From an optimization exercise on the open Yosys and OpenROAD flow, aimed at a short achievable clock period and few clock cycles; shortcuts taken in it are not production practice. Where RTL was checked, it was by simulation tests only, not by an equivalence proof against the original. Some runs may be left out. An edit can pass the tests and still lose a function that they never use. For run 7, only the layout was checked, not whether the RTL still works. Power figures rest on the tool's default switching activity, not on a simulated workload.

==> flow/config.mk <==
export PLATFORM = sky130hd
export DESIGN_NAME = processor
export DESIGN_NICKNAME = processor
export VERILOG_FILES = /design/flow/design.v
export SDC_FILE = /design/flow/constraint.sdc
export NUM_CORES = 4
export LEC_CHECK = 0
export ABC_CLOCK_PERIOD_IN_PS = 3000
export CAP_MARGIN = 20
export CORE_MARGIN = 2
export CORE_UTILIZATION = 40
export SLEW_MARGIN = 20
export TNS_END_PERCENT = 20
==> flow/constraint.sdc <==
create_clock -name core_clock -period 11.0 [get_ports {clk}]
set_input_delay 2.2000 -clock core_clock [delete_from_list [all_inputs] [get_ports {clk}]]
set_output_delay 2.2000 -clock core_clock [all_outputs]
set_load 0.01 [all_outputs]
==> flow/design.v <==
`default_nettype none
module processor( input         clk, reset,
                  output [31:0] PC,
                  input  [31:0] instruction,
                  output        WE,
                  output [31:0] address_to_mem,
                  output [31:0] data_to_mem,
                  input  [31:0] data_from_mem
);
  function [32:0] ks_add(input [31:0] x, input [31:0] y, input cin);
    reg [32:0] g, p, gn, pn;
    integer k, d;
    begin
      g = {x & y, cin};
      p = {x ^ y, 1'b0};
      for (d = 1; d < 33; d = d * 2) begin
        gn = g;
        pn = p;
        for (k = d; k < 33; k = k + 1) begin
          gn[k] = g[k] | (p[k] & g[k-d]);
          pn[k] = p[k] & p[k-d];
        end
        g = gn;
        p = pn;
      end
      ks_add = {g[32], (x ^ y) ^ g[31:0]};
    end
  endfunction
  localparam JT_BITS = 2;
  localparam JT_N    = 1 << JT_BITS;
  reg  [31:0] pc_f;
  reg         x_valid;
  reg  [31:0] x_pc, x_pc4, x_imm, x_tgt, x_a, x_b, x_s, x_pnpc;
  reg         x_ptaken;               
  reg         x_am, x_aw, x_ar, x_bm, x_bw, x_br, x_sm, x_sw, x_sr;
  reg  [4:0]  x_rs1, x_rs2, x_rd;     
  reg         x_use1, x_use2;
  reg         x_op_add, x_op_sub, x_op_and, x_op_srl, x_op_addv, x_op_avgv;
  reg         x_use_imm, x_link, x_load, x_store, x_beq, x_blt, x_jal, x_jalr;
  reg         m_valid, m_we, m_load;
  reg  [4:0]  m_rd;
  reg  [31:0] m_res, m_sdata;
  reg  [4:0]  w_rd;
  reg  [31:0] w_val;
  reg  [31:0] rf [1:31];
  reg         jt_v   [0:JT_N-1];      
  reg  [31:0] jt_tgt [0:JT_N-1];
  reg               u_valid;           
  reg [JT_BITS-1:0] u_idx;
  reg  [31:0]       u_tgt;
  wire [31:0] ins    = instruction;
  wire [6:0]  opcode = ins[6:0];
  wire [2:0]  f3     = ins[14:12];
  wire [4:0]  rs1    = ins[19:15];
  wire [4:0]  rs2    = ins[24:20];
  wire [4:0]  rd     = ins[11:7];
  wire d_r    = opcode == 7'b0110011;
  wire d_v    = opcode == 7'b0001011;
  wire d_addi = opcode == 7'b0010011;
  wire d_lw   = opcode == 7'b0000011;
  wire d_sw   = opcode == 7'b0100011;
  wire d_br   = opcode == 7'b1100011;
  wire d_jal  = opcode == 7'b1101111;
  wire d_jalr = opcode == 7'b1100111;
  wire d_wr      = d_r | d_v | d_addi | d_lw | d_jal | d_jalr;
  wire d_use_imm = d_addi | d_lw | d_sw | d_jalr;
  wire d_use1    = !d_jal;
  wire d_use2    = d_r | d_v | d_sw | d_br;
  wire [31:0] imm_i = {{20{ins[31]}}, ins[31:20]};
  wire [31:0] imm_s = {{20{ins[31]}}, ins[31:25], ins[11:7]};
  wire [31:0] imm_b = {{20{ins[31]}}, ins[7], ins[30:25], ins[11:8], 1'b0};
  wire [31:0] imm_j = {{12{ins[31]}}, ins[19:12], ins[20], ins[30:21], 1'b0};
  wire [31:0] d_imm = d_sw ? imm_s : d_br ? imm_b : d_jal ? imm_j : imm_i;
  reg  [31:0] rf_a, rf_b;
  integer r;
  always @(*) begin
    rf_a = 32'd0;
    rf_b = 32'd0;
    for (r = 1; r < 32; r = r + 1) begin
      rf_a = rf_a | ({32{rs1 == r}} & rf[r]);
      rf_b = rf_b | ({32{rs2 == r}} & rf[r]);
    end
  end
  wire fx_1 = x_valid && (x_rd != 5'd0) && (x_rd == rs1);
  wire fm_1 = m_valid && (m_rd != 5'd0) && (m_rd == rs1);
  wire fx_2 = x_valid && (x_rd != 5'd0) && (x_rd == rs2);
  wire fm_2 = m_valid && (m_rd != 5'd0) && (m_rd == rs2);
  wire [31:0] f_pc4 = pc_f + 32'd4;
  wire [32:0] f_tj  = ks_add(pc_f, imm_j, 1'b0);
  wire [32:0] f_tb  = ks_add(pc_f, imm_b, 1'b0);
  wire [JT_BITS-1:0] f_idx = pc_f[JT_BITS+1:2];
  wire        f_jr  = d_jalr && jt_v[f_idx];
  wire        f_bt  = d_br && ins[31];           
  wire        f_ptaken = d_jal || f_bt || f_jr;
  wire [31:0] f_pnpc = d_jal ? f_tj[31:0] :
                       f_bt  ? f_tb[31:0] :
                       f_jr  ? jt_tgt[f_idx] : f_pc4;
  wire [31:0] a  = ({32{x_am}} & m_res) | ({32{x_aw}} & w_val) | ({32{x_ar}} & x_a);
  wire [31:0] b  = ({32{x_bm}} & m_res) | ({32{x_bw}} & w_val) | ({32{x_br}} & x_b);
  wire [31:0] sd = ({32{x_sm}} & m_res) | ({32{x_sw}} & w_val) | ({32{x_sr}} & x_s);
  wire stall = x_valid && m_load && ((x_am && x_use1) || (x_sm && x_use2));
  wire sm_1 = m_valid && (m_rd != 5'd0) && (m_rd == x_rs1);
  wire sm_2 = m_valid && (m_rd != 5'd0) && (m_rd == x_rs2);
  wire [32:0] sum_c  = ks_add(a, b, 1'b0);
  wire [32:0] diff_c = ks_add(a, ~b, 1'b1);
  wire [31:0] sum  = sum_c[31:0];
  wire [31:0] diff = diff_c[31:0];
  wire [31:0] andv = a & b;
  wire [31:0] srlv = a >> b[4:0];
  wire [7:0]  v0 = a[7:0]   + b[7:0];
  wire [7:0]  v1 = a[15:8]  + b[15:8];
  wire [7:0]  v2 = a[23:16] + b[23:16];
  wire [7:0]  v3 = a[31:24] + b[31:24];
  wire [31:0] addv = {v3, v2, v1, v0};
  wire [31:0] avgv = {1'b0, v3[7:1], 1'b0, v2[7:1], 1'b0, v1[7:1], 1'b0, v0[7:1]};
  wire [31:0] alu = ({32{x_op_add}}  & sum)
                  | ({32{x_op_sub}}  & diff)
                  | ({32{x_op_and}}  & andv)
                  | ({32{x_op_srl}}  & srlv)
                  | ({32{x_op_addv}} & addv)
                  | ({32{x_op_avgv}} & avgv)
                  | ({32{x_link}}    & x_pc4);
  wire eq = (a == b);
  wire lt = (a[31] != b[31]) ? a[31] : diff[31];
  wire taken = x_jal || (x_beq && eq) || (x_blt && lt);    
  wire [31:0] cr = a ^ x_imm ^ x_pnpc;
  wire [31:0] cg = (a & x_imm) | ((a | x_imm) & ~x_pnpc);
  wire jalr_ok = !cr[0] && (cr[31:1] == cg[30:0]);
  wire mis = x_valid && !stall && (x_jalr ? !jalr_ok : (taken != x_ptaken));
  wire [31:0] redirect = x_jalr ? sum : taken ? x_tgt : x_pc4;
  wire x_go = x_valid && !stall;      
  assign PC             = pc_f;
  assign WE             = m_we;
  assign address_to_mem = m_res;
  assign data_to_mem    = m_sdata;
  wire [31:0] wb = m_load ? data_from_mem : m_res;
  integer i;
  always @(posedge clk) begin
    if (m_valid && m_rd != 5'd0)
      rf[m_rd] <= wb;
  end
  always @(posedge clk) begin
    if (!stall) begin
      x_pc       <= pc_f;
      x_pc4      <= f_pc4;
      x_pnpc     <= f_pnpc;
      x_ptaken   <= f_ptaken;
      x_imm      <= d_imm;
      x_tgt      <= d_jal ? f_tj[31:0] : f_tb[31:0];
      x_a        <= rf_a;
      x_b        <= d_use_imm ? d_imm : rf_b;
      x_s        <= rf_b;
      x_am       <= fx_1;
      x_aw       <= !fx_1 && fm_1;
      x_ar       <= !fx_1 && !fm_1;
      x_bm       <= !d_use_imm && fx_2;
      x_bw       <= !d_use_imm && !fx_2 && fm_2;
      x_br       <= d_use_imm || (!fx_2 && !fm_2);
      x_sm       <= fx_2;
      x_sw       <= !fx_2 && fm_2;
      x_sr       <= !fx_2 && !fm_2;
      x_rs1      <= rs1;
      x_rs2      <= rs2;
      x_rd       <= d_wr ? rd : 5'd0;
      x_use1     <= d_use1;
      x_use2     <= d_use2;
      x_op_add   <= (d_r && f3 == 3'b000 && !ins[30]) || d_addi || d_lw || d_sw;
      x_op_sub   <= d_r && f3 == 3'b000 && ins[30];
      x_op_and   <= d_r && f3 == 3'b111;
      x_op_srl   <= d_r && f3 == 3'b101;
      x_op_addv  <= d_v && !f3[0];
      x_op_avgv  <= d_v && f3[0];
      x_use_imm  <= d_use_imm;
      x_link     <= d_jal | d_jalr;
      x_load     <= d_lw;
      x_store    <= d_sw;
      x_beq      <= d_br && f3 == 3'b000;
      x_blt      <= d_br && f3 == 3'b100;
      x_jal      <= d_jal;
      x_jalr     <= d_jalr;
    end else begin
      x_a  <= a;
      x_b  <= b;
      x_s  <= sd;
      x_am <= 1'b0;
      x_aw <= sm_1;
      x_ar <= !sm_1;
      x_bm <= 1'b0;
      x_bw <= !x_use_imm && sm_2;
      x_br <= x_use_imm || !sm_2;
      x_sm <= 1'b0;
      x_sw <= sm_2;
      x_sr <= !sm_2;
    end
    m_res   <= alu;
    m_sdata <= sd;
    w_val   <= wb;
    u_idx   <= x_pc[JT_BITS+1:2];
    u_tgt   <= sum;
    if (u_valid)
      jt_tgt[u_idx] <= u_tgt;
  end
  always @(posedge clk) begin
    if (reset) begin
      pc_f    <= 32'd0;
      x_valid <= 1'b0;
      m_valid <= 1'b0;
      m_we    <= 1'b0;
      m_load  <= 1'b0;
      m_rd    <= 5'd0;
      w_rd    <= 5'd0;
      u_valid <= 1'b0;
      for (i = 0; i < JT_N; i = i + 1)
        jt_v[i] <= 1'b0;
    end else begin
      if (mis)
        pc_f <= redirect;
      else if (!stall)
        pc_f <= f_pnpc;
      if (mis)
        x_valid <= 1'b0;
      else if (!stall)
        x_valid <= 1'b1;
      m_valid <= x_go;
      m_we    <= x_go && x_store;
      m_load  <= x_go && x_load;
      m_rd    <= x_go ? x_rd : 5'd0;
      w_rd    <= m_valid ? m_rd : 5'd0;
      u_valid <= x_go && x_jalr;
      if (u_valid)
        jt_v[u_idx] <= 1'b1;
    end
  end
endmodule
`default_nettype wire
==> flow/flow/run.sh <==
#!/bin/bash
set -euo pipefail
bash standard.sh SETUP_SLACK_MARGIN=7.4 MATCH_CELL_FOOTPRINT=0 \
  "BUFFER_PORTS_ARGS=-buffer_cell sky130_fd_sc_hd__buf_4" finish > standard.log 2>&1
==> flow/standard.sh <==
#!/bin/bash
# synth_recipe.tcl (not shown) runs the flow's synth.tcl, then flattens the netlist and writes it again
# the make line also repeats each setting of config.mk as NAME=value (left out here)
make -C /OpenROAD-flow-scripts/flow DESIGN_CONFIG=/design/flow/config.mk WORK_HOME=/design/flow/orfs CLKGATE_MAP_FILE= SYNTH_SCRIPT=/design/flow/synth_recipe.tcl "${@:-finish}"
==> impl_metrics.py, run 1 <==
metrics = {
    "worst_setup_path": {
        "cp-startpoint": "x_bw",
        "cp_max_fo": 10,
        "slowest_stage": "a222oi_1",
        "crit_path_max_incr_delay_ns": 0.50,
        "crit_chain": "buf_12 -> a222oi_1 -> bufbuf_16 -> inv_2 -> ha_1 -> o21ba_4 -> nor2b_4 -> o311ai_4 -> a21oi_4 -> o22ai_4 -> o311ai_4 -> a211oi_2 -> fa_2 -> a21o_1 -> o211ai_1 -> nand4b_4 -> buf_8 -> buf_4 -> mux2i_1 -> a211oi_2",
        "reg2regPathDepth": 20,
        "reg2reg_from": "x_bw",
        "rrSetupSlack_ns": 6.09,
        "critPathArrivalTime_ns": 5.66,
        "start_kind": "flip-flop",
        "worst-path-buf-inv": 5,
        "critPathKind": "reg -> reg",
        "cpLargestDelayFamily": "compound AO/OA/AOI/OAI gates",
        "crit_cells": 20,
        "critical_path.endpoint_type": "flip-flop",
        "required_ns": 11.75,
    },
    "synthesis": {
        "synth_top_family_by_area": "compound AO/OA/AOI/OAI gates",
        "yosysMostFrequentCell": "edfxtp_1",
        "synth_top_cell_by_area": "edfxtp_1",
        "synth-compound-area-share": 0.2005,
        "async_flop_share": 0,
        "muxShareOfSynthArea": 0.03075,
        "syn_avg_cell_area_sq_um": 12.49,
        "synthAdderAreaFrac": 0.02901,
        "ys_ff_latch": 1553,
        "synth_xor_area_frac": 0.02190,
        "synthSimpleGateAreaFrac": 0.08523,
        "ys_seq_area_frac": 0.6022,
        "netlist_top_cells_count": "1,274 x edfxtp_1, 554 x a22oi_1, 354 x nand2_1",
        "synth.top_cell.area_share": 0.5255,
        "synth.distinct_cells": 100,
        "netlist_area_sq_um": 72800,
        "synthTopCellsByArea": "edfxtp_1 53%, dfxtp_1 7.7%, a22oi_1 5.7%",
        "synthCells": 5827,
        "yosys_warnings": 1,
        "synth_edf_count": 1274,
        "synth_flop_cell": "edfxtp_1",
    },
    "clocking": {
        "cts_buffers": 164,
        "htree_levels": 4,
        "clkSinkCount": 1553,
        "cts_max_path_buffers": 3,
        "cts_hold_buffers": 0,
        "cts-resized-gates": 274,
        "cts_tree": "yes",
        "cts.clk_slew.worst_paths_ns": 0.06,
        "insertion_delay_ns": 0.87,
        "clock-root-buffer": "clkbuf_16",
        "post_cts_buffers": 141,
    },
    "routing": {
        "wl_met3_microns": 53280,
        "drc": 0,
        "drt.antenna.violating_nets": 0,
        "vias": 63440,
        "drt-initial-drc-count": 13140,
        "wl_met2_microns": 151900,
        "wl_met1_microns": 118200,
        "routedWlPerCell_microns": 41.18,
        "first_pass_iters": 14,
        "vias_per_cell": 7.269,
        "top_layer": "met5",
        "drt-total-wl_microns": 359400,
    },
    "floorplan": {
        "dieArea_sq_um": 185400,
        "start_util": 0.4028,
        "die_h_microns": 430.6,
        "core_sq_um": 180700,
        "io_pins": 163,
        "rows": 156,
        "tapCellCount": 2370,
        "die_w_microns": 430.6,
    },
    "worst_hold_path": {
        "hold_start": "x_pc[2]",
        "whs_endpoint": "u_idx[0]",
        "min_path_type": "reg -> reg",
        "min_path_cells": 0,
    },
    "cells_and_area": {
        "regMostFlops": "rf",
        "multi_input_area_share": 0.3320,
        "seq_share": 0.4959,
        "largest_class": "sequential cells",
        "final-instance-count-excl-fill": 8727,
        "final_common_cell": "edfxtp_1",
        "antenna_cells": 16,
        "design.seq.count": 1553,
        "fill_cells": 15700,
        "syn2layout_area_growth_pct": 21.50,
        "nNetsFinal": 6418,
        "layout-drive-gt1-share": 0.2134,
        "layout_common_cells": "1,274 x edfxtp_1, 551 x a22oi_1, 494 x buf_4, 343 x nand2_1, 273 x dfxtp_1",
        "inv_count": 146,
        "multiInputGateArea_sq_um": 29360,
        "buf_share": 0.06693,
        "utilization": 0.4894,
        "ff_latch_area_sq_um": 43860,
        "clock_cell_area_share": 0.06480,
        "multi_input_gates": 3721,
        "largest_reg_flops": 992,
        "num-clock-buffers": 203,
    },
    "timing": {
        "max_freq_mhz": 203.7,
        "slew_violations": 0,
        "setup_viol": 0,
        "tightest_slew_ns": 1.193,
        "relSlewSlack": 0.2046,
        "tns_ns": 0,
        "fin_skew_ns": 0.04077,
        "timing.hold.ws_ns": 0.3392,
        "final_hold_viol_count": 0,
        "period_share": 0.4463,
        "fin_crit_ns": 4.910,
        "rsz0062_at_grt": "yes",
    },
    "power": {
        "p_comb_frac": 0.182,
        "p_clk_mw": 5.92,
        "sw_frac_of_total": 0.2944,
        "seqPwrFrac": 0.444,
        "power.net_switching_mw": 4.656,
        "totalPowerFinal_mw": 15.82,
        "vdd.ir_drop.worst_v": 0.0001398,
        "pg_seq_mw": 7.02,
        "p_per_area_nw_per_um2": 178.8,
        "power-top-group": "registers",
        "clkPwrFrac": 0.374,
        "p_int_mw": 11.16,
        "p_comb_mw": 2.88,
        "p_leak_nw": 31.32,
    },
    "global_routing": {
        "track_usage": 0.3677,
        "met3_usage": 0.1357,
        "grt_pass1_vias": 58610,
        "grt_use_met1": 0.4352,
        "grt_max_degree": 83,
        "grt_pass1_wl_microns": 475800,
        "grt-busiest-layer": "met2",
        "antenna_found_initial": 24,
        "gr-usage-met2": 0.5465,
        "grt_remaining_overflow": 0,
    },
    "place": {
        "portBuffers": 162,
        "place_area_sq_um": 77340,
        "post-place-ws_ns": 4.015,
        "gp_congestion": 0.9875,
        "dp.cells": 8114,
        "place_hpwl_microns": 205000,
    },
    "run": {
        "cap_violations": 0,
    },
    "run_status": {
        "status": "finished clean",
    },
}
Testbench counts for the RTL of run 1, summed over its fixed seeds: cycles 52,909.
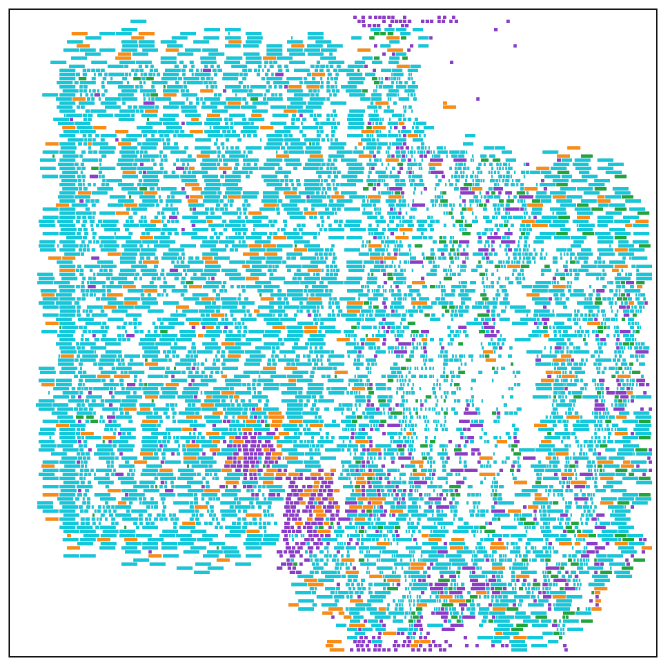
run_1/sizing.png
Scale: 1.5 px per micron.
- green: x2 (cells 269; share 4.2%)
- orange: x6 and larger (cells 345; share 5.4%)
- purple: x3 and x4 (cells 739; share 12%)
- cyan: x1 and smaller (cells 4,988; share 79%)
Final WS setup: 6.090 ns
nonclk buf count: 620
post-route cell area: 88,450 sq um

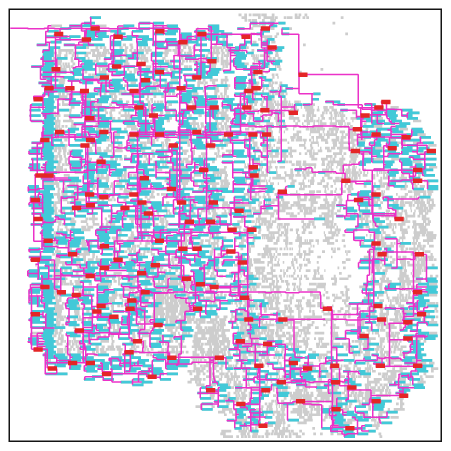
run_1/clock_wires.png
Scale: 1 px per micron.
- red: clock-net drivers (count 164)
- magenta: clock wires (length 19,600 microns)
- cyan: flip-flops (count 1,553)
- flops lie: spread over the die
- routed clock nets: 165

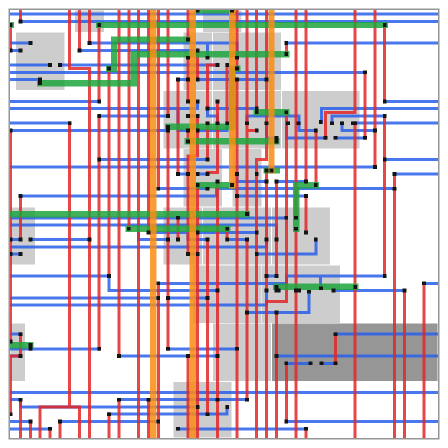
run_1/closeup.png
Window x 313 to 333, y 98 to 118 microns. Cells in gray, sequential cells in the stronger gray; small squares are vias.
- blue: M1
- orange: M4
- red: M2
- green: M3
- cells with their middle in the window: 17
- sequential cells in the window: 1
- netlist names of flops here include: `x_ptaken` (1)
- most frequent: nor2_1 (3)

## Run 2: files that changed since run 1, shown whole
==> flow/design.v <==
`default_nettype none
module processor( input         clk, reset,
                  output [31:0] PC,
                  input  [31:0] instruction,
                  output        WE,
                  output [31:0] address_to_mem,
                  output [31:0] data_to_mem,
                  input  [31:0] data_from_mem
);
  function [32:0] ks_add(input [31:0] x, input [31:0] y, input cin);
    reg [32:0] g, p, gn, pn;
    integer k, d;
    begin
      g = {x & y, cin};
      p = {x ^ y, 1'b0};
      for (d = 1; d < 33; d = d * 2) begin
        gn = g;
        pn = p;
        for (k = d; k < 33; k = k + 1) begin
          gn[k] = g[k] | (p[k] & g[k-d]);
          pn[k] = p[k] & p[k-d];
        end
        g = gn;
        p = pn;
      end
      ks_add = {g[32], (x ^ y) ^ g[31:0]};
    end
  endfunction
  localparam JT_BITS = 2;
  localparam JT_N    = 1 << JT_BITS;
  reg  [31:0] pc_f;
  reg         x_valid;
  reg  [31:0] x_pc, x_pc4, x_imm, x_tgt, x_pnpc;
  reg         x_ptaken;               
  reg  [31:0] x_ca0, x_ca1, x_ca2, x_ca3, x_cb0, x_cb1, x_cb2, x_cb3;
  reg  [31:0] x_afv, x_bfv, x_sfv;
  reg  [5:0]  x_asel, x_bsel, x_ssel;
  reg  [4:0]  x_rs1, x_rs2, x_rd;     
  reg         x_use1, x_use2;
  reg         x_op_add, x_op_sub, x_op_and, x_op_srl, x_op_addv, x_op_avgv;
  reg         x_use_imm, x_link, x_load, x_store, x_beq, x_blt, x_jal, x_jalr;
  reg         m_valid, m_we, m_load;
  reg  [4:0]  m_rd;
  reg  [31:0] m_res, m_sdata;
  reg  [31:0] rf [1:31];
  reg         jt_v   [0:JT_N-1];      
  reg  [31:0] jt_tgt [0:JT_N-1];
  reg               u_valid;           
  reg [JT_BITS-1:0] u_idx;
  reg  [31:0]       u_tgt;
  wire [31:0] ins    = instruction;
  wire [6:0]  opcode = ins[6:0];
  wire [2:0]  f3     = ins[14:12];
  wire [4:0]  rs1    = ins[19:15];
  wire [4:0]  rs2    = ins[24:20];
  wire [4:0]  rd     = ins[11:7];
  wire d_r    = opcode == 7'b0110011;
  wire d_v    = opcode == 7'b0001011;
  wire d_addi = opcode == 7'b0010011;
  wire d_lw   = opcode == 7'b0000011;
  wire d_sw   = opcode == 7'b0100011;
  wire d_br   = opcode == 7'b1100011;
  wire d_jal  = opcode == 7'b1101111;
  wire d_jalr = opcode == 7'b1100111;
  wire d_wr      = d_r | d_v | d_addi | d_lw | d_jal | d_jalr;
  wire d_use_imm = d_addi | d_lw | d_sw | d_jalr;
  wire d_use1    = !d_jal;
  wire d_use2    = d_r | d_v | d_sw | d_br;
  wire [31:0] imm_i = {{20{ins[31]}}, ins[31:20]};
  wire [31:0] imm_s = {{20{ins[31]}}, ins[31:25], ins[11:7]};
  wire [31:0] imm_b = {{20{ins[31]}}, ins[7], ins[30:25], ins[11:8], 1'b0};
  wire [31:0] imm_j = {{12{ins[31]}}, ins[19:12], ins[20], ins[30:21], 1'b0};
  wire [31:0] d_imm = d_sw ? imm_s : d_br ? imm_b : d_jal ? imm_j : imm_i;
  function [31:0] rf_pick(input [2:0] grp, input [1:0] k);
    integer q;
    begin
      rf_pick = 32'd0;
      for (q = 0; q < 8; q = q + 1)
        if ({q[2:0], k} != 5'd0)
          rf_pick = rf_pick | ({32{grp == q[2:0]}} & rf[{q[2:0], k}]);
    end
  endfunction
  wire fx_1 = x_valid && (x_rd != 5'd0) && (x_rd == rs1);
  wire fm_1 = m_valid && (m_rd != 5'd0) && (m_rd == rs1);
  wire fx_2 = x_valid && (x_rd != 5'd0) && (x_rd == rs2);
  wire fm_2 = m_valid && (m_rd != 5'd0) && (m_rd == rs2);
  wire       f_af = fm_1;
  wire       f_bf = d_use_imm || fm_2;
  wire       f_sf = fm_2;
  wire [3:0] oh1  = 4'b0001 << rs1[1:0];
  wire [3:0] oh2  = 4'b0001 << rs2[1:0];
  wire [31:0] f_pc4 = pc_f + 32'd4;
  wire [31:0] f_tj  = pc_f + imm_j;
  wire [31:0] f_tb  = pc_f + imm_b;
  wire [JT_BITS-1:0] f_idx = pc_f[JT_BITS+1:2];
  wire        f_jr  = d_jalr && jt_v[f_idx];
  wire        f_bt  = d_br && ins[31];           
  wire        f_ptaken = d_jal || f_bt || f_jr;
  wire [31:0] f_pnpc = d_jal ? f_tj :
                       f_bt  ? f_tb :
                       f_jr  ? jt_tgt[f_idx] : f_pc4;
  function [31:0] pick6(input [5:0] sel, input [31:0] c0, input [31:0] c1,
                        input [31:0] c2, input [31:0] c3, input [31:0] v,
                        input [31:0] m);
    pick6 = ({32{sel[0]}} & c0) | ({32{sel[1]}} & c1) | ({32{sel[2]}} & c2) |
            ({32{sel[3]}} & c3) | ({32{sel[4]}} & v)  | ({32{sel[5]}} & m);
  endfunction
  wire [31:0] a  = pick6(x_asel, x_ca0, x_ca1, x_ca2, x_ca3, x_afv, m_res);
  wire [31:0] b  = pick6(x_bsel, x_cb0, x_cb1, x_cb2, x_cb3, x_bfv, m_res);
  wire [31:0] sd = pick6(x_ssel, x_cb0, x_cb1, x_cb2, x_cb3, x_sfv, m_res);
  wire sm_1 = m_valid && (m_rd != 5'd0) && (m_rd == x_rs1);
  wire sm_2 = m_valid && (m_rd != 5'd0) && (m_rd == x_rs2);
  wire stall = x_valid && m_load && ((sm_1 && x_use1) || (sm_2 && x_use2));
  wire [32:0] sum_c  = ks_add(a, b, 1'b0);
  wire [32:0] diff_c = ks_add(a, ~b, 1'b1);
  wire [31:0] sum  = sum_c[31:0];
  wire [31:0] diff = diff_c[31:0];
  wire [31:0] andv = a & b;
  wire [31:0] srlv = a >> b[4:0];
  wire [7:0]  v0 = a[7:0]   + b[7:0];
  wire [7:0]  v1 = a[15:8]  + b[15:8];
  wire [7:0]  v2 = a[23:16] + b[23:16];
  wire [7:0]  v3 = a[31:24] + b[31:24];
  wire [31:0] addv = {v3, v2, v1, v0};
  wire [31:0] avgv = {1'b0, v3[7:1], 1'b0, v2[7:1], 1'b0, v1[7:1], 1'b0, v0[7:1]};
  wire [31:0] alu = ({32{x_op_add}}  & sum)
                  | ({32{x_op_sub}}  & diff)
                  | ({32{x_op_and}}  & andv)
                  | ({32{x_op_srl}}  & srlv)
                  | ({32{x_op_addv}} & addv)
                  | ({32{x_op_avgv}} & avgv)
                  | ({32{x_link}}    & x_pc4);
  wire eq = (a == b);
  wire lt = $signed(a) < $signed(b);
  wire taken = x_jal || (x_beq && eq) || (x_blt && lt);    
  wire [31:0] cr = a ^ x_imm ^ x_pnpc;
  wire [31:0] cg = (a & x_imm) | ((a | x_imm) & ~x_pnpc);
  wire jalr_ok = !cr[0] && (cr[31:1] == cg[30:0]);
  wire mis = x_valid && !stall && (x_jalr ? !jalr_ok : (taken != x_ptaken));
  wire [31:0] redirect = x_jalr ? sum : x_ptaken ? x_pc4 : x_tgt;
  wire x_go = x_valid && !stall;      
  assign PC             = pc_f;
  assign WE             = m_we;
  assign address_to_mem = m_res;
  assign data_to_mem    = m_sdata;
  wire [31:0] wb = m_load ? data_from_mem : m_res;
  integer i;
  always @(posedge clk) begin
    if (m_valid && m_rd != 5'd0)
      rf[m_rd] <= wb;
  end
  always @(posedge clk) begin
    if (!stall) begin
      x_pc       <= pc_f;
      x_pc4      <= f_pc4;
      x_pnpc     <= f_pnpc;
      x_ptaken   <= f_ptaken;
      x_imm      <= d_imm;
      x_tgt      <= d_jal ? f_tj : f_tb;
      x_ca0      <= rf_pick(rs1[4:2], 2'd0);
      x_ca1      <= rf_pick(rs1[4:2], 2'd1);
      x_ca2      <= rf_pick(rs1[4:2], 2'd2);
      x_ca3      <= rf_pick(rs1[4:2], 2'd3);
      x_cb0      <= rf_pick(rs2[4:2], 2'd0);
      x_cb1      <= rf_pick(rs2[4:2], 2'd1);
      x_cb2      <= rf_pick(rs2[4:2], 2'd2);
      x_cb3      <= rf_pick(rs2[4:2], 2'd3);
      x_asel     <= fx_1 ? 6'b100000 : f_af ? 6'b010000 : {2'b00, oh1};
      x_afv      <= wb;
      x_bsel     <= d_use_imm ? 6'b010000 : fx_2 ? 6'b100000 : f_bf ? 6'b010000 : {2'b00, oh2};
      x_bfv      <= d_use_imm ? d_imm : wb;
      x_ssel     <= fx_2 ? 6'b100000 : f_sf ? 6'b010000 : {2'b00, oh2};
      x_sfv      <= wb;
      x_rs1      <= rs1;
      x_rs2      <= rs2;
      x_rd       <= d_wr ? rd : 5'd0;
      x_use1     <= d_use1;
      x_use2     <= d_use2;
      x_op_add   <= (d_r && f3 == 3'b000 && !ins[30]) || d_addi || d_lw || d_sw;
      x_op_sub   <= d_r && f3 == 3'b000 && ins[30];
      x_op_and   <= d_r && f3 == 3'b111;
      x_op_srl   <= d_r && f3 == 3'b101;
      x_op_addv  <= d_v && !f3[0];
      x_op_avgv  <= d_v && f3[0];
      x_use_imm  <= d_use_imm;
      x_link     <= d_jal | d_jalr;
      x_load     <= d_lw;
      x_store    <= d_sw;
      x_beq      <= d_br && f3 == 3'b000;
      x_blt      <= d_br && f3 == 3'b100;
      x_jal      <= d_jal;
      x_jalr     <= d_jalr;
    end else begin
      if (sm_1) begin
        x_asel <= 6'b010000;
        x_afv  <= wb;
      end
      if (sm_2 && !x_use_imm) begin
        x_bsel <= 6'b010000;
        x_bfv  <= wb;
      end
      if (sm_2) begin
        x_ssel <= 6'b010000;
        x_sfv  <= wb;
      end
    end
    m_res   <= alu;
    m_sdata <= sd;
    u_idx   <= x_pc[JT_BITS+1:2];
    u_tgt   <= sum;
    if (u_valid)
      jt_tgt[u_idx] <= u_tgt;
  end
  always @(posedge clk) begin
    if (reset) begin
      pc_f    <= 32'd0;
      x_valid <= 1'b0;
      m_valid <= 1'b0;
      m_we    <= 1'b0;
      m_load  <= 1'b0;
      m_rd    <= 5'd0;
      u_valid <= 1'b0;
      for (i = 0; i < JT_N; i = i + 1)
        jt_v[i] <= 1'b0;
    end else begin
      if (mis)
        pc_f <= redirect;
      else if (!stall)
        pc_f <= f_pnpc;
      if (mis)
        x_valid <= 1'b0;
      else if (!stall)
        x_valid <= 1'b1;
      m_valid <= x_go;
      m_we    <= x_go && x_store;
      m_load  <= x_go && x_load;
      m_rd    <= x_go ? x_rd : 5'd0;
      u_valid <= x_go && x_jalr;
      if (u_valid)
        jt_v[u_idx] <= 1'b1;
    end
  end
endmodule
`default_nettype wire
==> flow/flow/run.sh <==
#!/bin/bash
set -euo pipefail
bash standard.sh SETUP_SLACK_MARGIN=7.6 MATCH_CELL_FOOTPRINT=0 \
  "BUFFER_PORTS_ARGS=-buffer_cell sky130_fd_sc_hd__buf_4" finish > standard.log 2>&1
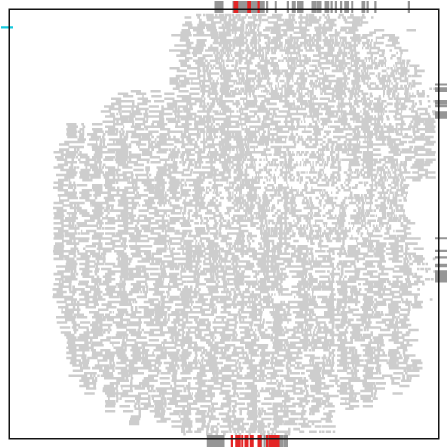
run_2/pinout.png
Pins as bars across the die edge, other pins in gray.
- cyan: `clk` (pins 1; direction input; edge west)
- red: `data_to_mem` (pins 32; direction output; edge 26 south, 6 north)
- all pins by edge: 77 north, 58 south, 27 east, 1 west
Horiz. Die Dim: 458.2 microns
height of the die: 458.2 microns

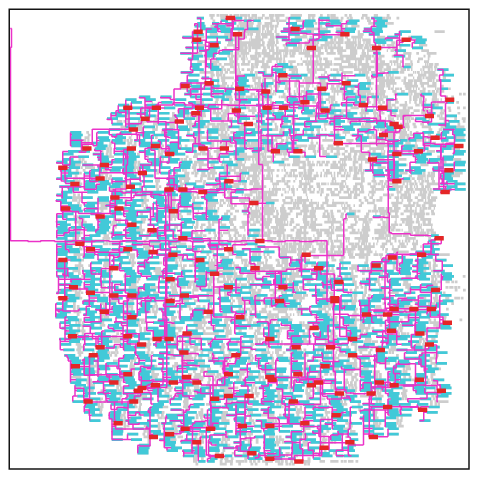
run_2/clock_wires.png
Scale: 1 px per micron.
- cyan: flip-flops (count 1,786)
- red: clock-net drivers (count 183)
- magenta: clock wires (length 21.5 mm)
- routed clock nets: 184
- flops lie: spread over the die

==> impl_metrics.py, run 2 <==
metrics = {
    "run_status": {
        "status": "finished clean",
    },
    "power": {
        "sw_frac_of_total": 0.2833,
        "p_clk_mw": 6.61,
        "power.net_switching_mw": 5.067,
        "p_int_mw": 12.82,
        "power-top-group": "registers",
        "p_per_area_nw_per_um2": 176.5,
        "seqPwrFrac": 0.459,
        "totalPowerFinal_mw": 17.89,
        "clkPwrFrac": 0.369,
        "vdd.ir_drop.worst_v": 0.0001373,
        "p_leak_nw": 35.24,
    },
    "routing": {
        "top_layer": "met5",
        "vias_per_cell": 6.953,
        "drt-total-wl_microns": 359800,
        "routedWlPerCell_microns": 37.88,
        "wl_met1_microns": 126800,
        "wl_met2_microns": 155000,
        "drt-initial-drc-count": 11520,
        "drt.antenna.violating_nets": 0,
        "vias": 66040,
    },
    "worst_hold_path": {
        "min_path_cells": 0,
        "hold_start": "x_pc[3]",
        "whs_endpoint": "u_idx[1]",
    },
    "global_routing": {
        "grt_max_degree": 125,
        "grt_use_met1": 0.4216,
        "grt_remaining_overflow": 0,
        "grt_pass1_wl_microns": 486900,
    },
    "timing": {
        "final_hold_viol_count": 0,
        "setup_viol": 0,
        "tns_ns": 0,
        "relSlewSlack": 0.2033,
        "rsz0062_at_grt": "yes",
        "fin_crit_ns": 4.249,
        "fin_skew_ns": 0.07944,
        "timing.hold.ws_ns": 0.3438,
    },
    "worst_setup_path": {
        "cp_max_fo": 32,
        "required_ns": 11.69,
        "crit_path_max_incr_delay_ns": 0.42,
        "critical_path.endpoint_type": "flip-flop",
        "slowest_stage": "edfxtp_1",
        "crit_cells": 17,
        "cpLargestDelayFamily": "simple AND/OR/NAND/NOR gates",
        "cp-startpoint": "x_asel[2]",
        "reg2regPathDepth": 17,
        "worst-path-buf-inv": 5,
        "critPathArrivalTime_ns": 4.94,
    },
    "synthesis": {
        "synth.top_cell.area_share": 0.5983,
        "yosys_warnings": 1,
        "syn_avg_cell_area_sq_um": 13.18,
        "async_flop_share": 0,
        "netlist_top_cells_count": "1,644 x edfxtp_1, 1,178 x a22oi_1, 370 x clkbuf_1",
        "synthAdderAreaFrac": 0.02575,
        "ys_seq_area_frac": 0.6327,
        "synthTopCellsByArea": "edfxtp_1 60%, a22oi_1 11%, dfxtp_1 3.4%",
        "synth-compound-area-share": 0.1749,
        "netlist_area_sq_um": 82520,
        "muxShareOfSynthArea": 0.04338,
        "synth_xor_area_frac": 0.01974,
        "yosysMostFrequentCell": "edfxtp_1",
        "synth.distinct_cells": 86,
        "synth_edf_count": 1644,
        "ys_ff_latch": 1786,
    },
    "cells_and_area": {
        "largest_class": "sequential cells",
        "buf_share": 0.06477,
        "stdcell_area_sq_um": 101400,
        "signal_buffers": 639,
        "multiInputGateArea_sq_um": 32000,
        "final_common_cell": "edfxtp_1",
        "regMostFlops": "rf",
        "design.seq.count": 1786,
        "syn2layout_area_growth_pct": 22.82,
        "multi_input_area_share": 0.3158,
        "largest_reg_flops": 992,
        "ff_latch_area_sq_um": 52300,
        "utilization": 0.4949,
        "final-instance-count-excl-fill": 9498,
        "num-clock-buffers": 236,
        "layout-drive-gt1-share": 0.2496,
        "multi_input_gates": 3870,
    },
    "run": {
        "cap_violations": 0,
    },
    "place": {
        "gp_congestion": 0.9820,
        "place_hpwl_microns": 209300,
    },
    "clocking": {
        "cts.clk_slew.worst_paths_ns": 0.06,
        "cts_hold_buffers": 0,
        "post_cts_buffers": 178,
        "cts-resized-gates": 740,
        "cts_max_path_buffers": 3,
        "cts_tree": "yes",
    },
    "floorplan": {
        "io_pins": 163,
        "dieArea_sq_um": 209900,
        "tapCellCount": 2688,
        "core_sq_um": 204800,
    },
}
Testbench counts for the RTL of run 2, summed over its fixed seeds: cycles 52,909.
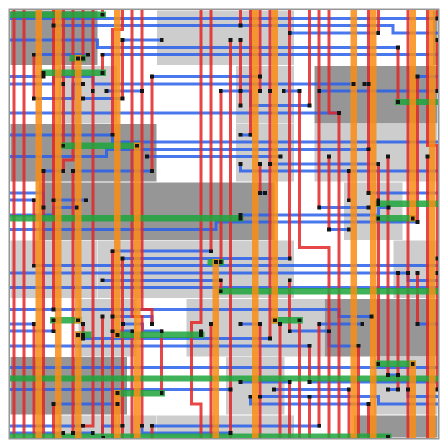
run_2/closeup.png
Window x 334 to 354, y 105 to 125 microns. Cells in gray, sequential cells in the stronger gray; small squares are vias.
- blue: M1
- green: M3
- orange: M4
- red: M2
- sequential cells in the window: 3
- most frequent: a22oi_1 (6), nand3_4 (3), edfxtp_1 (3)
- netlist names of flops here include: `x_ca0` (2), `x_afv` (1)
- cells with their middle in the window: 14

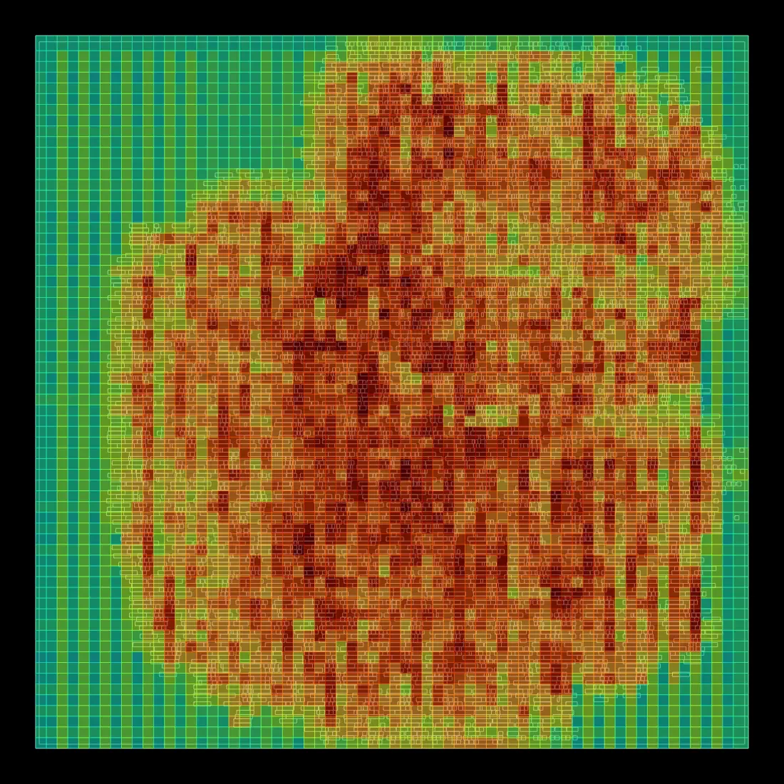
run_2/congestion_map.png
GRT Max-Usage Layer: met2
met2 global-route usage: 0.4839
Tot GR Track Use: 0.3278
met3 Use GR: 0.09101

==> run 2 -> run 3 <==
--- a/flow/design.v
+++ b/flow/design.v
@@ -29,6 +29,7 @@
   localparam JT_BITS = 2;
   localparam JT_N    = 1 << JT_BITS;
   reg  [31:0] pc_f;
+  reg  [31:0] pc_o;                   
   reg         x_valid;
   reg  [31:0] x_pc, x_pc4, x_imm, x_tgt, x_pnpc;
   reg         x_ptaken;               
@@ -42,9 +43,12 @@
   reg         m_valid, m_we, m_load;
   reg  [4:0]  m_rd;
   reg  [31:0] m_res, m_sdata;
+  reg  [31:0] m_addr;                 
   reg  [31:0] rf [1:31];
   reg         jt_v   [0:JT_N-1];      
   reg  [31:0] jt_tgt [0:JT_N-1];
+  reg         lr_v;                   
+  reg  [31:0] lr;
   reg               u_valid;           
   reg [JT_BITS-1:0] u_idx;
   reg  [31:0]       u_tgt;
@@ -93,12 +97,17 @@
   wire [31:0] f_tj  = pc_f + imm_j;
   wire [31:0] f_tb  = pc_f + imm_b;
   wire [JT_BITS-1:0] f_idx = pc_f[JT_BITS+1:2];
-  wire        f_jr  = d_jalr && jt_v[f_idx];
+  wire        f_ret = (rd == 5'd0) && lr_v;
+  wire        f_jr  = d_jalr && (f_ret || jt_v[f_idx]);
+  wire [31:0] f_jrt = f_ret ? lr : jt_tgt[f_idx];
   wire        f_bt  = d_br && ins[31];           
   wire        f_ptaken = d_jal || f_bt || f_jr;
   wire [31:0] f_pnpc = d_jal ? f_tj :
                        f_bt  ? f_tb :
-                       f_jr  ? jt_tgt[f_idx] : f_pc4;
+                       f_jr  ? f_jrt : f_pc4;
+  wire [31:0] f_pnpc_o = f_jr  ? f_jrt :
+                         f_bt  ? f_tb :
+                         d_jal ? f_tj : f_pc4;
   function [31:0] pick6(input [5:0] sel, input [31:0] c0, input [31:0] c1,
                         input [31:0] c2, input [31:0] c3, input [31:0] v,
                         input [31:0] m);
@@ -139,9 +148,9 @@
   wire mis = x_valid && !stall && (x_jalr ? !jalr_ok : (taken != x_ptaken));
   wire [31:0] redirect = x_jalr ? sum : x_ptaken ? x_pc4 : x_tgt;
   wire x_go = x_valid && !stall;      
-  assign PC             = pc_f;
+  assign PC             = pc_o;
   assign WE             = m_we;
-  assign address_to_mem = m_res;
+  assign address_to_mem = m_addr;
   assign data_to_mem    = m_sdata;
   wire [31:0] wb = m_load ? data_from_mem : m_res;
   integer i;
@@ -205,7 +214,10 @@
       end
     end
     m_res   <= alu;
+    m_addr  <= sum;
     m_sdata <= sd;
+    if (x_go && x_link && x_rd != 5'd0)
+      lr <= x_pc4;
     u_idx   <= x_pc[JT_BITS+1:2];
     u_tgt   <= sum;
     if (u_valid)
@@ -214,12 +226,14 @@
   always @(posedge clk) begin
     if (reset) begin
       pc_f    <= 32'd0;
+      pc_o    <= 32'd0;
       x_valid <= 1'b0;
       m_valid <= 1'b0;
       m_we    <= 1'b0;
       m_load  <= 1'b0;
       m_rd    <= 5'd0;
       u_valid <= 1'b0;
+      lr_v    <= 1'b0;
       for (i = 0; i < JT_N; i = i + 1)
         jt_v[i] <= 1'b0;
     end else begin
@@ -228,6 +242,10 @@
       else if (!stall)
         pc_f <= f_pnpc;
       if (mis)
+        pc_o <= redirect;
+      else if (!stall)
+        pc_o <= f_pnpc_o;
+      if (mis)
         x_valid <= 1'b0;
       else if (!stall)
         x_valid <= 1'b1;
@@ -235,6 +253,8 @@
       m_we    <= x_go && x_store;
       m_load  <= x_go && x_load;
       m_rd    <= x_go ? x_rd : 5'd0;
+      if (x_go && x_link && x_rd != 5'd0)
+        lr_v <= 1'b1;
       u_valid <= x_go && x_jalr;
       if (u_valid)
         jt_v[u_idx] <= 1'b1;
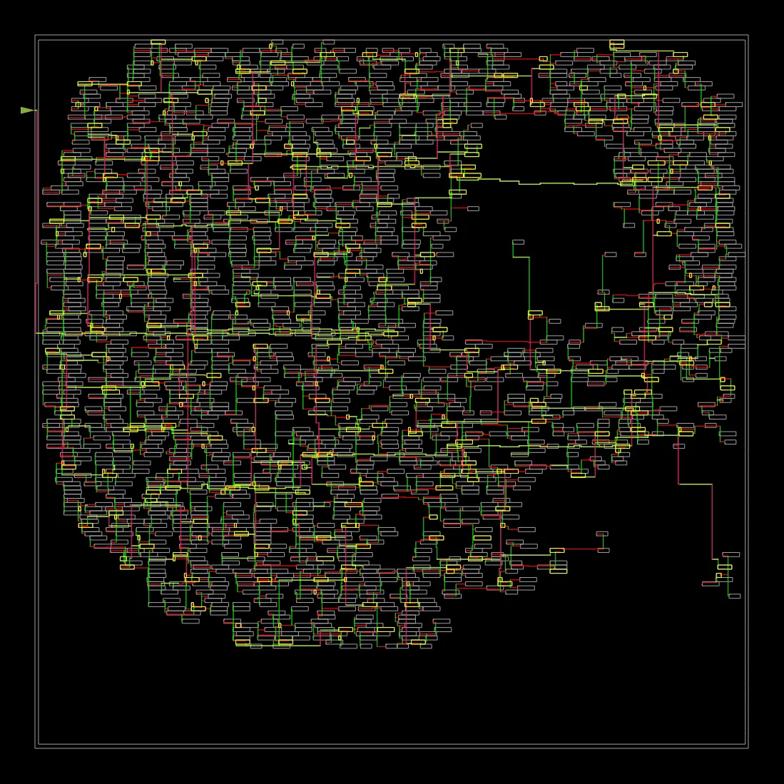
run_3/clock_nets.png
skew final: 0.06633 ns
clock latency on the worst-skew pair: 0.90 ns
clock buffers: 250
clk pwr: 6.47 mW

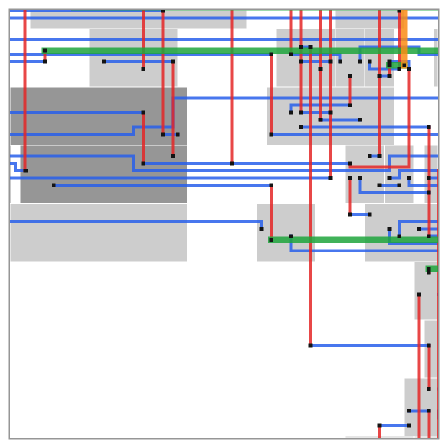
run_3/closeup.png
Window x 339 to 359, y 106 to 126 microns. Cells in gray, sequential cells in the stronger gray; small squares are vias.
- green: M3
- blue: M1
- orange: M4
- red: M2
- sequential cells in the window: 2
- cells with their middle in the window: 13
- netlist names of flops here include: `m_load` (1), `x_use1` (1)
- most frequent: nand2_1 (2), nor2_1 (2)

==> impl_metrics.py, run 3 <==
metrics = {
    "synthesis": {
        "muxShareOfSynthArea": 0.04360,
        "ys_ff_latch": 1851,
        "synth_edf_count": 1676,
        "synth_flop_cell": "edfxtp_1",
        "synth-compound-area-share": 0.1725,
        "yosysMostFrequentCell": "edfxtp_1",
        "synth_xor_area_frac": 0.01962,
        "yosys_warnings": 1,
        "synth_top_cell_by_area": "edfxtp_1",
        "synth.top_cell.area_share": 0.5903,
        "netlist_top_cells_count": "1,676 x edfxtp_1, 1,169 x a22oi_1, 353 x clkbuf_1",
        "async_flop_share": 0,
        "synthSimpleGateAreaFrac": 0.07962,
        "synthTopCellsByArea": "edfxtp_1 59%, a22oi_1 10%, dfxtp_1 4.1%",
        "syn_avg_cell_area_sq_um": 13.08,
        "synth_top_family_by_area": "compound AO/OA/AOI/OAI gates",
        "synthCells": 6517,
        "netlist_area_sq_um": 85260,
        "synth.distinct_cells": 101,
        "synthAdderAreaFrac": 0.02492,
        "ys_seq_area_frac": 0.6314,
    },
    "place": {
        "gp_congestion": 1.052,
        "place_hpwl_microns": 235300,
        "dp.cells": 9185,
        "portBuffers": 162,
        "post-place-ws_ns": 4.978,
        "place_area_sq_um": 90160,
    },
    "clocking": {
        "cts_hold_buffers": 0,
        "cts-resized-gates": 839,
        "post_cts_buffers": 242,
        "htree_levels": 4,
        "clkSinkCount": 1851,
        "cts_max_path_buffers": 3,
        "cts.clk_slew.worst_paths_ns": 0.07,
        "clock-root-buffer": "clkbuf_16",
        "cts_tree": "yes",
        "cts_buffers": 188,
    },
    "global_routing": {
        "met3_usage": 0.1186,
        "grt_pass1_wl_microns": 531500,
        "grt_pass1_vias": 64180,
        "grt-busiest-layer": "met2",
        "track_usage": 0.3517,
        "grt_use_met1": 0.4354,
        "antenna_found_initial": 42,
        "gr-usage-met2": 0.5065,
        "grt_remaining_overflow": 0,
        "grt_max_degree": 80,
    },
    "routing": {
        "wl_met2_microns": 165600,
        "vias": 69140,
        "first_pass_iters": 26,
        "top_layer": "met5",
        "wl_met1_microns": 132500,
        "drt-total-wl_microns": 393400,
        "wl_met3_microns": 57410,
        "routedWlPerCell_microns": 39.78,
        "vias_per_cell": 6.992,
        "drc": 0,
        "drt.antenna.violating_nets": 0,
        "drt-initial-drc-count": 13750,
    },
    "power": {
        "power.net_switching_mw": 5.210,
        "totalPowerFinal_mw": 17.97,
        "vdd.ir_drop.worst_v": 0.0001846,
        "p_leak_nw": 36.08,
        "power-top-group": "registers",
        "p_per_area_nw_per_um2": 172.4,
        "p_comb_mw": 3.07,
        "pg_seq_mw": 8.44,
        "sw_frac_of_total": 0.2899,
        "p_int_mw": 12.76,
        "seqPwrFrac": 0.469,
        "p_comb_frac": 0.171,
    },
    "worst_setup_path": {
        "start_kind": "flip-flop",
        "cp_max_fo": 16,
        "critical_path.endpoint_type": "flip-flop",
        "cpLargestDelayFamily": "compound AO/OA/AOI/OAI gates",
        "crit_path_max_incr_delay_ns": 0.50,
        "rrSetupSlack_ns": 6.72,
        "crit_chain": "buf_4 -> clkbuf_16 -> a22oi_1 -> nand3_4 -> ha_4 -> fa_2 -> a21o_1 -> a21oi_1 -> xnor2_1 -> a222oi_1 -> inv_1 -> a221o_1 -> a211o_1 -> a31oi_1 -> o21ba_4",
        "critPathKind": "reg -> reg",
        "cp-startpoint": "x_bsel[1]",
        "required_ns": 11.76,
        "slowest_stage": "fa_2",
        "reg2regPathDepth": 15,
        "critPathArrivalTime_ns": 5.04,
        "reg2reg_from": "x_bsel[1]",
        "worst-path-buf-inv": 3,
    },
    "cells_and_area": {
        "inv_count": 151,
        "clock_cell_area_share": 0.05914,
        "design.seq.count": 1851,
        "utilization": 0.4915,
        "ff_latch_area_sq_um": 53840,
        "multi_input_gates": 4056,
        "final_common_cell": "edfxtp_1",
        "largest_reg_flops": 992,
        "buf_share": 0.06132,
        "antenna_cells": 30,
        "largest_class": "sequential cells",
        "layout_common_cells": "1,676 x edfxtp_1, 1,122 x a22oi_1, 462 x buf_4, 304 x nand2_1, 232 x nor2_1",
        "nNetsFinal": 7089,
        "multiInputGateArea_sq_um": 33580,
        "syn2layout_area_growth_pct": 22.26,
        "signal_buffers": 628,
        "layout-drive-gt1-share": 0.2427,
        "final-instance-count-excl-fill": 9888,
        "regMostFlops": "rf",
        "fill_cells": 18060,
        "multi_input_area_share": 0.3222,
        "seq_share": 0.5165,
        "stdcell_area_sq_um": 104200,
    },
    "floorplan": {
        "core_sq_um": 212100,
        "start_util": 0.4020,
        "dieArea_sq_um": 216900,
        "rows": 169,
        "io_pins": 163,
        "tapCellCount": 2821,
    },
    "worst_hold_path": {
        "min_path_type": "reg -> reg",
        "hold_start": "x_pc[2]",
        "whs_endpoint": "u_idx[0]",
        "min_path_cells": 0,
    },
    "timing": {
        "max_freq_mhz": 233.4,
        "rsz0062_at_grt": "yes",
        "setup_viol": 0,
        "slew_violations": 0,
        "tns_ns": 0,
        "layout_setup_ws_ns": 6.715,
        "fin_crit_ns": 4.285,
        "timing.hold.ws_ns": 0.3527,
        "relSlewSlack": 0.08676,
        "period_share": 0.3895,
        "tightest_slew_ns": 1.356,
        "final_hold_viol_count": 0,
    },
    "run_status": {
        "status": "finished clean",
    },
    "run": {
        "cap_violations": 0,
    },
}
Testbench counts for the RTL of run 3, summed over its fixed seeds: cycles 52,347.
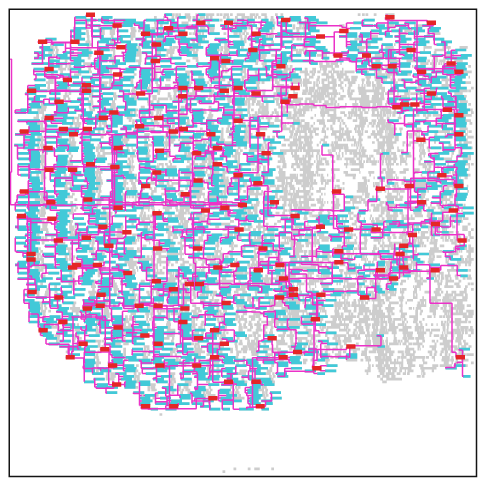
run_3/clock_wires.png
Scale: 1 px per micron.
- magenta: clock wires (length 22.2 mm)
- cyan: flip-flops (count 1,851)
- red: clock-net drivers (count 188)
- routed clock nets: 189
clock share of power: 0.360

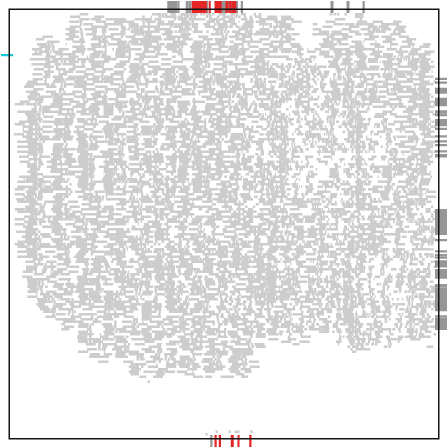
run_3/pinout.png
Pins as bars across the die edge, other pins in gray.
- red: `data_to_mem` (pins 32; direction output; edge 26 north, 6 south)
- cyan: `clk` (pins 1; direction input; edge west)
- all pins by edge: 93 east, 62 north, 7 south, 1 west
Horiz. Die Dim: 465.7 microns
height of the die: 465.7 microns

==> run 3 -> run 4 <==
--- a/flow/design.v
+++ b/flow/design.v
@@ -33,9 +33,9 @@
   reg         x_valid;
   reg  [31:0] x_pc, x_pc4, x_imm, x_tgt, x_pnpc;
   reg         x_ptaken;               
-  reg  [31:0] x_ca0, x_ca1, x_ca2, x_ca3, x_cb0, x_cb1, x_cb2, x_cb3;
-  reg  [31:0] x_afv, x_bfv, x_sfv;
-  reg  [5:0]  x_asel, x_bsel, x_ssel;
+  reg  [31:0] x_cra, x_crb;           
+  reg  [31:0] x_bop;                  
+  reg         x_am, x_bm, x_sm;       
   reg  [4:0]  x_rs1, x_rs2, x_rd;     
   reg         x_use1, x_use2;
   reg         x_op_add, x_op_sub, x_op_and, x_op_srl, x_op_addv, x_op_avgv;
@@ -84,15 +84,18 @@
           rf_pick = rf_pick | ({32{grp == q[2:0]}} & rf[{q[2:0], k}]);
     end
   endfunction
+  function [31:0] rf_full(input [4:0] n);
+    case (n[1:0])
+      2'd0: rf_full = rf_pick(n[4:2], 2'd0);
+      2'd1: rf_full = rf_pick(n[4:2], 2'd1);
+      2'd2: rf_full = rf_pick(n[4:2], 2'd2);
+      default: rf_full = rf_pick(n[4:2], 2'd3);
+    endcase
+  endfunction
   wire fx_1 = x_valid && (x_rd != 5'd0) && (x_rd == rs1);
   wire fm_1 = m_valid && (m_rd != 5'd0) && (m_rd == rs1);
   wire fx_2 = x_valid && (x_rd != 5'd0) && (x_rd == rs2);
   wire fm_2 = m_valid && (m_rd != 5'd0) && (m_rd == rs2);
-  wire       f_af = fm_1;
-  wire       f_bf = d_use_imm || fm_2;
-  wire       f_sf = fm_2;
-  wire [3:0] oh1  = 4'b0001 << rs1[1:0];
-  wire [3:0] oh2  = 4'b0001 << rs2[1:0];
   wire [31:0] f_pc4 = pc_f + 32'd4;
   wire [31:0] f_tj  = pc_f + imm_j;
   wire [31:0] f_tb  = pc_f + imm_b;
@@ -108,15 +111,9 @@
   wire [31:0] f_pnpc_o = f_jr  ? f_jrt :
                          f_bt  ? f_tb :
                          d_jal ? f_tj : f_pc4;
-  function [31:0] pick6(input [5:0] sel, input [31:0] c0, input [31:0] c1,
-                        input [31:0] c2, input [31:0] c3, input [31:0] v,
-                        input [31:0] m);
-    pick6 = ({32{sel[0]}} & c0) | ({32{sel[1]}} & c1) | ({32{sel[2]}} & c2) |
-            ({32{sel[3]}} & c3) | ({32{sel[4]}} & v)  | ({32{sel[5]}} & m);
-  endfunction
-  wire [31:0] a  = pick6(x_asel, x_ca0, x_ca1, x_ca2, x_ca3, x_afv, m_res);
-  wire [31:0] b  = pick6(x_bsel, x_cb0, x_cb1, x_cb2, x_cb3, x_bfv, m_res);
-  wire [31:0] sd = pick6(x_ssel, x_cb0, x_cb1, x_cb2, x_cb3, x_sfv, m_res);
+  wire [31:0] a  = x_am ? m_res : x_cra;
+  wire [31:0] b  = x_bm ? m_res : x_bop;
+  wire [31:0] sd = x_sm ? m_res : x_crb;
   wire sm_1 = m_valid && (m_rd != 5'd0) && (m_rd == x_rs1);
   wire sm_2 = m_valid && (m_rd != 5'd0) && (m_rd == x_rs2);
   wire stall = x_valid && m_load && ((sm_1 && x_use1) || (sm_2 && x_use2));
@@ -139,12 +136,29 @@
                   | ({32{x_op_addv}} & addv)
                   | ({32{x_op_avgv}} & avgv)
                   | ({32{x_link}}    & x_pc4);
-  wire eq = (a == b);
-  wire lt = $signed(a) < $signed(b);
-  wire taken = x_jal || (x_beq && eq) || (x_blt && lt);    
-  wire [31:0] cr = a ^ x_imm ^ x_pnpc;
-  wire [31:0] cg = (a & x_imm) | ((a | x_imm) & ~x_pnpc);
-  wire jalr_ok = !cr[0] && (cr[31:1] == cg[30:0]);
+  wire [31:0] csrca [0:1];
+  wire [31:0] csrcb [0:1];
+  wire [1:0]  csa = {x_am, !x_am};
+  wire [1:0]  csb = {x_sm, !x_sm};
+  assign csrca[0] = x_cra;  assign csrca[1] = m_res;
+  assign csrcb[0] = x_crb;  assign csrcb[1] = m_res;
+  reg  taken_bc, jalr_ok;
+  reg  [31:0] cr, cg;
+  integer ia, ib;
+  always @(*) begin
+    taken_bc = 1'b0;
+    jalr_ok  = 1'b0;
+    for (ia = 0; ia < 2; ia = ia + 1) begin
+      for (ib = 0; ib < 2; ib = ib + 1)
+        taken_bc = taken_bc | (csa[ia] & csb[ib] &
+                     ((x_beq & (csrca[ia] == csrcb[ib])) |
+                      (x_blt & ($signed(csrca[ia]) < $signed(csrcb[ib])))));
+      cr = csrca[ia] ^ x_imm ^ x_pnpc;
+      cg = (csrca[ia] & x_imm) | ((csrca[ia] | x_imm) & ~x_pnpc);
+      jalr_ok = jalr_ok | (csa[ia] & !cr[0] & (cr[31:1] == cg[30:0]));
+    end
+  end
+  wire taken = x_jal || taken_bc;    
   wire mis = x_valid && !stall && (x_jalr ? !jalr_ok : (taken != x_ptaken));
   wire [31:0] redirect = x_jalr ? sum : x_ptaken ? x_pc4 : x_tgt;
   wire x_go = x_valid && !stall;      
@@ -166,20 +180,12 @@
       x_ptaken   <= f_ptaken;
       x_imm      <= d_imm;
       x_tgt      <= d_jal ? f_tj : f_tb;
-      x_ca0      <= rf_pick(rs1[4:2], 2'd0);
-      x_ca1      <= rf_pick(rs1[4:2], 2'd1);
-      x_ca2      <= rf_pick(rs1[4:2], 2'd2);
-      x_ca3      <= rf_pick(rs1[4:2], 2'd3);
-      x_cb0      <= rf_pick(rs2[4:2], 2'd0);
-      x_cb1      <= rf_pick(rs2[4:2], 2'd1);
-      x_cb2      <= rf_pick(rs2[4:2], 2'd2);
-      x_cb3      <= rf_pick(rs2[4:2], 2'd3);
-      x_asel     <= fx_1 ? 6'b100000 : f_af ? 6'b010000 : {2'b00, oh1};
-      x_afv      <= wb;
-      x_bsel     <= d_use_imm ? 6'b010000 : fx_2 ? 6'b100000 : f_bf ? 6'b010000 : {2'b00, oh2};
-      x_bfv      <= d_use_imm ? d_imm : wb;
-      x_ssel     <= fx_2 ? 6'b100000 : f_sf ? 6'b010000 : {2'b00, oh2};
-      x_sfv      <= wb;
+      x_cra      <= fm_1 ? wb : rf_full(rs1);
+      x_crb      <= fm_2 ? wb : rf_full(rs2);
+      x_bop      <= d_use_imm ? d_imm : fm_2 ? wb : rf_full(rs2);
+      x_am       <= fx_1;
+      x_bm       <= fx_2 && !d_use_imm;
+      x_sm       <= fx_2;
       x_rs1      <= rs1;
       x_rs2      <= rs2;
       x_rd       <= d_wr ? rd : 5'd0;
@@ -201,16 +207,16 @@
       x_jalr     <= d_jalr;
     end else begin
       if (sm_1) begin
-        x_asel <= 6'b010000;
-        x_afv  <= wb;
+        x_am  <= 1'b0;
+        x_cra <= wb;
       end
       if (sm_2 && !x_use_imm) begin
-        x_bsel <= 6'b010000;
-        x_bfv  <= wb;
+        x_bm  <= 1'b0;
+        x_bop <= wb;
       end
       if (sm_2) begin
-        x_ssel <= 6'b010000;
-        x_sfv  <= wb;
+        x_sm  <= 1'b0;
+        x_crb <= wb;
       end
     end
     m_res   <= alu;
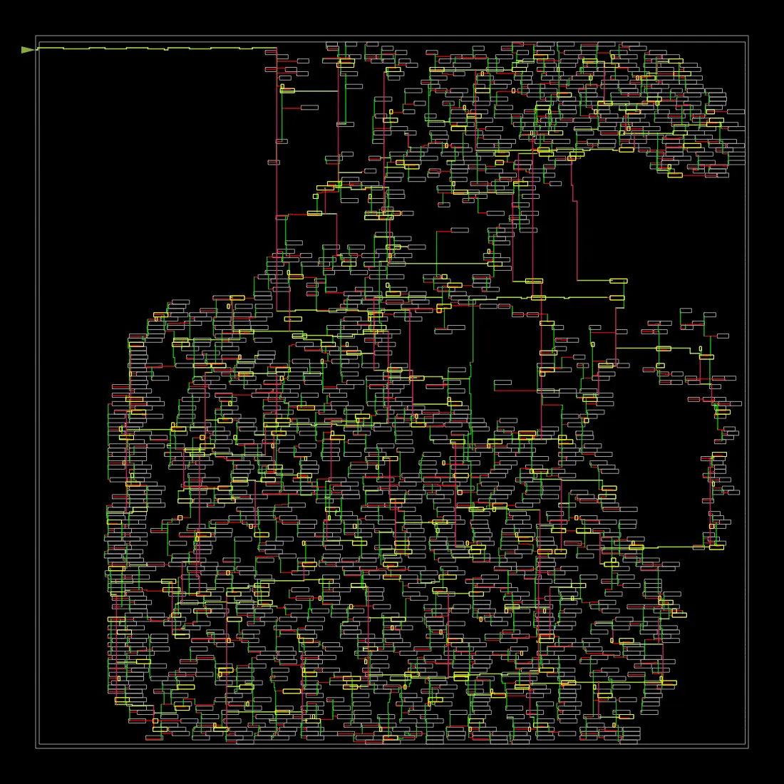
run_4/clock_nets.png
TritonCTS Sinks: 1,580
skew final: 0.08072 ns
number of CTS-inserted buffers: 164

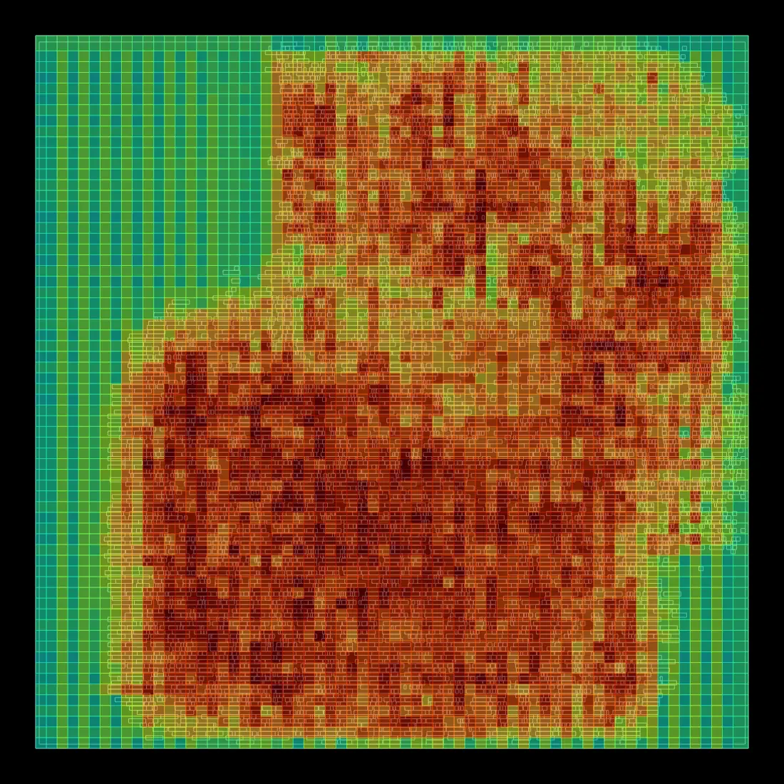
run_4/congestion_map.png
met3 Use GR: 0.1697
post-layout util: 0.5265
Tot GR Track Use: 0.3821

==> impl_metrics.py, run 4 <==
metrics = {
    "worst_setup_path": {
        "critPathArrivalTime_ns": 5.13,
        "critPathKind": "in -> reg",
        "required_ns": 11.76,
        "cpLargestDelayFamily": "compound AO/OA/AOI/OAI gates",
        "slowest_stage": "o211ai_1",
        "crit_cells": 15,
    },
    "power": {
        "clkPwrFrac": 0.339,
        "p_comb_mw": 4.37,
        "p_leak_nw": 39.19,
        "p_comb_frac": 0.250,
        "p_int_mw": 11.90,
        "vdd.ir_drop.worst_v": 0.0001325,
        "power.net_switching_mw": 5.548,
        "totalPowerFinal_mw": 17.45,
    },
    "synthesis": {
        "synthAdderAreaFrac": 0.04740,
        "synth.distinct_cells": 100,
        "synth-compound-area-share": 0.1819,
        "synth_edf_count": 1405,
        "ys_ff_latch": 1580,
        "async_flop_share": 0,
        "synth_xor_area_frac": 0.02270,
        "synth_top_family_by_area": "compound AO/OA/AOI/OAI gates",
        "synthSimpleGateAreaFrac": 0.08286,
    },
    "run": {
        "cap_violations": 0,
    },
    "routing": {
        "top_layer": "met5",
        "drt-total-wl_microns": 423900,
        "drt-initial-drc-count": 16060,
        "vias_per_cell": 7.136,
        "routedWlPerCell_microns": 39.92,
    },
    "worst_hold_path": {
        "whs_endpoint": "u_idx[0]",
        "min_path_type": "reg -> reg",
    },
    "clocking": {
        "cts_tree": "yes",
        "clock-root-buffer": "clkbuf_16",
        "cts-resized-gates": 1215,
        "insertion_delay_ns": 0.88,
        "post_cts_buffers": 404,
    },
    "timing": {
        "setup_viol": 0,
        "layout_setup_ws_ns": 6.622,
        "final_hold_viol_count": 0,
        "tns_ns": 0,
        "rsz0062_at_grt": "yes",
    },
    "cells_and_area": {
        "layout_common_cells": "1,405 x edfxtp_1, 662 x buf_4, 538 x nand2_1, 413 x a21oi_1, 377 x nor2_1",
        "buf_share": 0.1127,
        "seq_share": 0.4235,
        "clock_cell_area_share": 0.05214,
        "regMostFlops": "rf",
        "inv_count": 235,
        "nNetsFinal": 8105,
        "largest_class": "sequential cells",
        "antenna_cells": 21,
    },
    "floorplan": {
        "dieArea_sq_um": 210100,
        "start_util": 0.4027,
        "tapCellCount": 2688,
        "core_sq_um": 205000,
    },
    "run_status": {
        "status": "finished clean",
    },
    "global_routing": {
        "grt_use_met1": 0.4886,
        "grt_remaining_overflow": 0,
        "antenna_found_initial": 36,
    },
    "place": {
        "place_area_sq_um": 87540,
        "dp.cells": 9583,
        "post-place-ws_ns": 4.136,
    },
}
Testbench counts for the RTL of run 4, summed over its fixed seeds: cycles 52,347.
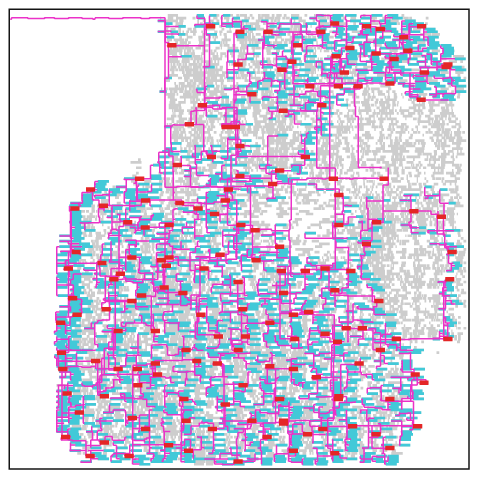
run_4/clock_wires.png
Scale: 1 px per micron.
- magenta: clock wires (length 20,000 microns)
- red: clock-net drivers (count 164)
- cyan: flip-flops (count 1,580)
- flops lie: spread over the die

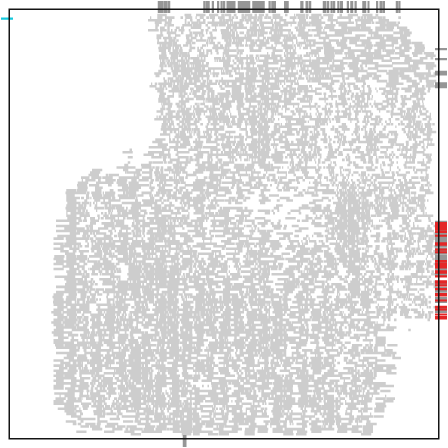
run_4/pinout.png
Pins as bars across the die edge, other pins in gray.
- red: `data_to_mem` (pins 32; direction output; edge east)
- cyan: `clk` (pins 1; direction input; edge west)
- all pins by edge: 86 north, 73 east, 3 south, 1 west
port buffer count: 162
height of the die: 458.3 microns
Horiz. Die Dim: 458.3 microns

==> run 4 -> run 5 <==
--- a/flow/design.v
+++ b/flow/design.v
@@ -103,14 +103,8 @@
   wire        f_ret = (rd == 5'd0) && lr_v;
   wire        f_jr  = d_jalr && (f_ret || jt_v[f_idx]);
   wire [31:0] f_jrt = f_ret ? lr : jt_tgt[f_idx];
-  wire        f_bt  = d_br && ins[31];           
+  wire        f_bt  = d_br && (ins[31] || (f3 == 3'b000 && rs1 == rs2));
   wire        f_ptaken = d_jal || f_bt || f_jr;
-  wire [31:0] f_pnpc = d_jal ? f_tj :
-                       f_bt  ? f_tb :
-                       f_jr  ? f_jrt : f_pc4;
-  wire [31:0] f_pnpc_o = f_jr  ? f_jrt :
-                         f_bt  ? f_tb :
-                         d_jal ? f_tj : f_pc4;
   wire [31:0] a  = x_am ? m_res : x_cra;
   wire [31:0] b  = x_bm ? m_res : x_bop;
   wire [31:0] sd = x_sm ? m_res : x_crb;
@@ -167,7 +161,28 @@
   assign address_to_mem = m_addr;
   assign data_to_mem    = m_sdata;
   wire [31:0] wb = m_load ? data_from_mem : m_res;
+  wire go_f   = !mis && !stall;
+  wire sel_tj = go_f && d_jal;
+  wire sel_tb = go_f && f_bt;
+  wire sel_jr = go_f && !d_jal && !f_bt && f_jr;
+  wire sel_p4 = go_f && !d_jal && !f_bt && !f_jr;
+  wire hold   = stall && !mis;
+  wire [31:0] pc_next   = ({32{sel_tj}} & f_tj)  | ({32{sel_tb}} & f_tb)
+                        | ({32{sel_jr}} & f_jrt) | ({32{sel_p4}} & f_pc4)
+                        | ({32{mis}} & redirect) | ({32{hold}} & pc_f);
+  wire [31:0] pc_next_o = ({32{hold}} & pc_o)    | ({32{mis}} & redirect)
+                        | ({32{sel_p4}} & f_pc4) | ({32{sel_jr}} & f_jrt)
+                        | ({32{sel_tb}} & f_tb)  | ({32{sel_tj}} & f_tj);
   integer i;
+  always @(posedge clk) begin
+    if (reset) begin
+      pc_f <= 32'd0;
+      pc_o <= 32'd0;
+    end else begin
+      pc_f <= pc_next;
+      pc_o <= pc_next_o;
+    end
+  end
   always @(posedge clk) begin
     if (m_valid && m_rd != 5'd0)
       rf[m_rd] <= wb;
@@ -176,10 +191,10 @@
     if (!stall) begin
       x_pc       <= pc_f;
       x_pc4      <= f_pc4;
-      x_pnpc     <= f_pnpc;
+      x_pnpc     <= f_jr ? f_jrt : f_pc4;      
       x_ptaken   <= f_ptaken;
       x_imm      <= d_imm;
-      x_tgt      <= d_jal ? f_tj : f_tb;
+      x_tgt      <= f_tb;                      
       x_cra      <= fm_1 ? wb : rf_full(rs1);
       x_crb      <= fm_2 ? wb : rf_full(rs2);
       x_bop      <= d_use_imm ? d_imm : fm_2 ? wb : rf_full(rs2);
@@ -231,8 +246,6 @@
   end
   always @(posedge clk) begin
     if (reset) begin
-      pc_f    <= 32'd0;
-      pc_o    <= 32'd0;
       x_valid <= 1'b0;
       m_valid <= 1'b0;
       m_we    <= 1'b0;
@@ -243,14 +256,6 @@
       for (i = 0; i < JT_N; i = i + 1)
         jt_v[i] <= 1'b0;
     end else begin
-      if (mis)
-        pc_f <= redirect;
-      else if (!stall)
-        pc_f <= f_pnpc;
-      if (mis)
-        pc_o <= redirect;
-      else if (!stall)
-        pc_o <= f_pnpc_o;
       if (mis)
         x_valid <= 1'b0;
       else if (!stall)
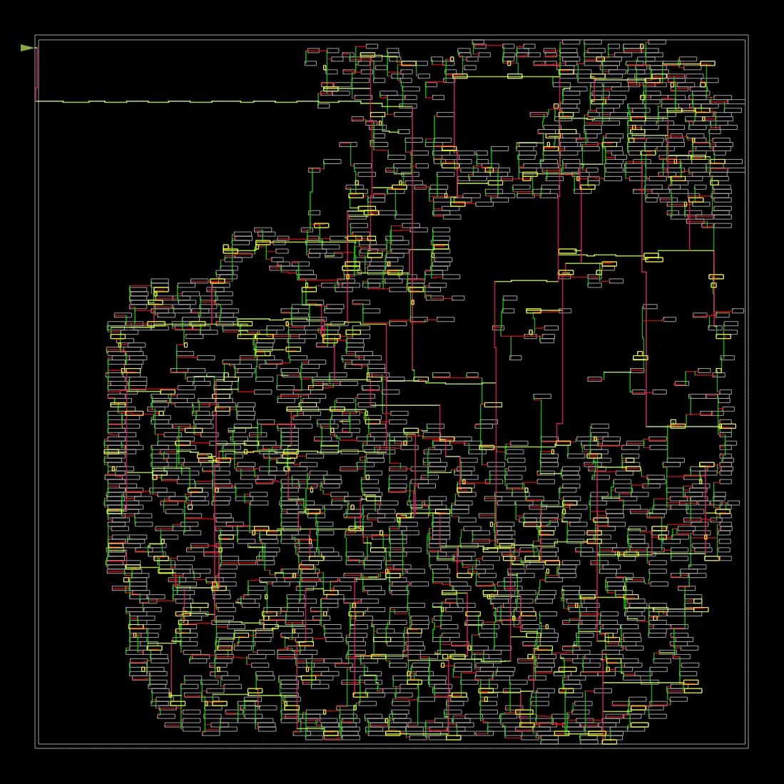
run_5/clock_nets.png
clock buffers: 205
TritonCTS Sinks: 1,578
number of CTS-inserted buffers: 165
clock latency on the worst-skew pair: 0.89 ns
skew final: 0.06762 ns

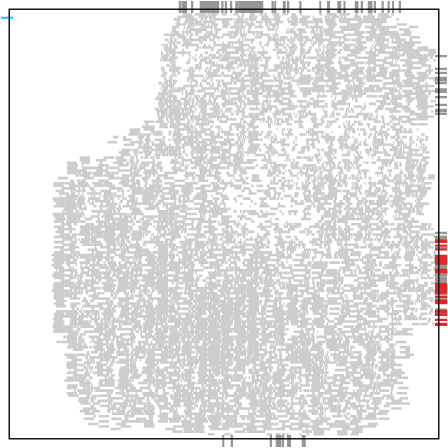
run_5/pinout.png
Pins as bars across the die edge, other pins in gray.
- red: `data_to_mem` (pins 32; direction output; edge east)
- cyan: `clk` (pins 1; direction input; edge west)
- all pins by edge: 81 north, 66 east, 15 south, 1 west

==> impl_metrics.py, run 5 <==
metrics = {
    "synthesis": {
        "syn_avg_cell_area_sq_um": 11.75,
        "synth_top_cell_by_area": "edfxtp_1",
        "synthSimpleGateAreaFrac": 0.08294,
        "synth_top_family_by_area": "compound AO/OA/AOI/OAI gates",
        "ys_ff_latch": 1578,
        "muxShareOfSynthArea": 0.06399,
        "synthAdderAreaFrac": 0.04818,
        "yosysMostFrequentCell": "edfxtp_1",
        "netlist_area_sq_um": 81240,
        "ys_seq_area_frac": 0.5620,
        "async_flop_share": 0,
        "synth_xor_area_frac": 0.02512,
        "synthCells": 6916,
        "synth.top_cell.area_share": 0.5193,
        "synth.distinct_cells": 94,
        "synth_flop_cell": "edfxtp_1",
        "netlist_top_cells_count": "1,405 x edfxtp_1, 574 x nand2_1, 497 x a21oi_1",
        "synth_edf_count": 1405,
        "synthTopCellsByArea": "edfxtp_1 52%, dfxtp_1 4.3%, ha_1 3.1%",
    },
    "timing": {
        "period_share": 0.4001,
        "tns_ns": 0,
        "tightest_slew_ns": 1.185,
        "max_freq_mhz": 227.2,
        "rsz0062_at_grt": "yes",
        "timing.hold.ws_ns": 0.3391,
        "fin_crit_ns": 4.402,
        "slew_violations": 0,
    },
    "power": {
        "power-top-group": "registers",
        "vdd.ir_drop.worst_v": 0.0001231,
        "p_int_mw": 11.77,
        "power.net_switching_mw": 5.633,
        "sw_frac_of_total": 0.3237,
        "p_comb_frac": 0.246,
        "p_per_area_nw_per_um2": 165.3,
        "seqPwrFrac": 0.417,
        "totalPowerFinal_mw": 17.40,
        "pg_seq_mw": 7.26,
        "p_leak_nw": 37.83,
    },
    "cells_and_area": {
        "largest_class": "sequential cells",
        "final_common_cell": "edfxtp_1",
        "design.seq.count": 1578,
        "inv_count": 223,
        "multi_input_area_share": 0.3558,
        "ff_latch_area_sq_um": 45740,
        "multiInputGateArea_sq_um": 37460,
        "multi_input_gates": 4654,
        "utilization": 0.5210,
        "fill_cells": 16780,
        "largest_reg_flops": 992,
        "layout-drive-gt1-share": 0.2846,
        "buf_share": 0.1159,
        "nNetsFinal": 7985,
        "stdcell_area_sq_um": 105300,
        "seq_share": 0.4343,
        "clock_cell_area_share": 0.05271,
        "antenna_cells": 38,
        "layout_common_cells": "1,405 x edfxtp_1, 633 x buf_4, 562 x nand2_1, 411 x a21oi_1, 406 x nor2_1",
        "signal_buffers": 1025,
    },
    "clocking": {
        "post_cts_buffers": 350,
        "cts-resized-gates": 980,
        "cts.clk_slew.worst_paths_ns": 0.06,
        "cts_hold_buffers": 0,
        "cts_tree": "yes",
        "htree_levels": 4,
    },
    "global_routing": {
        "grt_max_degree": 103,
        "grt_pass1_wl_microns": 556800,
        "grt_remaining_overflow": 0,
        "grt_pass1_vias": 66920,
    },
    "routing": {
        "top_layer": "met5",
        "wl_met2_microns": 165200,
        "drt-initial-drc-count": 16840,
        "wl_met1_microns": 145400,
        "wl_met3_microns": 79880,
        "drt.antenna.violating_nets": 0,
        "vias": 76040,
        "first_pass_iters": 14,
    },
    "worst_setup_path": {
        "reg2regPathDepth": 16,
        "slowest_stage": "a2111o_1",
        "critPathKind": "in -> reg",
        "crit_path_max_incr_delay_ns": 0.49,
        "crit_cells": 14,
        "reg2reg_from": "x_crb[3]",
        "critical_path.endpoint_type": "flip-flop",
        "critPathArrivalTime_ns": 5.13,
        "cp_max_fo": 6,
        "cp-startpoint": "instruction[28]",
        "start_kind": "input pin",
        "worst-path-buf-inv": 4,
        "required_ns": 11.73,
    },
    "run": {
        "cap_violations": 0,
    },
    "run_status": {
        "status": "finished clean",
    },
    "floorplan": {
        "start_util": 0.4020,
        "rows": 165,
        "die_h_microns": 454.7,
        "die_w_microns": 454.7,
        "dieArea_sq_um": 206700,
        "io_pins": 163,
        "tapCellCount": 2672,
        "core_sq_um": 202100,
    },
    "place": {
        "dp.cells": 9450,
        "place_area_sq_um": 86070,
        "gp_congestion": 0.9964,
        "portBuffers": 162,
        "post-place-ws_ns": 4.551,
    },
    "worst_hold_path": {
        "min_path_cells": 0,
        "min_path_type": "reg -> reg",
        "whs_endpoint": "u_idx[0]",
    },
}
Testbench counts for the RTL of run 5, summed over its fixed seeds: cycles 52,139.
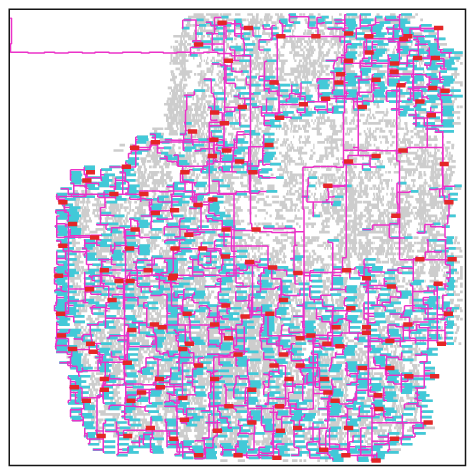
run_5/clock_wires.png
Scale: 1 px per micron.
- red: clock-net drivers (count 165)
- magenta: clock wires (length 20.2 mm)
- cyan: flip-flops (count 1,578)
- routed clock nets: 166
clk pwr: 5.87 mW
clock share of power: 0.337

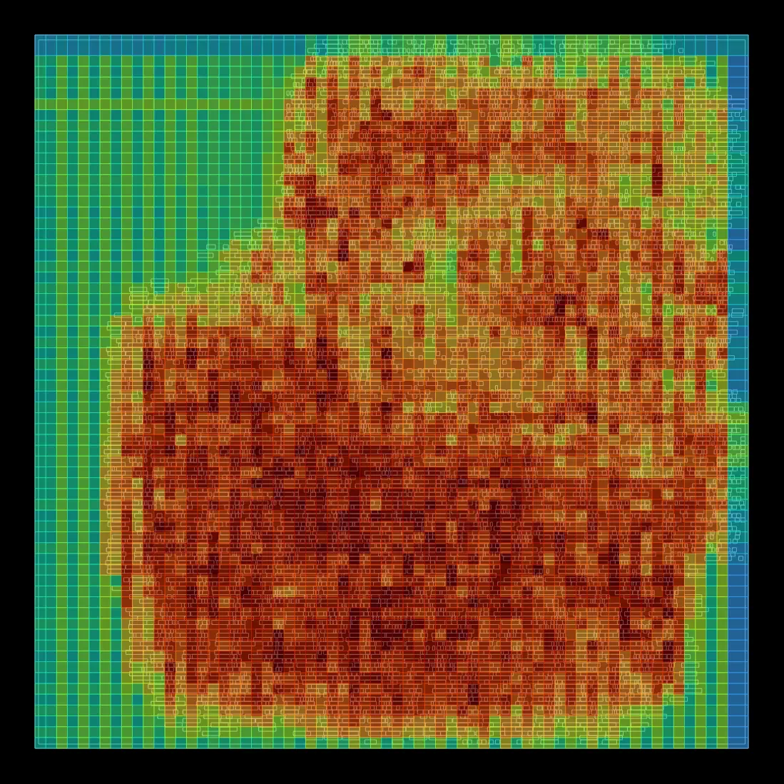
run_5/congestion_map.png
Tot GR Track Use: 0.3906
GRT met1 Usage: 0.4890
met3 Use GR: 0.1908
average wire per standard cell: 41.03 microns
met2 global-route usage: 0.5241

## Run 6: files that changed since run 5, shown whole
==> flow/design.v <==
`default_nettype none
module processor( input         clk, reset,
                  output [31:0] PC,
                  input  [31:0] instruction,
                  output        WE,
                  output [31:0] address_to_mem,
                  output [31:0] data_to_mem,
                  input  [31:0] data_from_mem
);
  localparam BTB_BITS = 5;
  localparam BTB_N    = 1 << BTB_BITS;
  localparam TAG_W    = 8;                
  reg  [31:0] pc_f;
  reg         x_valid;
  reg  [31:0] x_pc, x_pc4, x_imm, x_a, x_b, x_s, x_pnpc;
  reg         x_am, x_aw, x_ar, x_bm, x_bw, x_br, x_sm, x_sw, x_sr;
  reg         x_pred_seq;             
  reg  [4:0]  x_rs1, x_rs2, x_rd;     
  reg         x_use1, x_use2;
  reg         x_op_add, x_op_sub, x_op_and, x_op_srl, x_op_addv, x_op_avgv;
  reg         x_use_imm, x_link, x_load, x_store, x_beq, x_blt, x_jal, x_jalr;
  reg         m_valid, m_we, m_load;
  reg  [4:0]  m_rd;
  reg  [31:0] m_res, m_sdata;
  reg  [4:0]  w_rd;
  reg  [31:0] w_val;
  reg  [31:0] rf [1:31];
  reg                 u_valid, u_set;    
  reg  [29:0]         u_pc, u_tgt;
  reg              btb_v   [0:BTB_N-1];
  reg  [TAG_W-1:0] btb_tag [0:BTB_N-1];
  reg  [29:0]      btb_tgt [0:BTB_N-1];
  wire [31:0] ins    = instruction;
  wire [6:0]  opcode = ins[6:0];
  wire [2:0]  f3     = ins[14:12];
  wire [4:0]  rs1    = ins[19:15];
  wire [4:0]  rs2    = ins[24:20];
  wire [4:0]  rd     = ins[11:7];
  wire d_r    = opcode == 7'b0110011;
  wire d_v    = opcode == 7'b0001011;
  wire d_addi = opcode == 7'b0010011;
  wire d_lw   = opcode == 7'b0000011;
  wire d_sw   = opcode == 7'b0100011;
  wire d_br   = opcode == 7'b1100011;
  wire d_jal  = opcode == 7'b1101111;
  wire d_jalr = opcode == 7'b1100111;
  wire d_wr   = d_r | d_v | d_addi | d_lw | d_jal | d_jalr;
  wire [31:0] imm_i = {{20{ins[31]}}, ins[31:20]};
  wire [31:0] imm_s = {{20{ins[31]}}, ins[31:25], ins[11:7]};
  wire [31:0] imm_b = {{20{ins[31]}}, ins[7], ins[30:25], ins[11:8], 1'b0};
  wire [31:0] imm_j = {{12{ins[31]}}, ins[19:12], ins[20], ins[30:21], 1'b0};
  wire [31:0] d_imm = d_sw ? imm_s : d_br ? imm_b : d_jal ? imm_j : imm_i;
  wire [31:0] rf_a = (rs1 == 5'd0) ? 32'd0 : rf[rs1];
  wire [31:0] rf_b = (rs2 == 5'd0) ? 32'd0 : rf[rs2];
  wire d_use_imm = d_addi | d_lw | d_sw | d_jalr;
  wire d_use1     = !d_jal;
  wire d_use2     = d_r | d_v | d_sw | d_br;
  wire fx_1 = x_valid && (x_rd != 5'd0) && (x_rd == rs1);
  wire fm_1 = m_valid && (m_rd != 5'd0) && (m_rd == rs1);
  wire fx_2 = x_valid && (x_rd != 5'd0) && (x_rd == rs2);
  wire fm_2 = m_valid && (m_rd != 5'd0) && (m_rd == rs2);
  wire [BTB_BITS-1:0] f_idx = pc_f[BTB_BITS+1:2];
  wire        f_hit  = btb_v[f_idx] && (btb_tag[f_idx] == pc_f[TAG_W+BTB_BITS+1:BTB_BITS+2]);
  wire [31:0] f_pc4  = pc_f + 32'd4;
  wire [31:0] f_tgt  = {btb_tgt[f_idx], 2'b00};
  wire [31:0] f_pnpc = f_hit ? f_tgt : f_pc4;
  wire        f_seq  = !f_hit || (f_tgt == f_pc4);
  wire [31:0] a  = ({32{x_am}} & m_res) | ({32{x_aw}} & w_val) | ({32{x_ar}} & x_a);
  wire [31:0] b  = ({32{x_bm}} & m_res) | ({32{x_bw}} & w_val) | ({32{x_br}} & x_b);
  wire [31:0] sd = ({32{x_sm}} & m_res) | ({32{x_sw}} & w_val) | ({32{x_sr}} & x_s);
  wire stall = x_valid && m_load && ((x_am && x_use1) || (x_sm && x_use2));
  wire sm_1 = m_valid && (m_rd != 5'd0) && (m_rd == x_rs1);
  wire sm_2 = m_valid && (m_rd != 5'd0) && (m_rd == x_rs2);
  wire [31:0] sum  = a + b;
  wire [31:0] diff = a - b;
  wire [31:0] andv = a & b;
  wire [31:0] srlv = a >> b[4:0];
  wire [7:0]  v0 = a[7:0]   + b[7:0];
  wire [7:0]  v1 = a[15:8]  + b[15:8];
  wire [7:0]  v2 = a[23:16] + b[23:16];
  wire [7:0]  v3 = a[31:24] + b[31:24];
  wire [31:0] addv = {v3, v2, v1, v0};
  wire [31:0] avgv = {1'b0, v3[7:1], 1'b0, v2[7:1], 1'b0, v1[7:1], 1'b0, v0[7:1]};
  wire [31:0] alu = ({32{x_op_add}}  & sum)
                  | ({32{x_op_sub}}  & diff)
                  | ({32{x_op_and}}  & andv)
                  | ({32{x_op_srl}}  & srlv)
                  | ({32{x_op_addv}} & addv)
                  | ({32{x_op_avgv}} & avgv)
                  | ({32{x_link}}    & x_pc4);
  wire eq = (a == b);
  wire lt = ($signed(a) < $signed(b));
  wire taken = x_jal || x_jalr || (x_beq && eq) || (x_blt && lt);
  wire [31:0] pc_imm = x_pc + x_imm;
  wire [31:0] target = x_jalr ? sum : pc_imm;
  wire [31:0] cp  = x_jalr ? a : x_pc;
  wire [31:0] cr  = cp ^ x_imm ^ x_pnpc;
  wire [31:0] cg  = (cp & x_imm) | ((cp | x_imm) & ~x_pnpc);
  wire tgt_ok = !cr[0] && (cr[31:1] == cg[30:0]);
  wire mis = x_valid && !stall && (taken ? !tgt_ok : !x_pred_seq);
  wire [31:0] redirect = taken ? target : x_pc4;
  wire x_go = x_valid && !stall;      
  assign PC             = pc_f;
  assign WE             = m_we;
  assign address_to_mem = m_res;
  assign data_to_mem    = m_sdata;
  wire [31:0] wb = m_load ? data_from_mem : m_res;
  integer i;
  always @(posedge clk) begin
    if (m_valid && m_rd != 5'd0)
      rf[m_rd] <= wb;
  end
  always @(posedge clk) begin
      if (!stall) begin
        x_pc       <= pc_f;
        x_pc4      <= f_pc4;
        x_pnpc     <= f_pnpc;
        x_pred_seq <= f_seq;
        x_imm      <= d_imm;
        x_a        <= rf_a;
        x_b        <= d_use_imm ? d_imm : rf_b;
        x_s        <= rf_b;
        x_am       <= fx_1;
        x_aw       <= !fx_1 && fm_1;
        x_ar       <= !fx_1 && !fm_1;
        x_bm       <= !d_use_imm && fx_2;
        x_bw       <= !d_use_imm && !fx_2 && fm_2;
        x_br       <= d_use_imm || (!fx_2 && !fm_2);
        x_sm       <= fx_2;
        x_sw       <= !fx_2 && fm_2;
        x_sr       <= !fx_2 && !fm_2;
        x_rs1      <= rs1;
        x_rs2      <= rs2;
        x_rd       <= d_wr ? rd : 5'd0;
        x_use1     <= d_use1;
        x_use2     <= d_use2;
        x_op_add   <= (d_r && f3 == 3'b000 && !ins[30]) || d_addi || d_lw || d_sw;
        x_op_sub   <= d_r && f3 == 3'b000 && ins[30];
        x_op_and   <= d_r && f3 == 3'b111;
        x_op_srl   <= d_r && f3 == 3'b101;
        x_op_addv  <= d_v && !f3[0];
        x_op_avgv  <= d_v && f3[0];
        x_use_imm  <= d_use_imm;
        x_link     <= d_jal | d_jalr;
        x_load     <= d_lw;
        x_store    <= d_sw;
        x_beq      <= d_br && f3 == 3'b000;
        x_blt      <= d_br && f3 == 3'b100;
        x_jal      <= d_jal;
        x_jalr     <= d_jalr;
      end else begin
        x_a  <= a;
        x_b  <= b;
        x_s  <= sd;
        x_am <= 1'b0;
        x_aw <= sm_1;
        x_ar <= !sm_1;
        x_bm <= 1'b0;
        x_bw <= !x_use_imm && sm_2;
        x_br <= x_use_imm || !sm_2;
        x_sm <= 1'b0;
        x_sw <= sm_2;
        x_sr <= !sm_2;
      end
      m_res   <= alu;
      m_sdata <= sd;
      w_val <= wb;
      u_set   <= taken;
      u_pc    <= x_pc[31:2];
      u_tgt   <= target[31:2];
      if (u_valid) begin
        btb_tag[u_pc[BTB_BITS-1:0]] <= u_pc[TAG_W+BTB_BITS-1:BTB_BITS];
        btb_tgt[u_pc[BTB_BITS-1:0]] <= u_tgt;
      end
  end
  always @(posedge clk) begin
    if (reset) begin
      pc_f    <= 32'd0;
      x_valid <= 1'b0;
      m_valid <= 1'b0;
      m_we    <= 1'b0;
      m_load  <= 1'b0;
      m_rd    <= 5'd0;
      w_rd    <= 5'd0;
      u_valid <= 1'b0;
      for (i = 0; i < BTB_N; i = i + 1)
        btb_v[i] <= 1'b0;
    end else begin
      if (mis)
        pc_f <= redirect;
      else if (!stall)
        pc_f <= f_pnpc;
      if (mis)
        x_valid <= 1'b0;
      else if (!stall)
        x_valid <= 1'b1;
      m_valid <= x_go;
      m_we    <= x_go && x_store;
      m_load  <= x_go && x_load;
      m_rd    <= x_go ? x_rd : 5'd0;
      w_rd  <= m_valid ? m_rd : 5'd0;
      u_valid <= x_go && (taken || !x_pred_seq);
      if (u_valid)
        btb_v[u_pc[BTB_BITS-1:0]] <= u_set;
    end
  end
endmodule
`default_nettype wire
==> flow/flow/run.sh <==
#!/bin/bash
set -euo pipefail
bash standard.sh SETUP_SLACK_MARGIN=7.4 MATCH_CELL_FOOTPRINT=0 \
  "BUFFER_PORTS_ARGS=-buffer_cell sky130_fd_sc_hd__buf_4" finish > standard.log 2>&1
==> flow/config.mk <==
export PLATFORM = sky130hd
export DESIGN_NAME = processor
export DESIGN_NICKNAME = processor
export VERILOG_FILES = /design/flow/design.v
export SDC_FILE = /design/flow/constraint.sdc
export NUM_CORES = 4
export LEC_CHECK = 0
export ABC_CLOCK_PERIOD_IN_PS = 3500
export CAP_MARGIN = 20
export CORE_MARGIN = 2
export CORE_UTILIZATION = 40
export SLEW_MARGIN = 20
export TNS_END_PERCENT = 20
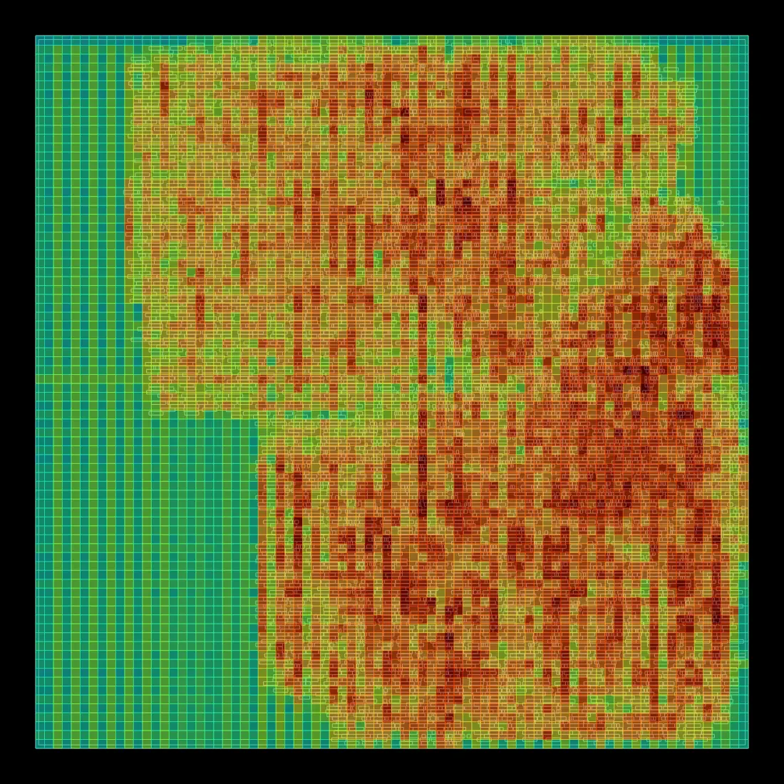
run_6/congestion_map.png
Tot GR Track Use: 0.2790
average wire per standard cell: 36.51 microns

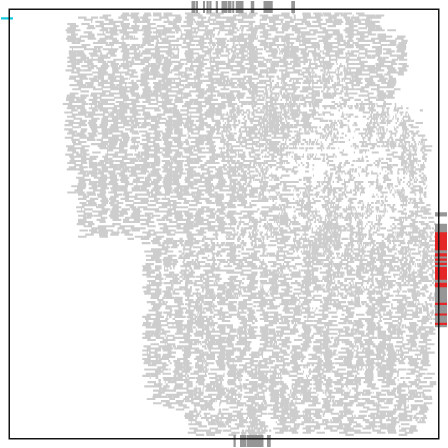
run_6/pinout.png
Pins as bars across the die edge, other pins in gray.
- cyan: `clk` (pins 1; direction input; edge west)
- red: `data_to_mem` (pins 32; direction output; edge east)

==> impl_metrics.py, run 6 <==
metrics = {
    "global_routing": {
        "grt_use_met1": 0.3872,
        "grt_pass1_vias": 75440,
        "grt_remaining_overflow": 0,
        "antenna_found_initial": 40,
        "met3_usage": 0.06557,
    },
    "synthesis": {
        "synthCells": 7430,
        "syn_avg_cell_area_sq_um": 16.20,
        "netlist_top_cells_count": "2,387 x edfxtp_1, 784 x mux4_2, 412 x nor2_1",
        "synth_flop_cell": "edfxtp_1",
        "netlist_area_sq_um": 120300,
        "ys_seq_area_frac": 0.6442,
        "async_flop_share": 0,
        "yosysMostFrequentCell": "edfxtp_1",
        "synthAdderAreaFrac": 0.01607,
    },
    "power": {
        "sw_frac_of_total": 0.2601,
        "p_leak_nw": 48.90,
        "pg_seq_mw": 11.6,
        "p_comb_frac": 0.143,
        "vdd.ir_drop.worst_v": 0.0001411,
        "clkPwrFrac": 0.388,
        "power-top-group": "registers",
    },
    "worst_setup_path": {
        "required_ns": 11.73,
        "start_kind": "flip-flop",
        "worst-path-buf-inv": 6,
        "cp-startpoint": "x_bm",
        "rrSetupSlack_ns": 6.77,
    },
    "routing": {
        "drt-initial-drc-count": 13270,
        "first_pass_iters": 17,
        "top_layer": "met5",
        "drt-total-wl_microns": 443100,
        "wl_met3_microns": 52640,
        "vias": 78770,
    },
    "cells_and_area": {
        "stdcell_area_sq_um": 143700,
        "buf_share": 0.05637,
        "clock_cell_area_share": 0.06357,
        "multiInputGateArea_sq_um": 42900,
        "num-clock-buffers": 371,
        "design.seq.count": 2679,
        "utilization": 0.4796,
        "inv_count": 226,
        "signal_buffers": 722,
        "ff_latch_area_sq_um": 77570,
        "multi_input_gates": 4022,
        "layout-drive-gt1-share": 0.3002,
        "layout_common_cells": "2,387 x edfxtp_1, 784 x mux4_2, 514 x buf_4, 393 x nand2_1, 358 x clkbuf_16",
        "final_common_cell": "edfxtp_1",
    },
    "floorplan": {
        "start_util": 0.4018,
        "io_pins": 163,
        "tapCellCount": 3958,
    },
    "worst_hold_path": {
        "hold_start": "x_load",
        "min_path_type": "reg -> reg",
    },
    "clocking": {
        "cts_buffers": 282,
        "cts_tree": "yes",
        "clock-root-buffer": "clkbuf_16",
        "cts_hold_buffers": 0,
        "cts_max_path_buffers": 4,
        "cts.clk_slew.worst_paths_ns": 0.06,
    },
    "place": {
        "post-place-ws_ns": 4.685,
    },
    "timing": {
        "fin_skew_ns": 0.1096,
        "fin_crit_ns": 4.233,
        "slew_violations": 0,
        "setup_viol": 0,
    },
    "run_status": {
        "status": "finished clean",
    },
}
Testbench counts for the RTL of run 6, summed over its fixed seeds: cycles 54,609.
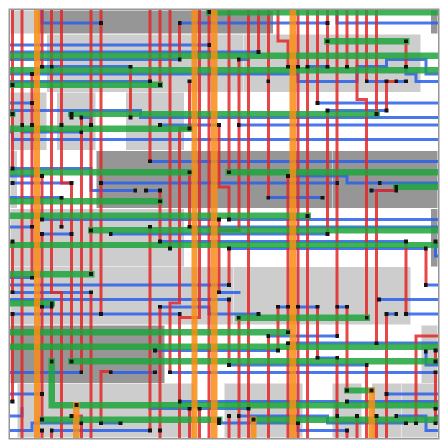
run_6/closeup.png
Window x 404 to 424, y 128 to 148 microns. Cells in gray, sequential cells in the stronger gray; small squares are vias.
- blue: M1
- green: M3
- red: M2
- orange: M4
- netlist names of flops here include: `rf` (2)
- sequential cells in the window: 2
- most frequent: mux4_2 (4), nand2_1 (3)
- cells with their middle in the window: 17

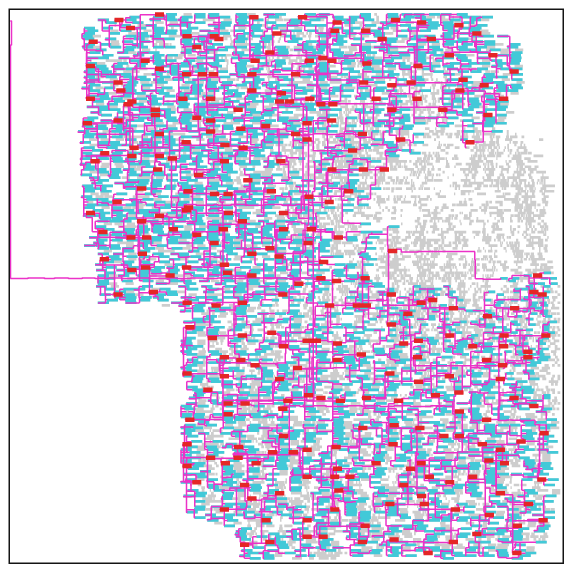
run_6/clock_wires.png
Scale: 1 px per micron.
- red: clock-net drivers (count 282)
- magenta: clock wires (length 32.1 mm)
- cyan: flip-flops (count 2,679)
- flops lie: spread over the die
- routed clock nets: 283

--- run 7 (changed files replaced; the others as in run 6) ---
removed: flow/flow/run.sh
removed: flow/standard.sh
==> flow/design.v <==
`default_nettype none
module alu32(
    input [31:0] srcA, srcB,
    input [2:0] alu_control,
    output reg [31:0] alu_out,
    output reg alu_zero,
    output reg alu_less
);
  always @(*) begin  
    case (alu_control)
      3'b000: alu_out = srcA + srcB;  
      3'b001: alu_out = srcA - srcB;  
      3'b010: alu_out = srcA & srcB;  
      3'b011: alu_out = srcA >> srcB[4:0];  
      3'b100: begin  
        alu_out = {(srcA[31:24] + srcB[31:24]),
             (srcA[23:16] + srcB[23:16]),
             (srcA[15:8]  + srcB[15:8]),
             (srcA[7:0]   + srcB[7:0])};
      end
      3'b101: begin  
        alu_out = {((srcA[31:24] + srcB[31:24]) >> 1),
             ((srcA[23:16] + srcB[23:16]) >> 1),
             ((srcA[15:8]  + srcB[15:8])  >> 1),
             ((srcA[7:0]   + srcB[7:0])   >> 1)};
      end
      3'b110: alu_out = 32'b0;  
      default: alu_out = 32'b0;
    endcase
    alu_zero = (alu_out == 32'b0);
    alu_less = ($signed(srcA) < $signed(srcB));
  end
endmodule
module control_unit(
    input  [6:0] opcode,
    input  [2:0] funct3,
    input  [6:0] funct7,
    output reg       BranchBeq,
    output reg       BranchJal,
    output reg       BranchJalr,
    output reg       RegWrite,
    output reg       MemToReg,
    output reg       MemWrite,
    output reg [2:0] ALUControl,
    output reg       ALUSrc,
    output reg [2:0] immControl,
    output reg      BranchBLT
    );
localparam R_TYPE   = 7'b0110011;
localparam addi_instr   = 7'b0010011;
localparam lw_instr   = 7'b0000011;
localparam sw_instr   = 7'b0100011;
localparam beq_blt_instr   = 7'b1100011;  
localparam JAL      = 7'b1101111;
localparam JALR     = 7'b1100111;
localparam ADD_V    = 7'b0001011;
  always @(*) begin
    BranchBeq   = 0;
    BranchJal   = 0;
    BranchJalr  = 0;
    RegWrite    = 0;
    MemToReg    = 0;
    MemWrite    = 0;
    ALUControl  = 3'b000;
    ALUSrc      = 0;
    immControl  = 3'b000;
    BranchBLT   = 0;
    case (opcode)
      R_TYPE: begin
        RegWrite = 1;
        ALUSrc   = 0;
        if (funct3 == 3'b000) begin
          if (funct7 == 7'b0100000)
            ALUControl = 3'b001;  
          else
            ALUControl = 3'b000;  
        end
        else if (funct3 == 3'b111) begin
          ALUControl = 3'b010;  
        end
        else if (funct3 == 3'b101) begin
          ALUControl = 3'b011;  
        end
      end
      addi_instr: begin
        RegWrite = 1;
        ALUSrc   = 1;
        ALUControl = 3'b000;
        immControl = 3'b001;
      end
      lw_instr: begin
        RegWrite = 1;
        ALUSrc   = 1;
        MemToReg = 1;
        ALUControl = 3'b000;
        immControl = 3'b001;
      end
      sw_instr: begin
        MemWrite = 1;
        ALUSrc   = 1;
        ALUControl = 3'b000;
        immControl = 3'b010; 
      end
      beq_blt_instr: begin
        if (funct3 == 3'b000) begin  
          BranchBeq = 1;
          ALUControl = 3'b001; 
        end
        else if (funct3 == 3'b100) begin  
          BranchBLT = 1;
          ALUControl = 3'b110;  
        end
        immControl = 3'b011;
      end
      JAL: begin
        RegWrite  = 1;
        BranchJal = 1;
        ALUSrc = 1;
        immControl = 3'b101;
      end
      JALR: begin
        RegWrite  = 1;
        BranchJalr = 1;
        ALUSrc = 1;
        immControl = 3'b001;
      end
      ADD_V: begin
        RegWrite = 1;
        ALUSrc   = 0;
        if (funct3 == 3'b000) begin
          ALUControl = 3'b100;
        end
        else if (funct3 == 3'b001) begin
          ALUControl = 3'b101;
        end
      end
      default: begin
        RegWrite   = 0;
        MemToReg   = 0;
        MemWrite   = 0;
        BranchBeq  = 0;
        BranchJal  = 0;
        BranchJalr = 0;
        ALUSrc     = 0;
        ALUControl = 3'b000;
        immControl = 3'b000;
        BranchBLT  = 0;
      end
    endcase
  end
endmodule
module imm_decode(
    input  [31:0] instr,
    input  [2:0]  immControl,
    output reg [31:0] imm_out);
  always @(*) begin
    case (immControl)
      3'b000: imm_out = 0;  
      3'b001: imm_out =  {{20{instr[31]}}, instr[31:20]};  
      3'b010: imm_out = {{20{instr[31]}}, instr[31:25], instr[11:7]};  
      3'b011: imm_out = {{19{instr[31]}}, instr[31], instr[7], instr[30:25], instr[11:8], 1'b0};  
      3'b100: imm_out = {instr[31:12], 12'b0};  
      3'b101: imm_out = {{11{instr[31]}}, instr[31], instr[19:12], instr[20], instr[30:21], 1'b0};  
      default: imm_out = 32'b0;
    endcase
  end
endmodule
module reg_file(
  input clk,
  input regWrite,
  input [4:0] rs1, rs2, addressWrite,
  input [31:0] wd,
  output reg [31:0] rd1, rd2);
  reg [31:0] regs [31:0];
  always @(posedge clk) begin
    if (regWrite && (addressWrite != 0))
      regs[addressWrite] <= wd;
  end
  always @(*) begin
    rd1 = (rs1 == 0) ? 32'b0 : regs[rs1];
    rd2 = (rs2 == 0) ? 32'b0 : regs[rs2];
  end
endmodule
module mux2_1(
  input  [31:0] a, 
  input  [31:0] b, 
  input  select,
  output [31:0] y
);
  assign y = (select == 0) ? a : b;
endmodule
module pc_reg(
    input        clk,
    input        reset,
    input [31:0] out,
    output reg [31:0] pc
);
  always @(posedge clk) begin
    if (reset)
      pc <= 32'b0;
    else
      pc <= out;
  end
endmodule
module add_operation(
    input  [31:0] a,
    input  [31:0] b,
    output [31:0] y
);
    assign y = a + b;
endmodule
module and2(input a, b, output y);
    assign y = a & b;
endmodule
module or2(input a, b, output y);
    assign y = a | b;
endmodule
module or3(input a, b, c, output y);
    assign y = a | b | c;
endmodule
module processor( input         clk, reset,
                  output [31:0] PC,
                  input  [31:0] instruction,
                  output        WE,
                  output [31:0] address_to_mem,
                  output [31:0] data_to_mem,
                  input  [31:0] data_from_mem
);
wire [6:0]  opcode = instruction[6:0];
wire [2:0]  funct3 = instruction[14:12];
wire [6:0]  funct7 = instruction[31:25];
wire [4:0]  a1    = instruction[19:15];
wire [4:0]  a2    = instruction[24:20];
wire [4:0]  a3     = instruction[11:7];
wire RegWrite, MemToReg, MemWrite, ALUSrc, BranchJal, BranchJalr, BranchBeq, BranchJalrx, branchBLT;
wire [2:0] ALUControl, immControl;
wire alu_zero, alu_less;
wire [31:0] ALUOut;
control_unit cu_res (opcode, funct3, funct7, BranchBeq, BranchJal, BranchJalr, RegWrite, MemToReg, MemWrite, ALUControl, ALUSrc, immControl, branchBLT);
wire [31:0] imm_out;
imm_decode dec_res (instruction, immControl, imm_out);
wire [31:0] rd1, rd2, writeData;
reg_file reg_res (clk, RegWrite, a1, a2, a3, writeData, rd1, rd2);
wire [31:0] SrcA = rd1;
wire [31:0] SrcB;
mux2_1 alu_operand_mux (rd2, imm_out, ALUSrc, SrcB);
alu32 alu_res (SrcA, SrcB, ALUControl, ALUOut, alu_zero, alu_less);
assign WE             = MemWrite;
assign address_to_mem = ALUOut; 
assign data_to_mem    = rd2;
wire [31:0] PCplus4;
wire [31:0] jalr_target;
wire [31:0] regWriteData;
mux2_1 regWriteMux1 (ALUOut, PCplus4, BranchJalrx, jalr_target);
mux2_1 regWriteMux2 (jalr_target, data_from_mem, MemToReg, writeData);
wire [31:0] branchAdderOutput;
wire[31:0] branchTargetOutput;
add_operation branchAdder (imm_out, PC, branchAdderOutput);
mux2_1 branchTarget_mux (branchAdderOutput, ALUOut, BranchJalr, branchTargetOutput);
add_operation pcPlus4Adder (PC, 32'd4, PCplus4);
wire BranchOutcome;
wire[31:0] Pc_n;
mux2_1 leftestMux (PCplus4, branchTargetOutput, BranchOutcome, Pc_n);
pc_reg pc_register (clk, reset, Pc_n, PC);
or2 branchOrJalr (BranchJal, BranchJalr, BranchJalrx);
wire branchBeqAndZeroResult;
wire branchBLTandLessResult;
and2 branchAndZero (BranchBeq, alu_zero, branchBeqAndZeroResult);
and2 branchBltAndLess (branchBLT, alu_less, branchBLTandLessResult);
or3 branchOutcomeOrJal (branchBeqAndZeroResult, BranchJalrx, branchBLTandLessResult, BranchOutcome);
endmodule
`default_nettype wire
==> flow/run.sh <==
#!/bin/bash
# synth_recipe.tcl (not shown) runs the flow's synth.tcl, then flattens the netlist and writes it again
# the make line also repeats each setting of config.mk as NAME=value (left out here)
make -C /OpenROAD-flow-scripts/flow DESIGN_CONFIG=/design/flow/config.mk WORK_HOME=/design/flow/orfs CLKGATE_MAP_FILE= SYNTH_SCRIPT=/design/flow/synth_recipe.tcl finish
==> flow/config.mk <==
export PLATFORM = sky130hd
export DESIGN_NAME = processor
export DESIGN_NICKNAME = processor
export VERILOG_FILES = /design/flow/design.v
export SDC_FILE = /design/flow/constraint.sdc
export NUM_CORES = 4
export LEC_CHECK = 0
export CAP_MARGIN = 20
export CORE_MARGIN = 2
export CORE_UTILIZATION = 40
export SLEW_MARGIN = 20
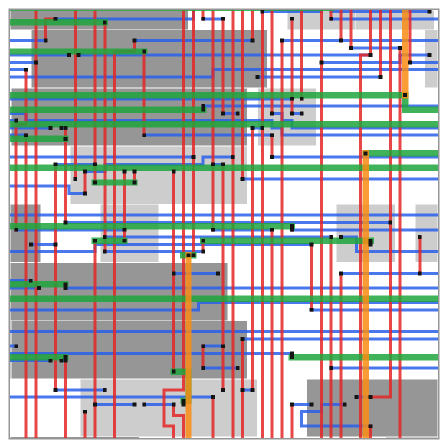
run_7/closeup.png
Window x 281 to 301, y 87 to 107 microns. Cells in gray, sequential cells in the stronger gray; small squares are vias.
- orange: M4
- blue: M1
- green: M3
- red: M2
- cells with their middle in the window: 10
- most frequent: edfxtp_1 (5), mux4_2 (2), buf_4 (2)
- netlist names of flops here include: `reg_res.regs` (5)
- sequential cells in the window: 5

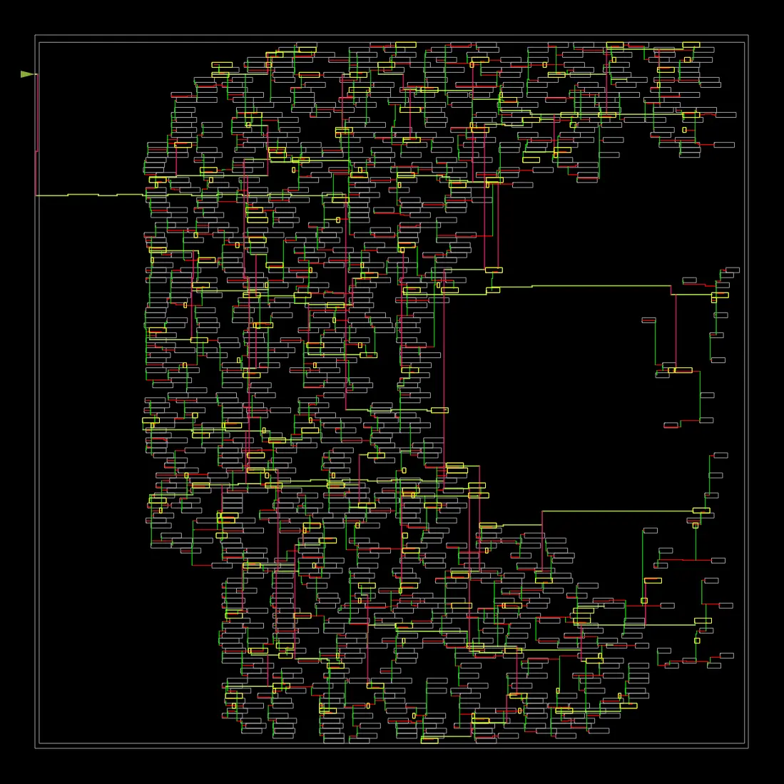
run_7/clock_nets.png
skew final: 0.04736 ns
TritonCTS Sinks: 1,056
FF+latch count: 1,056

==> impl_metrics.py, run 7 <==
metrics = {
    "routing": {
        "wl_met2_microns": 102400,
        "vias": 43160,
        "first_pass_iters": 6,
        "wl_met1_microns": 85920,
        "drt-total-wl_microns": 225400,
        "drt-initial-drc-count": 6064,
        "routedWlPerCell_microns": 34.98,
        "wl_met3_microns": 25300,
        "drt.antenna.violating_nets": 0,
        "vias_per_cell": 6.699,
        "drc": 0,
        "top_layer": "met4",
    },
    "timing": {
        "tns_ns": 0,
        "slew_violations": 0,
        "final_hold_viol_count": 0,
        "layout_setup_ws_ns": 0.2886,
        "fin_crit_ns": 10.71,
        "rsz0062_at_grt": "no",
        "max_freq_mhz": 93.36,
        "setup_viol": 0,
        "timing.hold.ws_ns": 0.5977,
        "relSlewSlack": 0.2384,
        "period_share": 0.9738,
        "tightest_slew_ns": 1.142,
    },
    "floorplan": {
        "core_sq_um": 145900,
        "start_util": 0.4032,
        "die_w_microns": 387.5,
        "die_h_microns": 387.5,
        "io_pins": 163,
        "rows": 140,
        "dieArea_sq_um": 150200,
        "tapCellCount": 1917,
    },
    "place": {
        "gp_congestion": 1.037,
        "dp.cells": 6248,
        "portBuffers": 162,
        "place_hpwl_microns": 149400,
        "place_area_sq_um": 64760,
        "post-place-ws_ns": 0.3036,
    },
    "run": {
        "cap_violations": 0,
    },
    "cells_and_area": {
        "clock_cell_area_share": 0.04991,
        "multiInputGateArea_sq_um": 26260,
        "largest_class": "sequential cells",
        "fill_cells": 12630,
        "buf_share": 0.06273,
        "antenna_cells": 0,
        "nNetsFinal": 4607,
        "syn2layout_area_growth_pct": 15.95,
        "multi_input_gates": 2667,
        "largest_reg_flops": 1024,
        "signal_buffers": 481,
        "layout-drive-gt1-share": 0.2534,
        "final-instance-count-excl-fill": 6443,
        "ff_latch_area_sq_um": 31390,
        "final_common_cell": "edfxtp_1",
        "layout_common_cells": "1,024 x edfxtp_1, 504 x mux4_2, 301 x buf_4, 247 x nand2_1, 226 x nor2_1",
        "inv_count": 128,
        "num-clock-buffers": 126,
        "stdcell_area_sq_um": 68210,
        "multi_input_area_share": 0.3850,
        "seq_share": 0.4602,
    },
    "synthesis": {
        "synthSimpleGateAreaFrac": 0.07797,
        "synthTopCellsByArea": "edfxtp_1 52%, mux4_2 19%, mux2i_1 3.3%",
        "synth.distinct_cells": 97,
        "yosysMostFrequentCell": "edfxtp_1",
        "synth_edf_count": 1024,
        "synth_top_cell_by_area": "edfxtp_1",
        "synthAdderAreaFrac": 0.02246,
        "netlist_area_sq_um": 58830,
        "synth_top_family_by_area": "multiplexers",
        "netlist_top_cells_count": "1,024 x edfxtp_1, 504 x mux4_2, 263 x nor2_1",
        "synth.top_cell.area_share": 0.5227,
        "syn_avg_cell_area_sq_um": 14.33,
        "muxShareOfSynthArea": 0.2318,
        "synth-compound-area-share": 0.09200,
        "ys_seq_area_frac": 0.5336,
        "async_flop_share": 0,
        "ys_ff_latch": 1056,
        "yosys_warnings": 5,
        "synthCells": 4105,
        "synth_flop_cell": "edfxtp_1",
        "synth_xor_area_frac": 0.01191,
    },
    "worst_hold_path": {
        "hold_start": "pc_register.pc[1]",
        "min_path_cells": 2,
        "whs_endpoint": "pc_register.pc[1]",
        "min_path_type": "reg -> reg",
    },
    "clocking": {
        "cts.clk_slew.worst_paths_ns": 0.06,
        "cts_buffers": 105,
        "cts_max_path_buffers": 3,
        "htree_levels": 3,
        "cts_tree": "yes",
        "insertion_delay_ns": 0.75,
        "cts-resized-gates": 0,
        "cts_hold_buffers": 0,
        "clock-root-buffer": "clkbuf_16",
        "post_cts_buffers": 0,
    },
    "worst_setup_path": {
        "worst-path-buf-inv": 7,
        "crit_path_max_incr_delay_ns": 0.61,
        "critical_path.endpoint_type": "output pin",
        "crit_cells": 23,
        "rrSetupSlack_ns": 3.82,
        "critPathArrivalTime_ns": 8.51,
        "reg2reg_from": "reg_res.regs[11][8]",
        "critPathKind": "in -> out",
        "cp_max_fo": 24,
        "cp_common_cell": "buf_4",
        "crit_chain": "buf_8 -> buf_12 -> buf_12 -> buf_4 -> mux4_2 -> and2_1 -> a2111oi_2 -> o31a_1 -> ha_1 -> buf_4 -> o21a_1 -> o31a_1 -> o211ai_1 -> a21o_1 -> a211oi_1 -> buf_4 -> o311ai_0 -> nand3_1 -> nand2_1 -> o211ai_1 -> mux2i_1 -> o221ai_1 -> clkdlybuf4s50_1",
        "reg2regPathDepth": 29,
        "cp-startpoint": "instruction[20]",
        "slowest_stage": "clkdlybuf4s50_1",
        "reg2reg_to": "pc_register.pc[17]",
        "cpLargestDelayFamily": "compound AO/OA/AOI/OAI gates",
        "critPathCapture": "address_to_mem[31]",
        "required_ns": 8.80,
        "start_kind": "input pin",
    },
    "power": {
        "p_comb_frac": 0.259,
        "clkPwrFrac": 0.311,
        "p_clk_mw": 3.60,
        "sw_frac_of_total": 0.3105,
        "seqPwrFrac": 0.431,
        "p_per_area_nw_per_um2": 170.0,
        "power-top-group": "registers",
        "p_leak_nw": 23.11,
        "vdd.ir_drop.worst_v": 0.0001307,
        "power.net_switching_mw": 3.601,
        "p_int_mw": 7.997,
        "pg_seq_mw": 5.00,
        "totalPowerFinal_mw": 11.60,
        "p_comb_mw": 3.00,
    },
    "global_routing": {
        "grt_pass1_wl_microns": 315400,
        "antenna_found_initial": 3,
        "grt-busiest-layer": "met2",
        "met3_usage": 0.05945,
        "grt_remaining_overflow": 0,
        "grt_max_degree": 61,
        "track_usage": 0.2949,
        "gr-usage-met2": 0.4567,
        "grt_pass1_vias": 41470,
    },
    "run_status": {
        "status": "finished clean",
    },
}
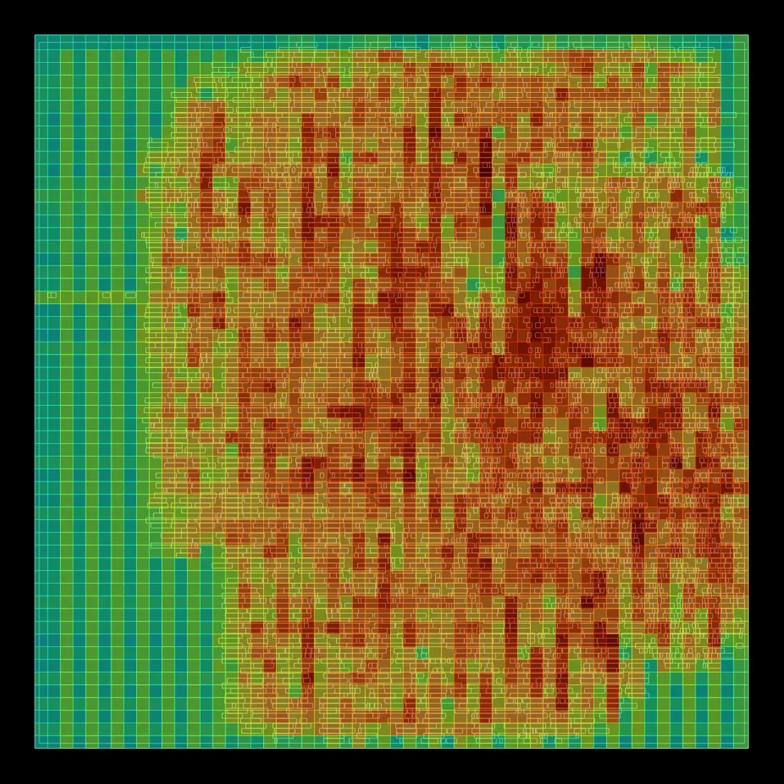
run_7/congestion_map.png
post-layout util: 0.4675
GRT met1 Usage: 0.3991

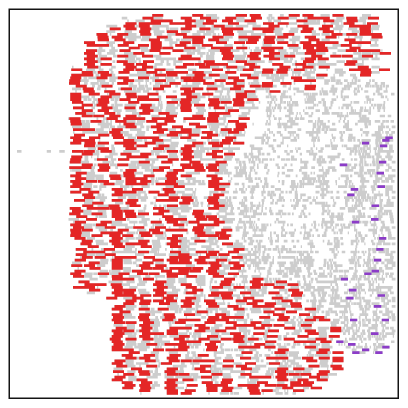
run_7/blocks.png
Scale: 1 px per micron.
- purple: `pc_register` (sequential cells 32)
- red: `reg_res` (sequential cells 1,024)


==> gallery <==
Clock wiring as the flow saved it.
image #1
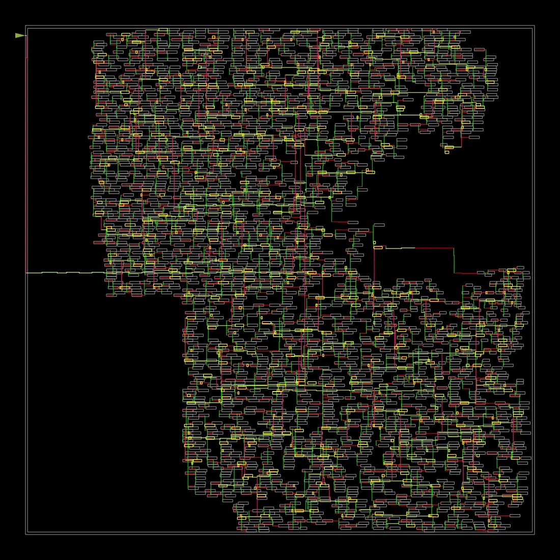
image #2
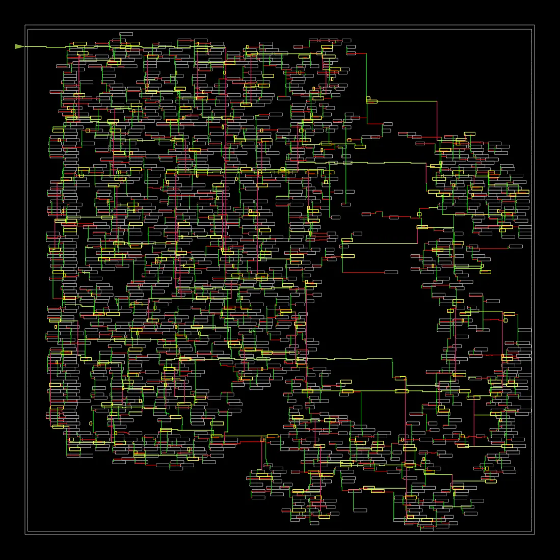
image #3
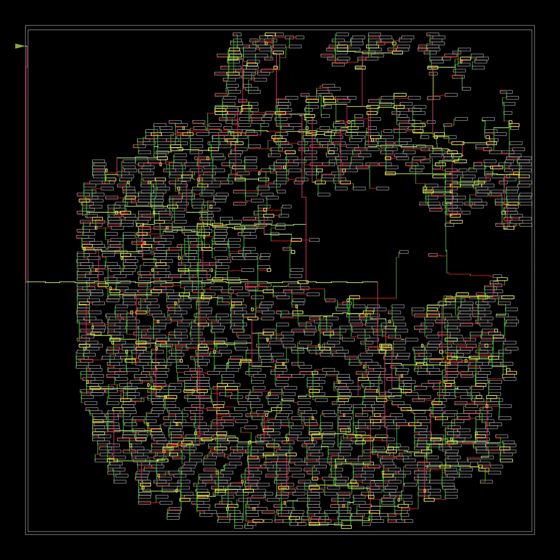
- image #3 = run 2
- image #1 = run 6
- image #2 = run 1
The one with the most sequential cells is image #1.

==> what the ideal ports hide <==
No port has a modelled driver above. Below, the same layouts with a new extraction and two added sets of constraints.
Step 1 (the two cells are an assumption about what drives the block):
set clk [get_ports {clk}]
set_driving_cell -lib_cell sky130_fd_sc_hd__clkbuf_16 $clk
set_driving_cell -lib_cell sky130_fd_sc_hd__buf_2 [delete_from_list [all_inputs] $clk]
Step 2, shift: input delay + t, output delay - t, t = (earliest + latest rising clock arrival at the registers) / 2. This alone moves slack from input paths to output paths.
Three values: ideal, step 1, step 2; two values: the first two.
run	t, ns	setup WS [ns]	cell pins on the clock port's net
run 1	0.949	6.090 / 6.090 / 5.606	1
run 2	0.938	6.751 / 6.608 / 5.670	1
run 3	0.947	6.715 / 6.669 / 5.723	1
run 4	0.938	6.622 / 6.494 / 5.556	1
run 5	0.952	6.599 / 6.143 / 5.191	1
run 6	0.951	6.768 / 6.768 / 5.960	1
run 7	0.815	0.289 / 0.236 / 0.236	1
After both steps every run listed still meets setup and hold. For run 5, which loses most, drivers alone change the setup slack by -0.456 ns; drivers and shift together by -1.408 ns.
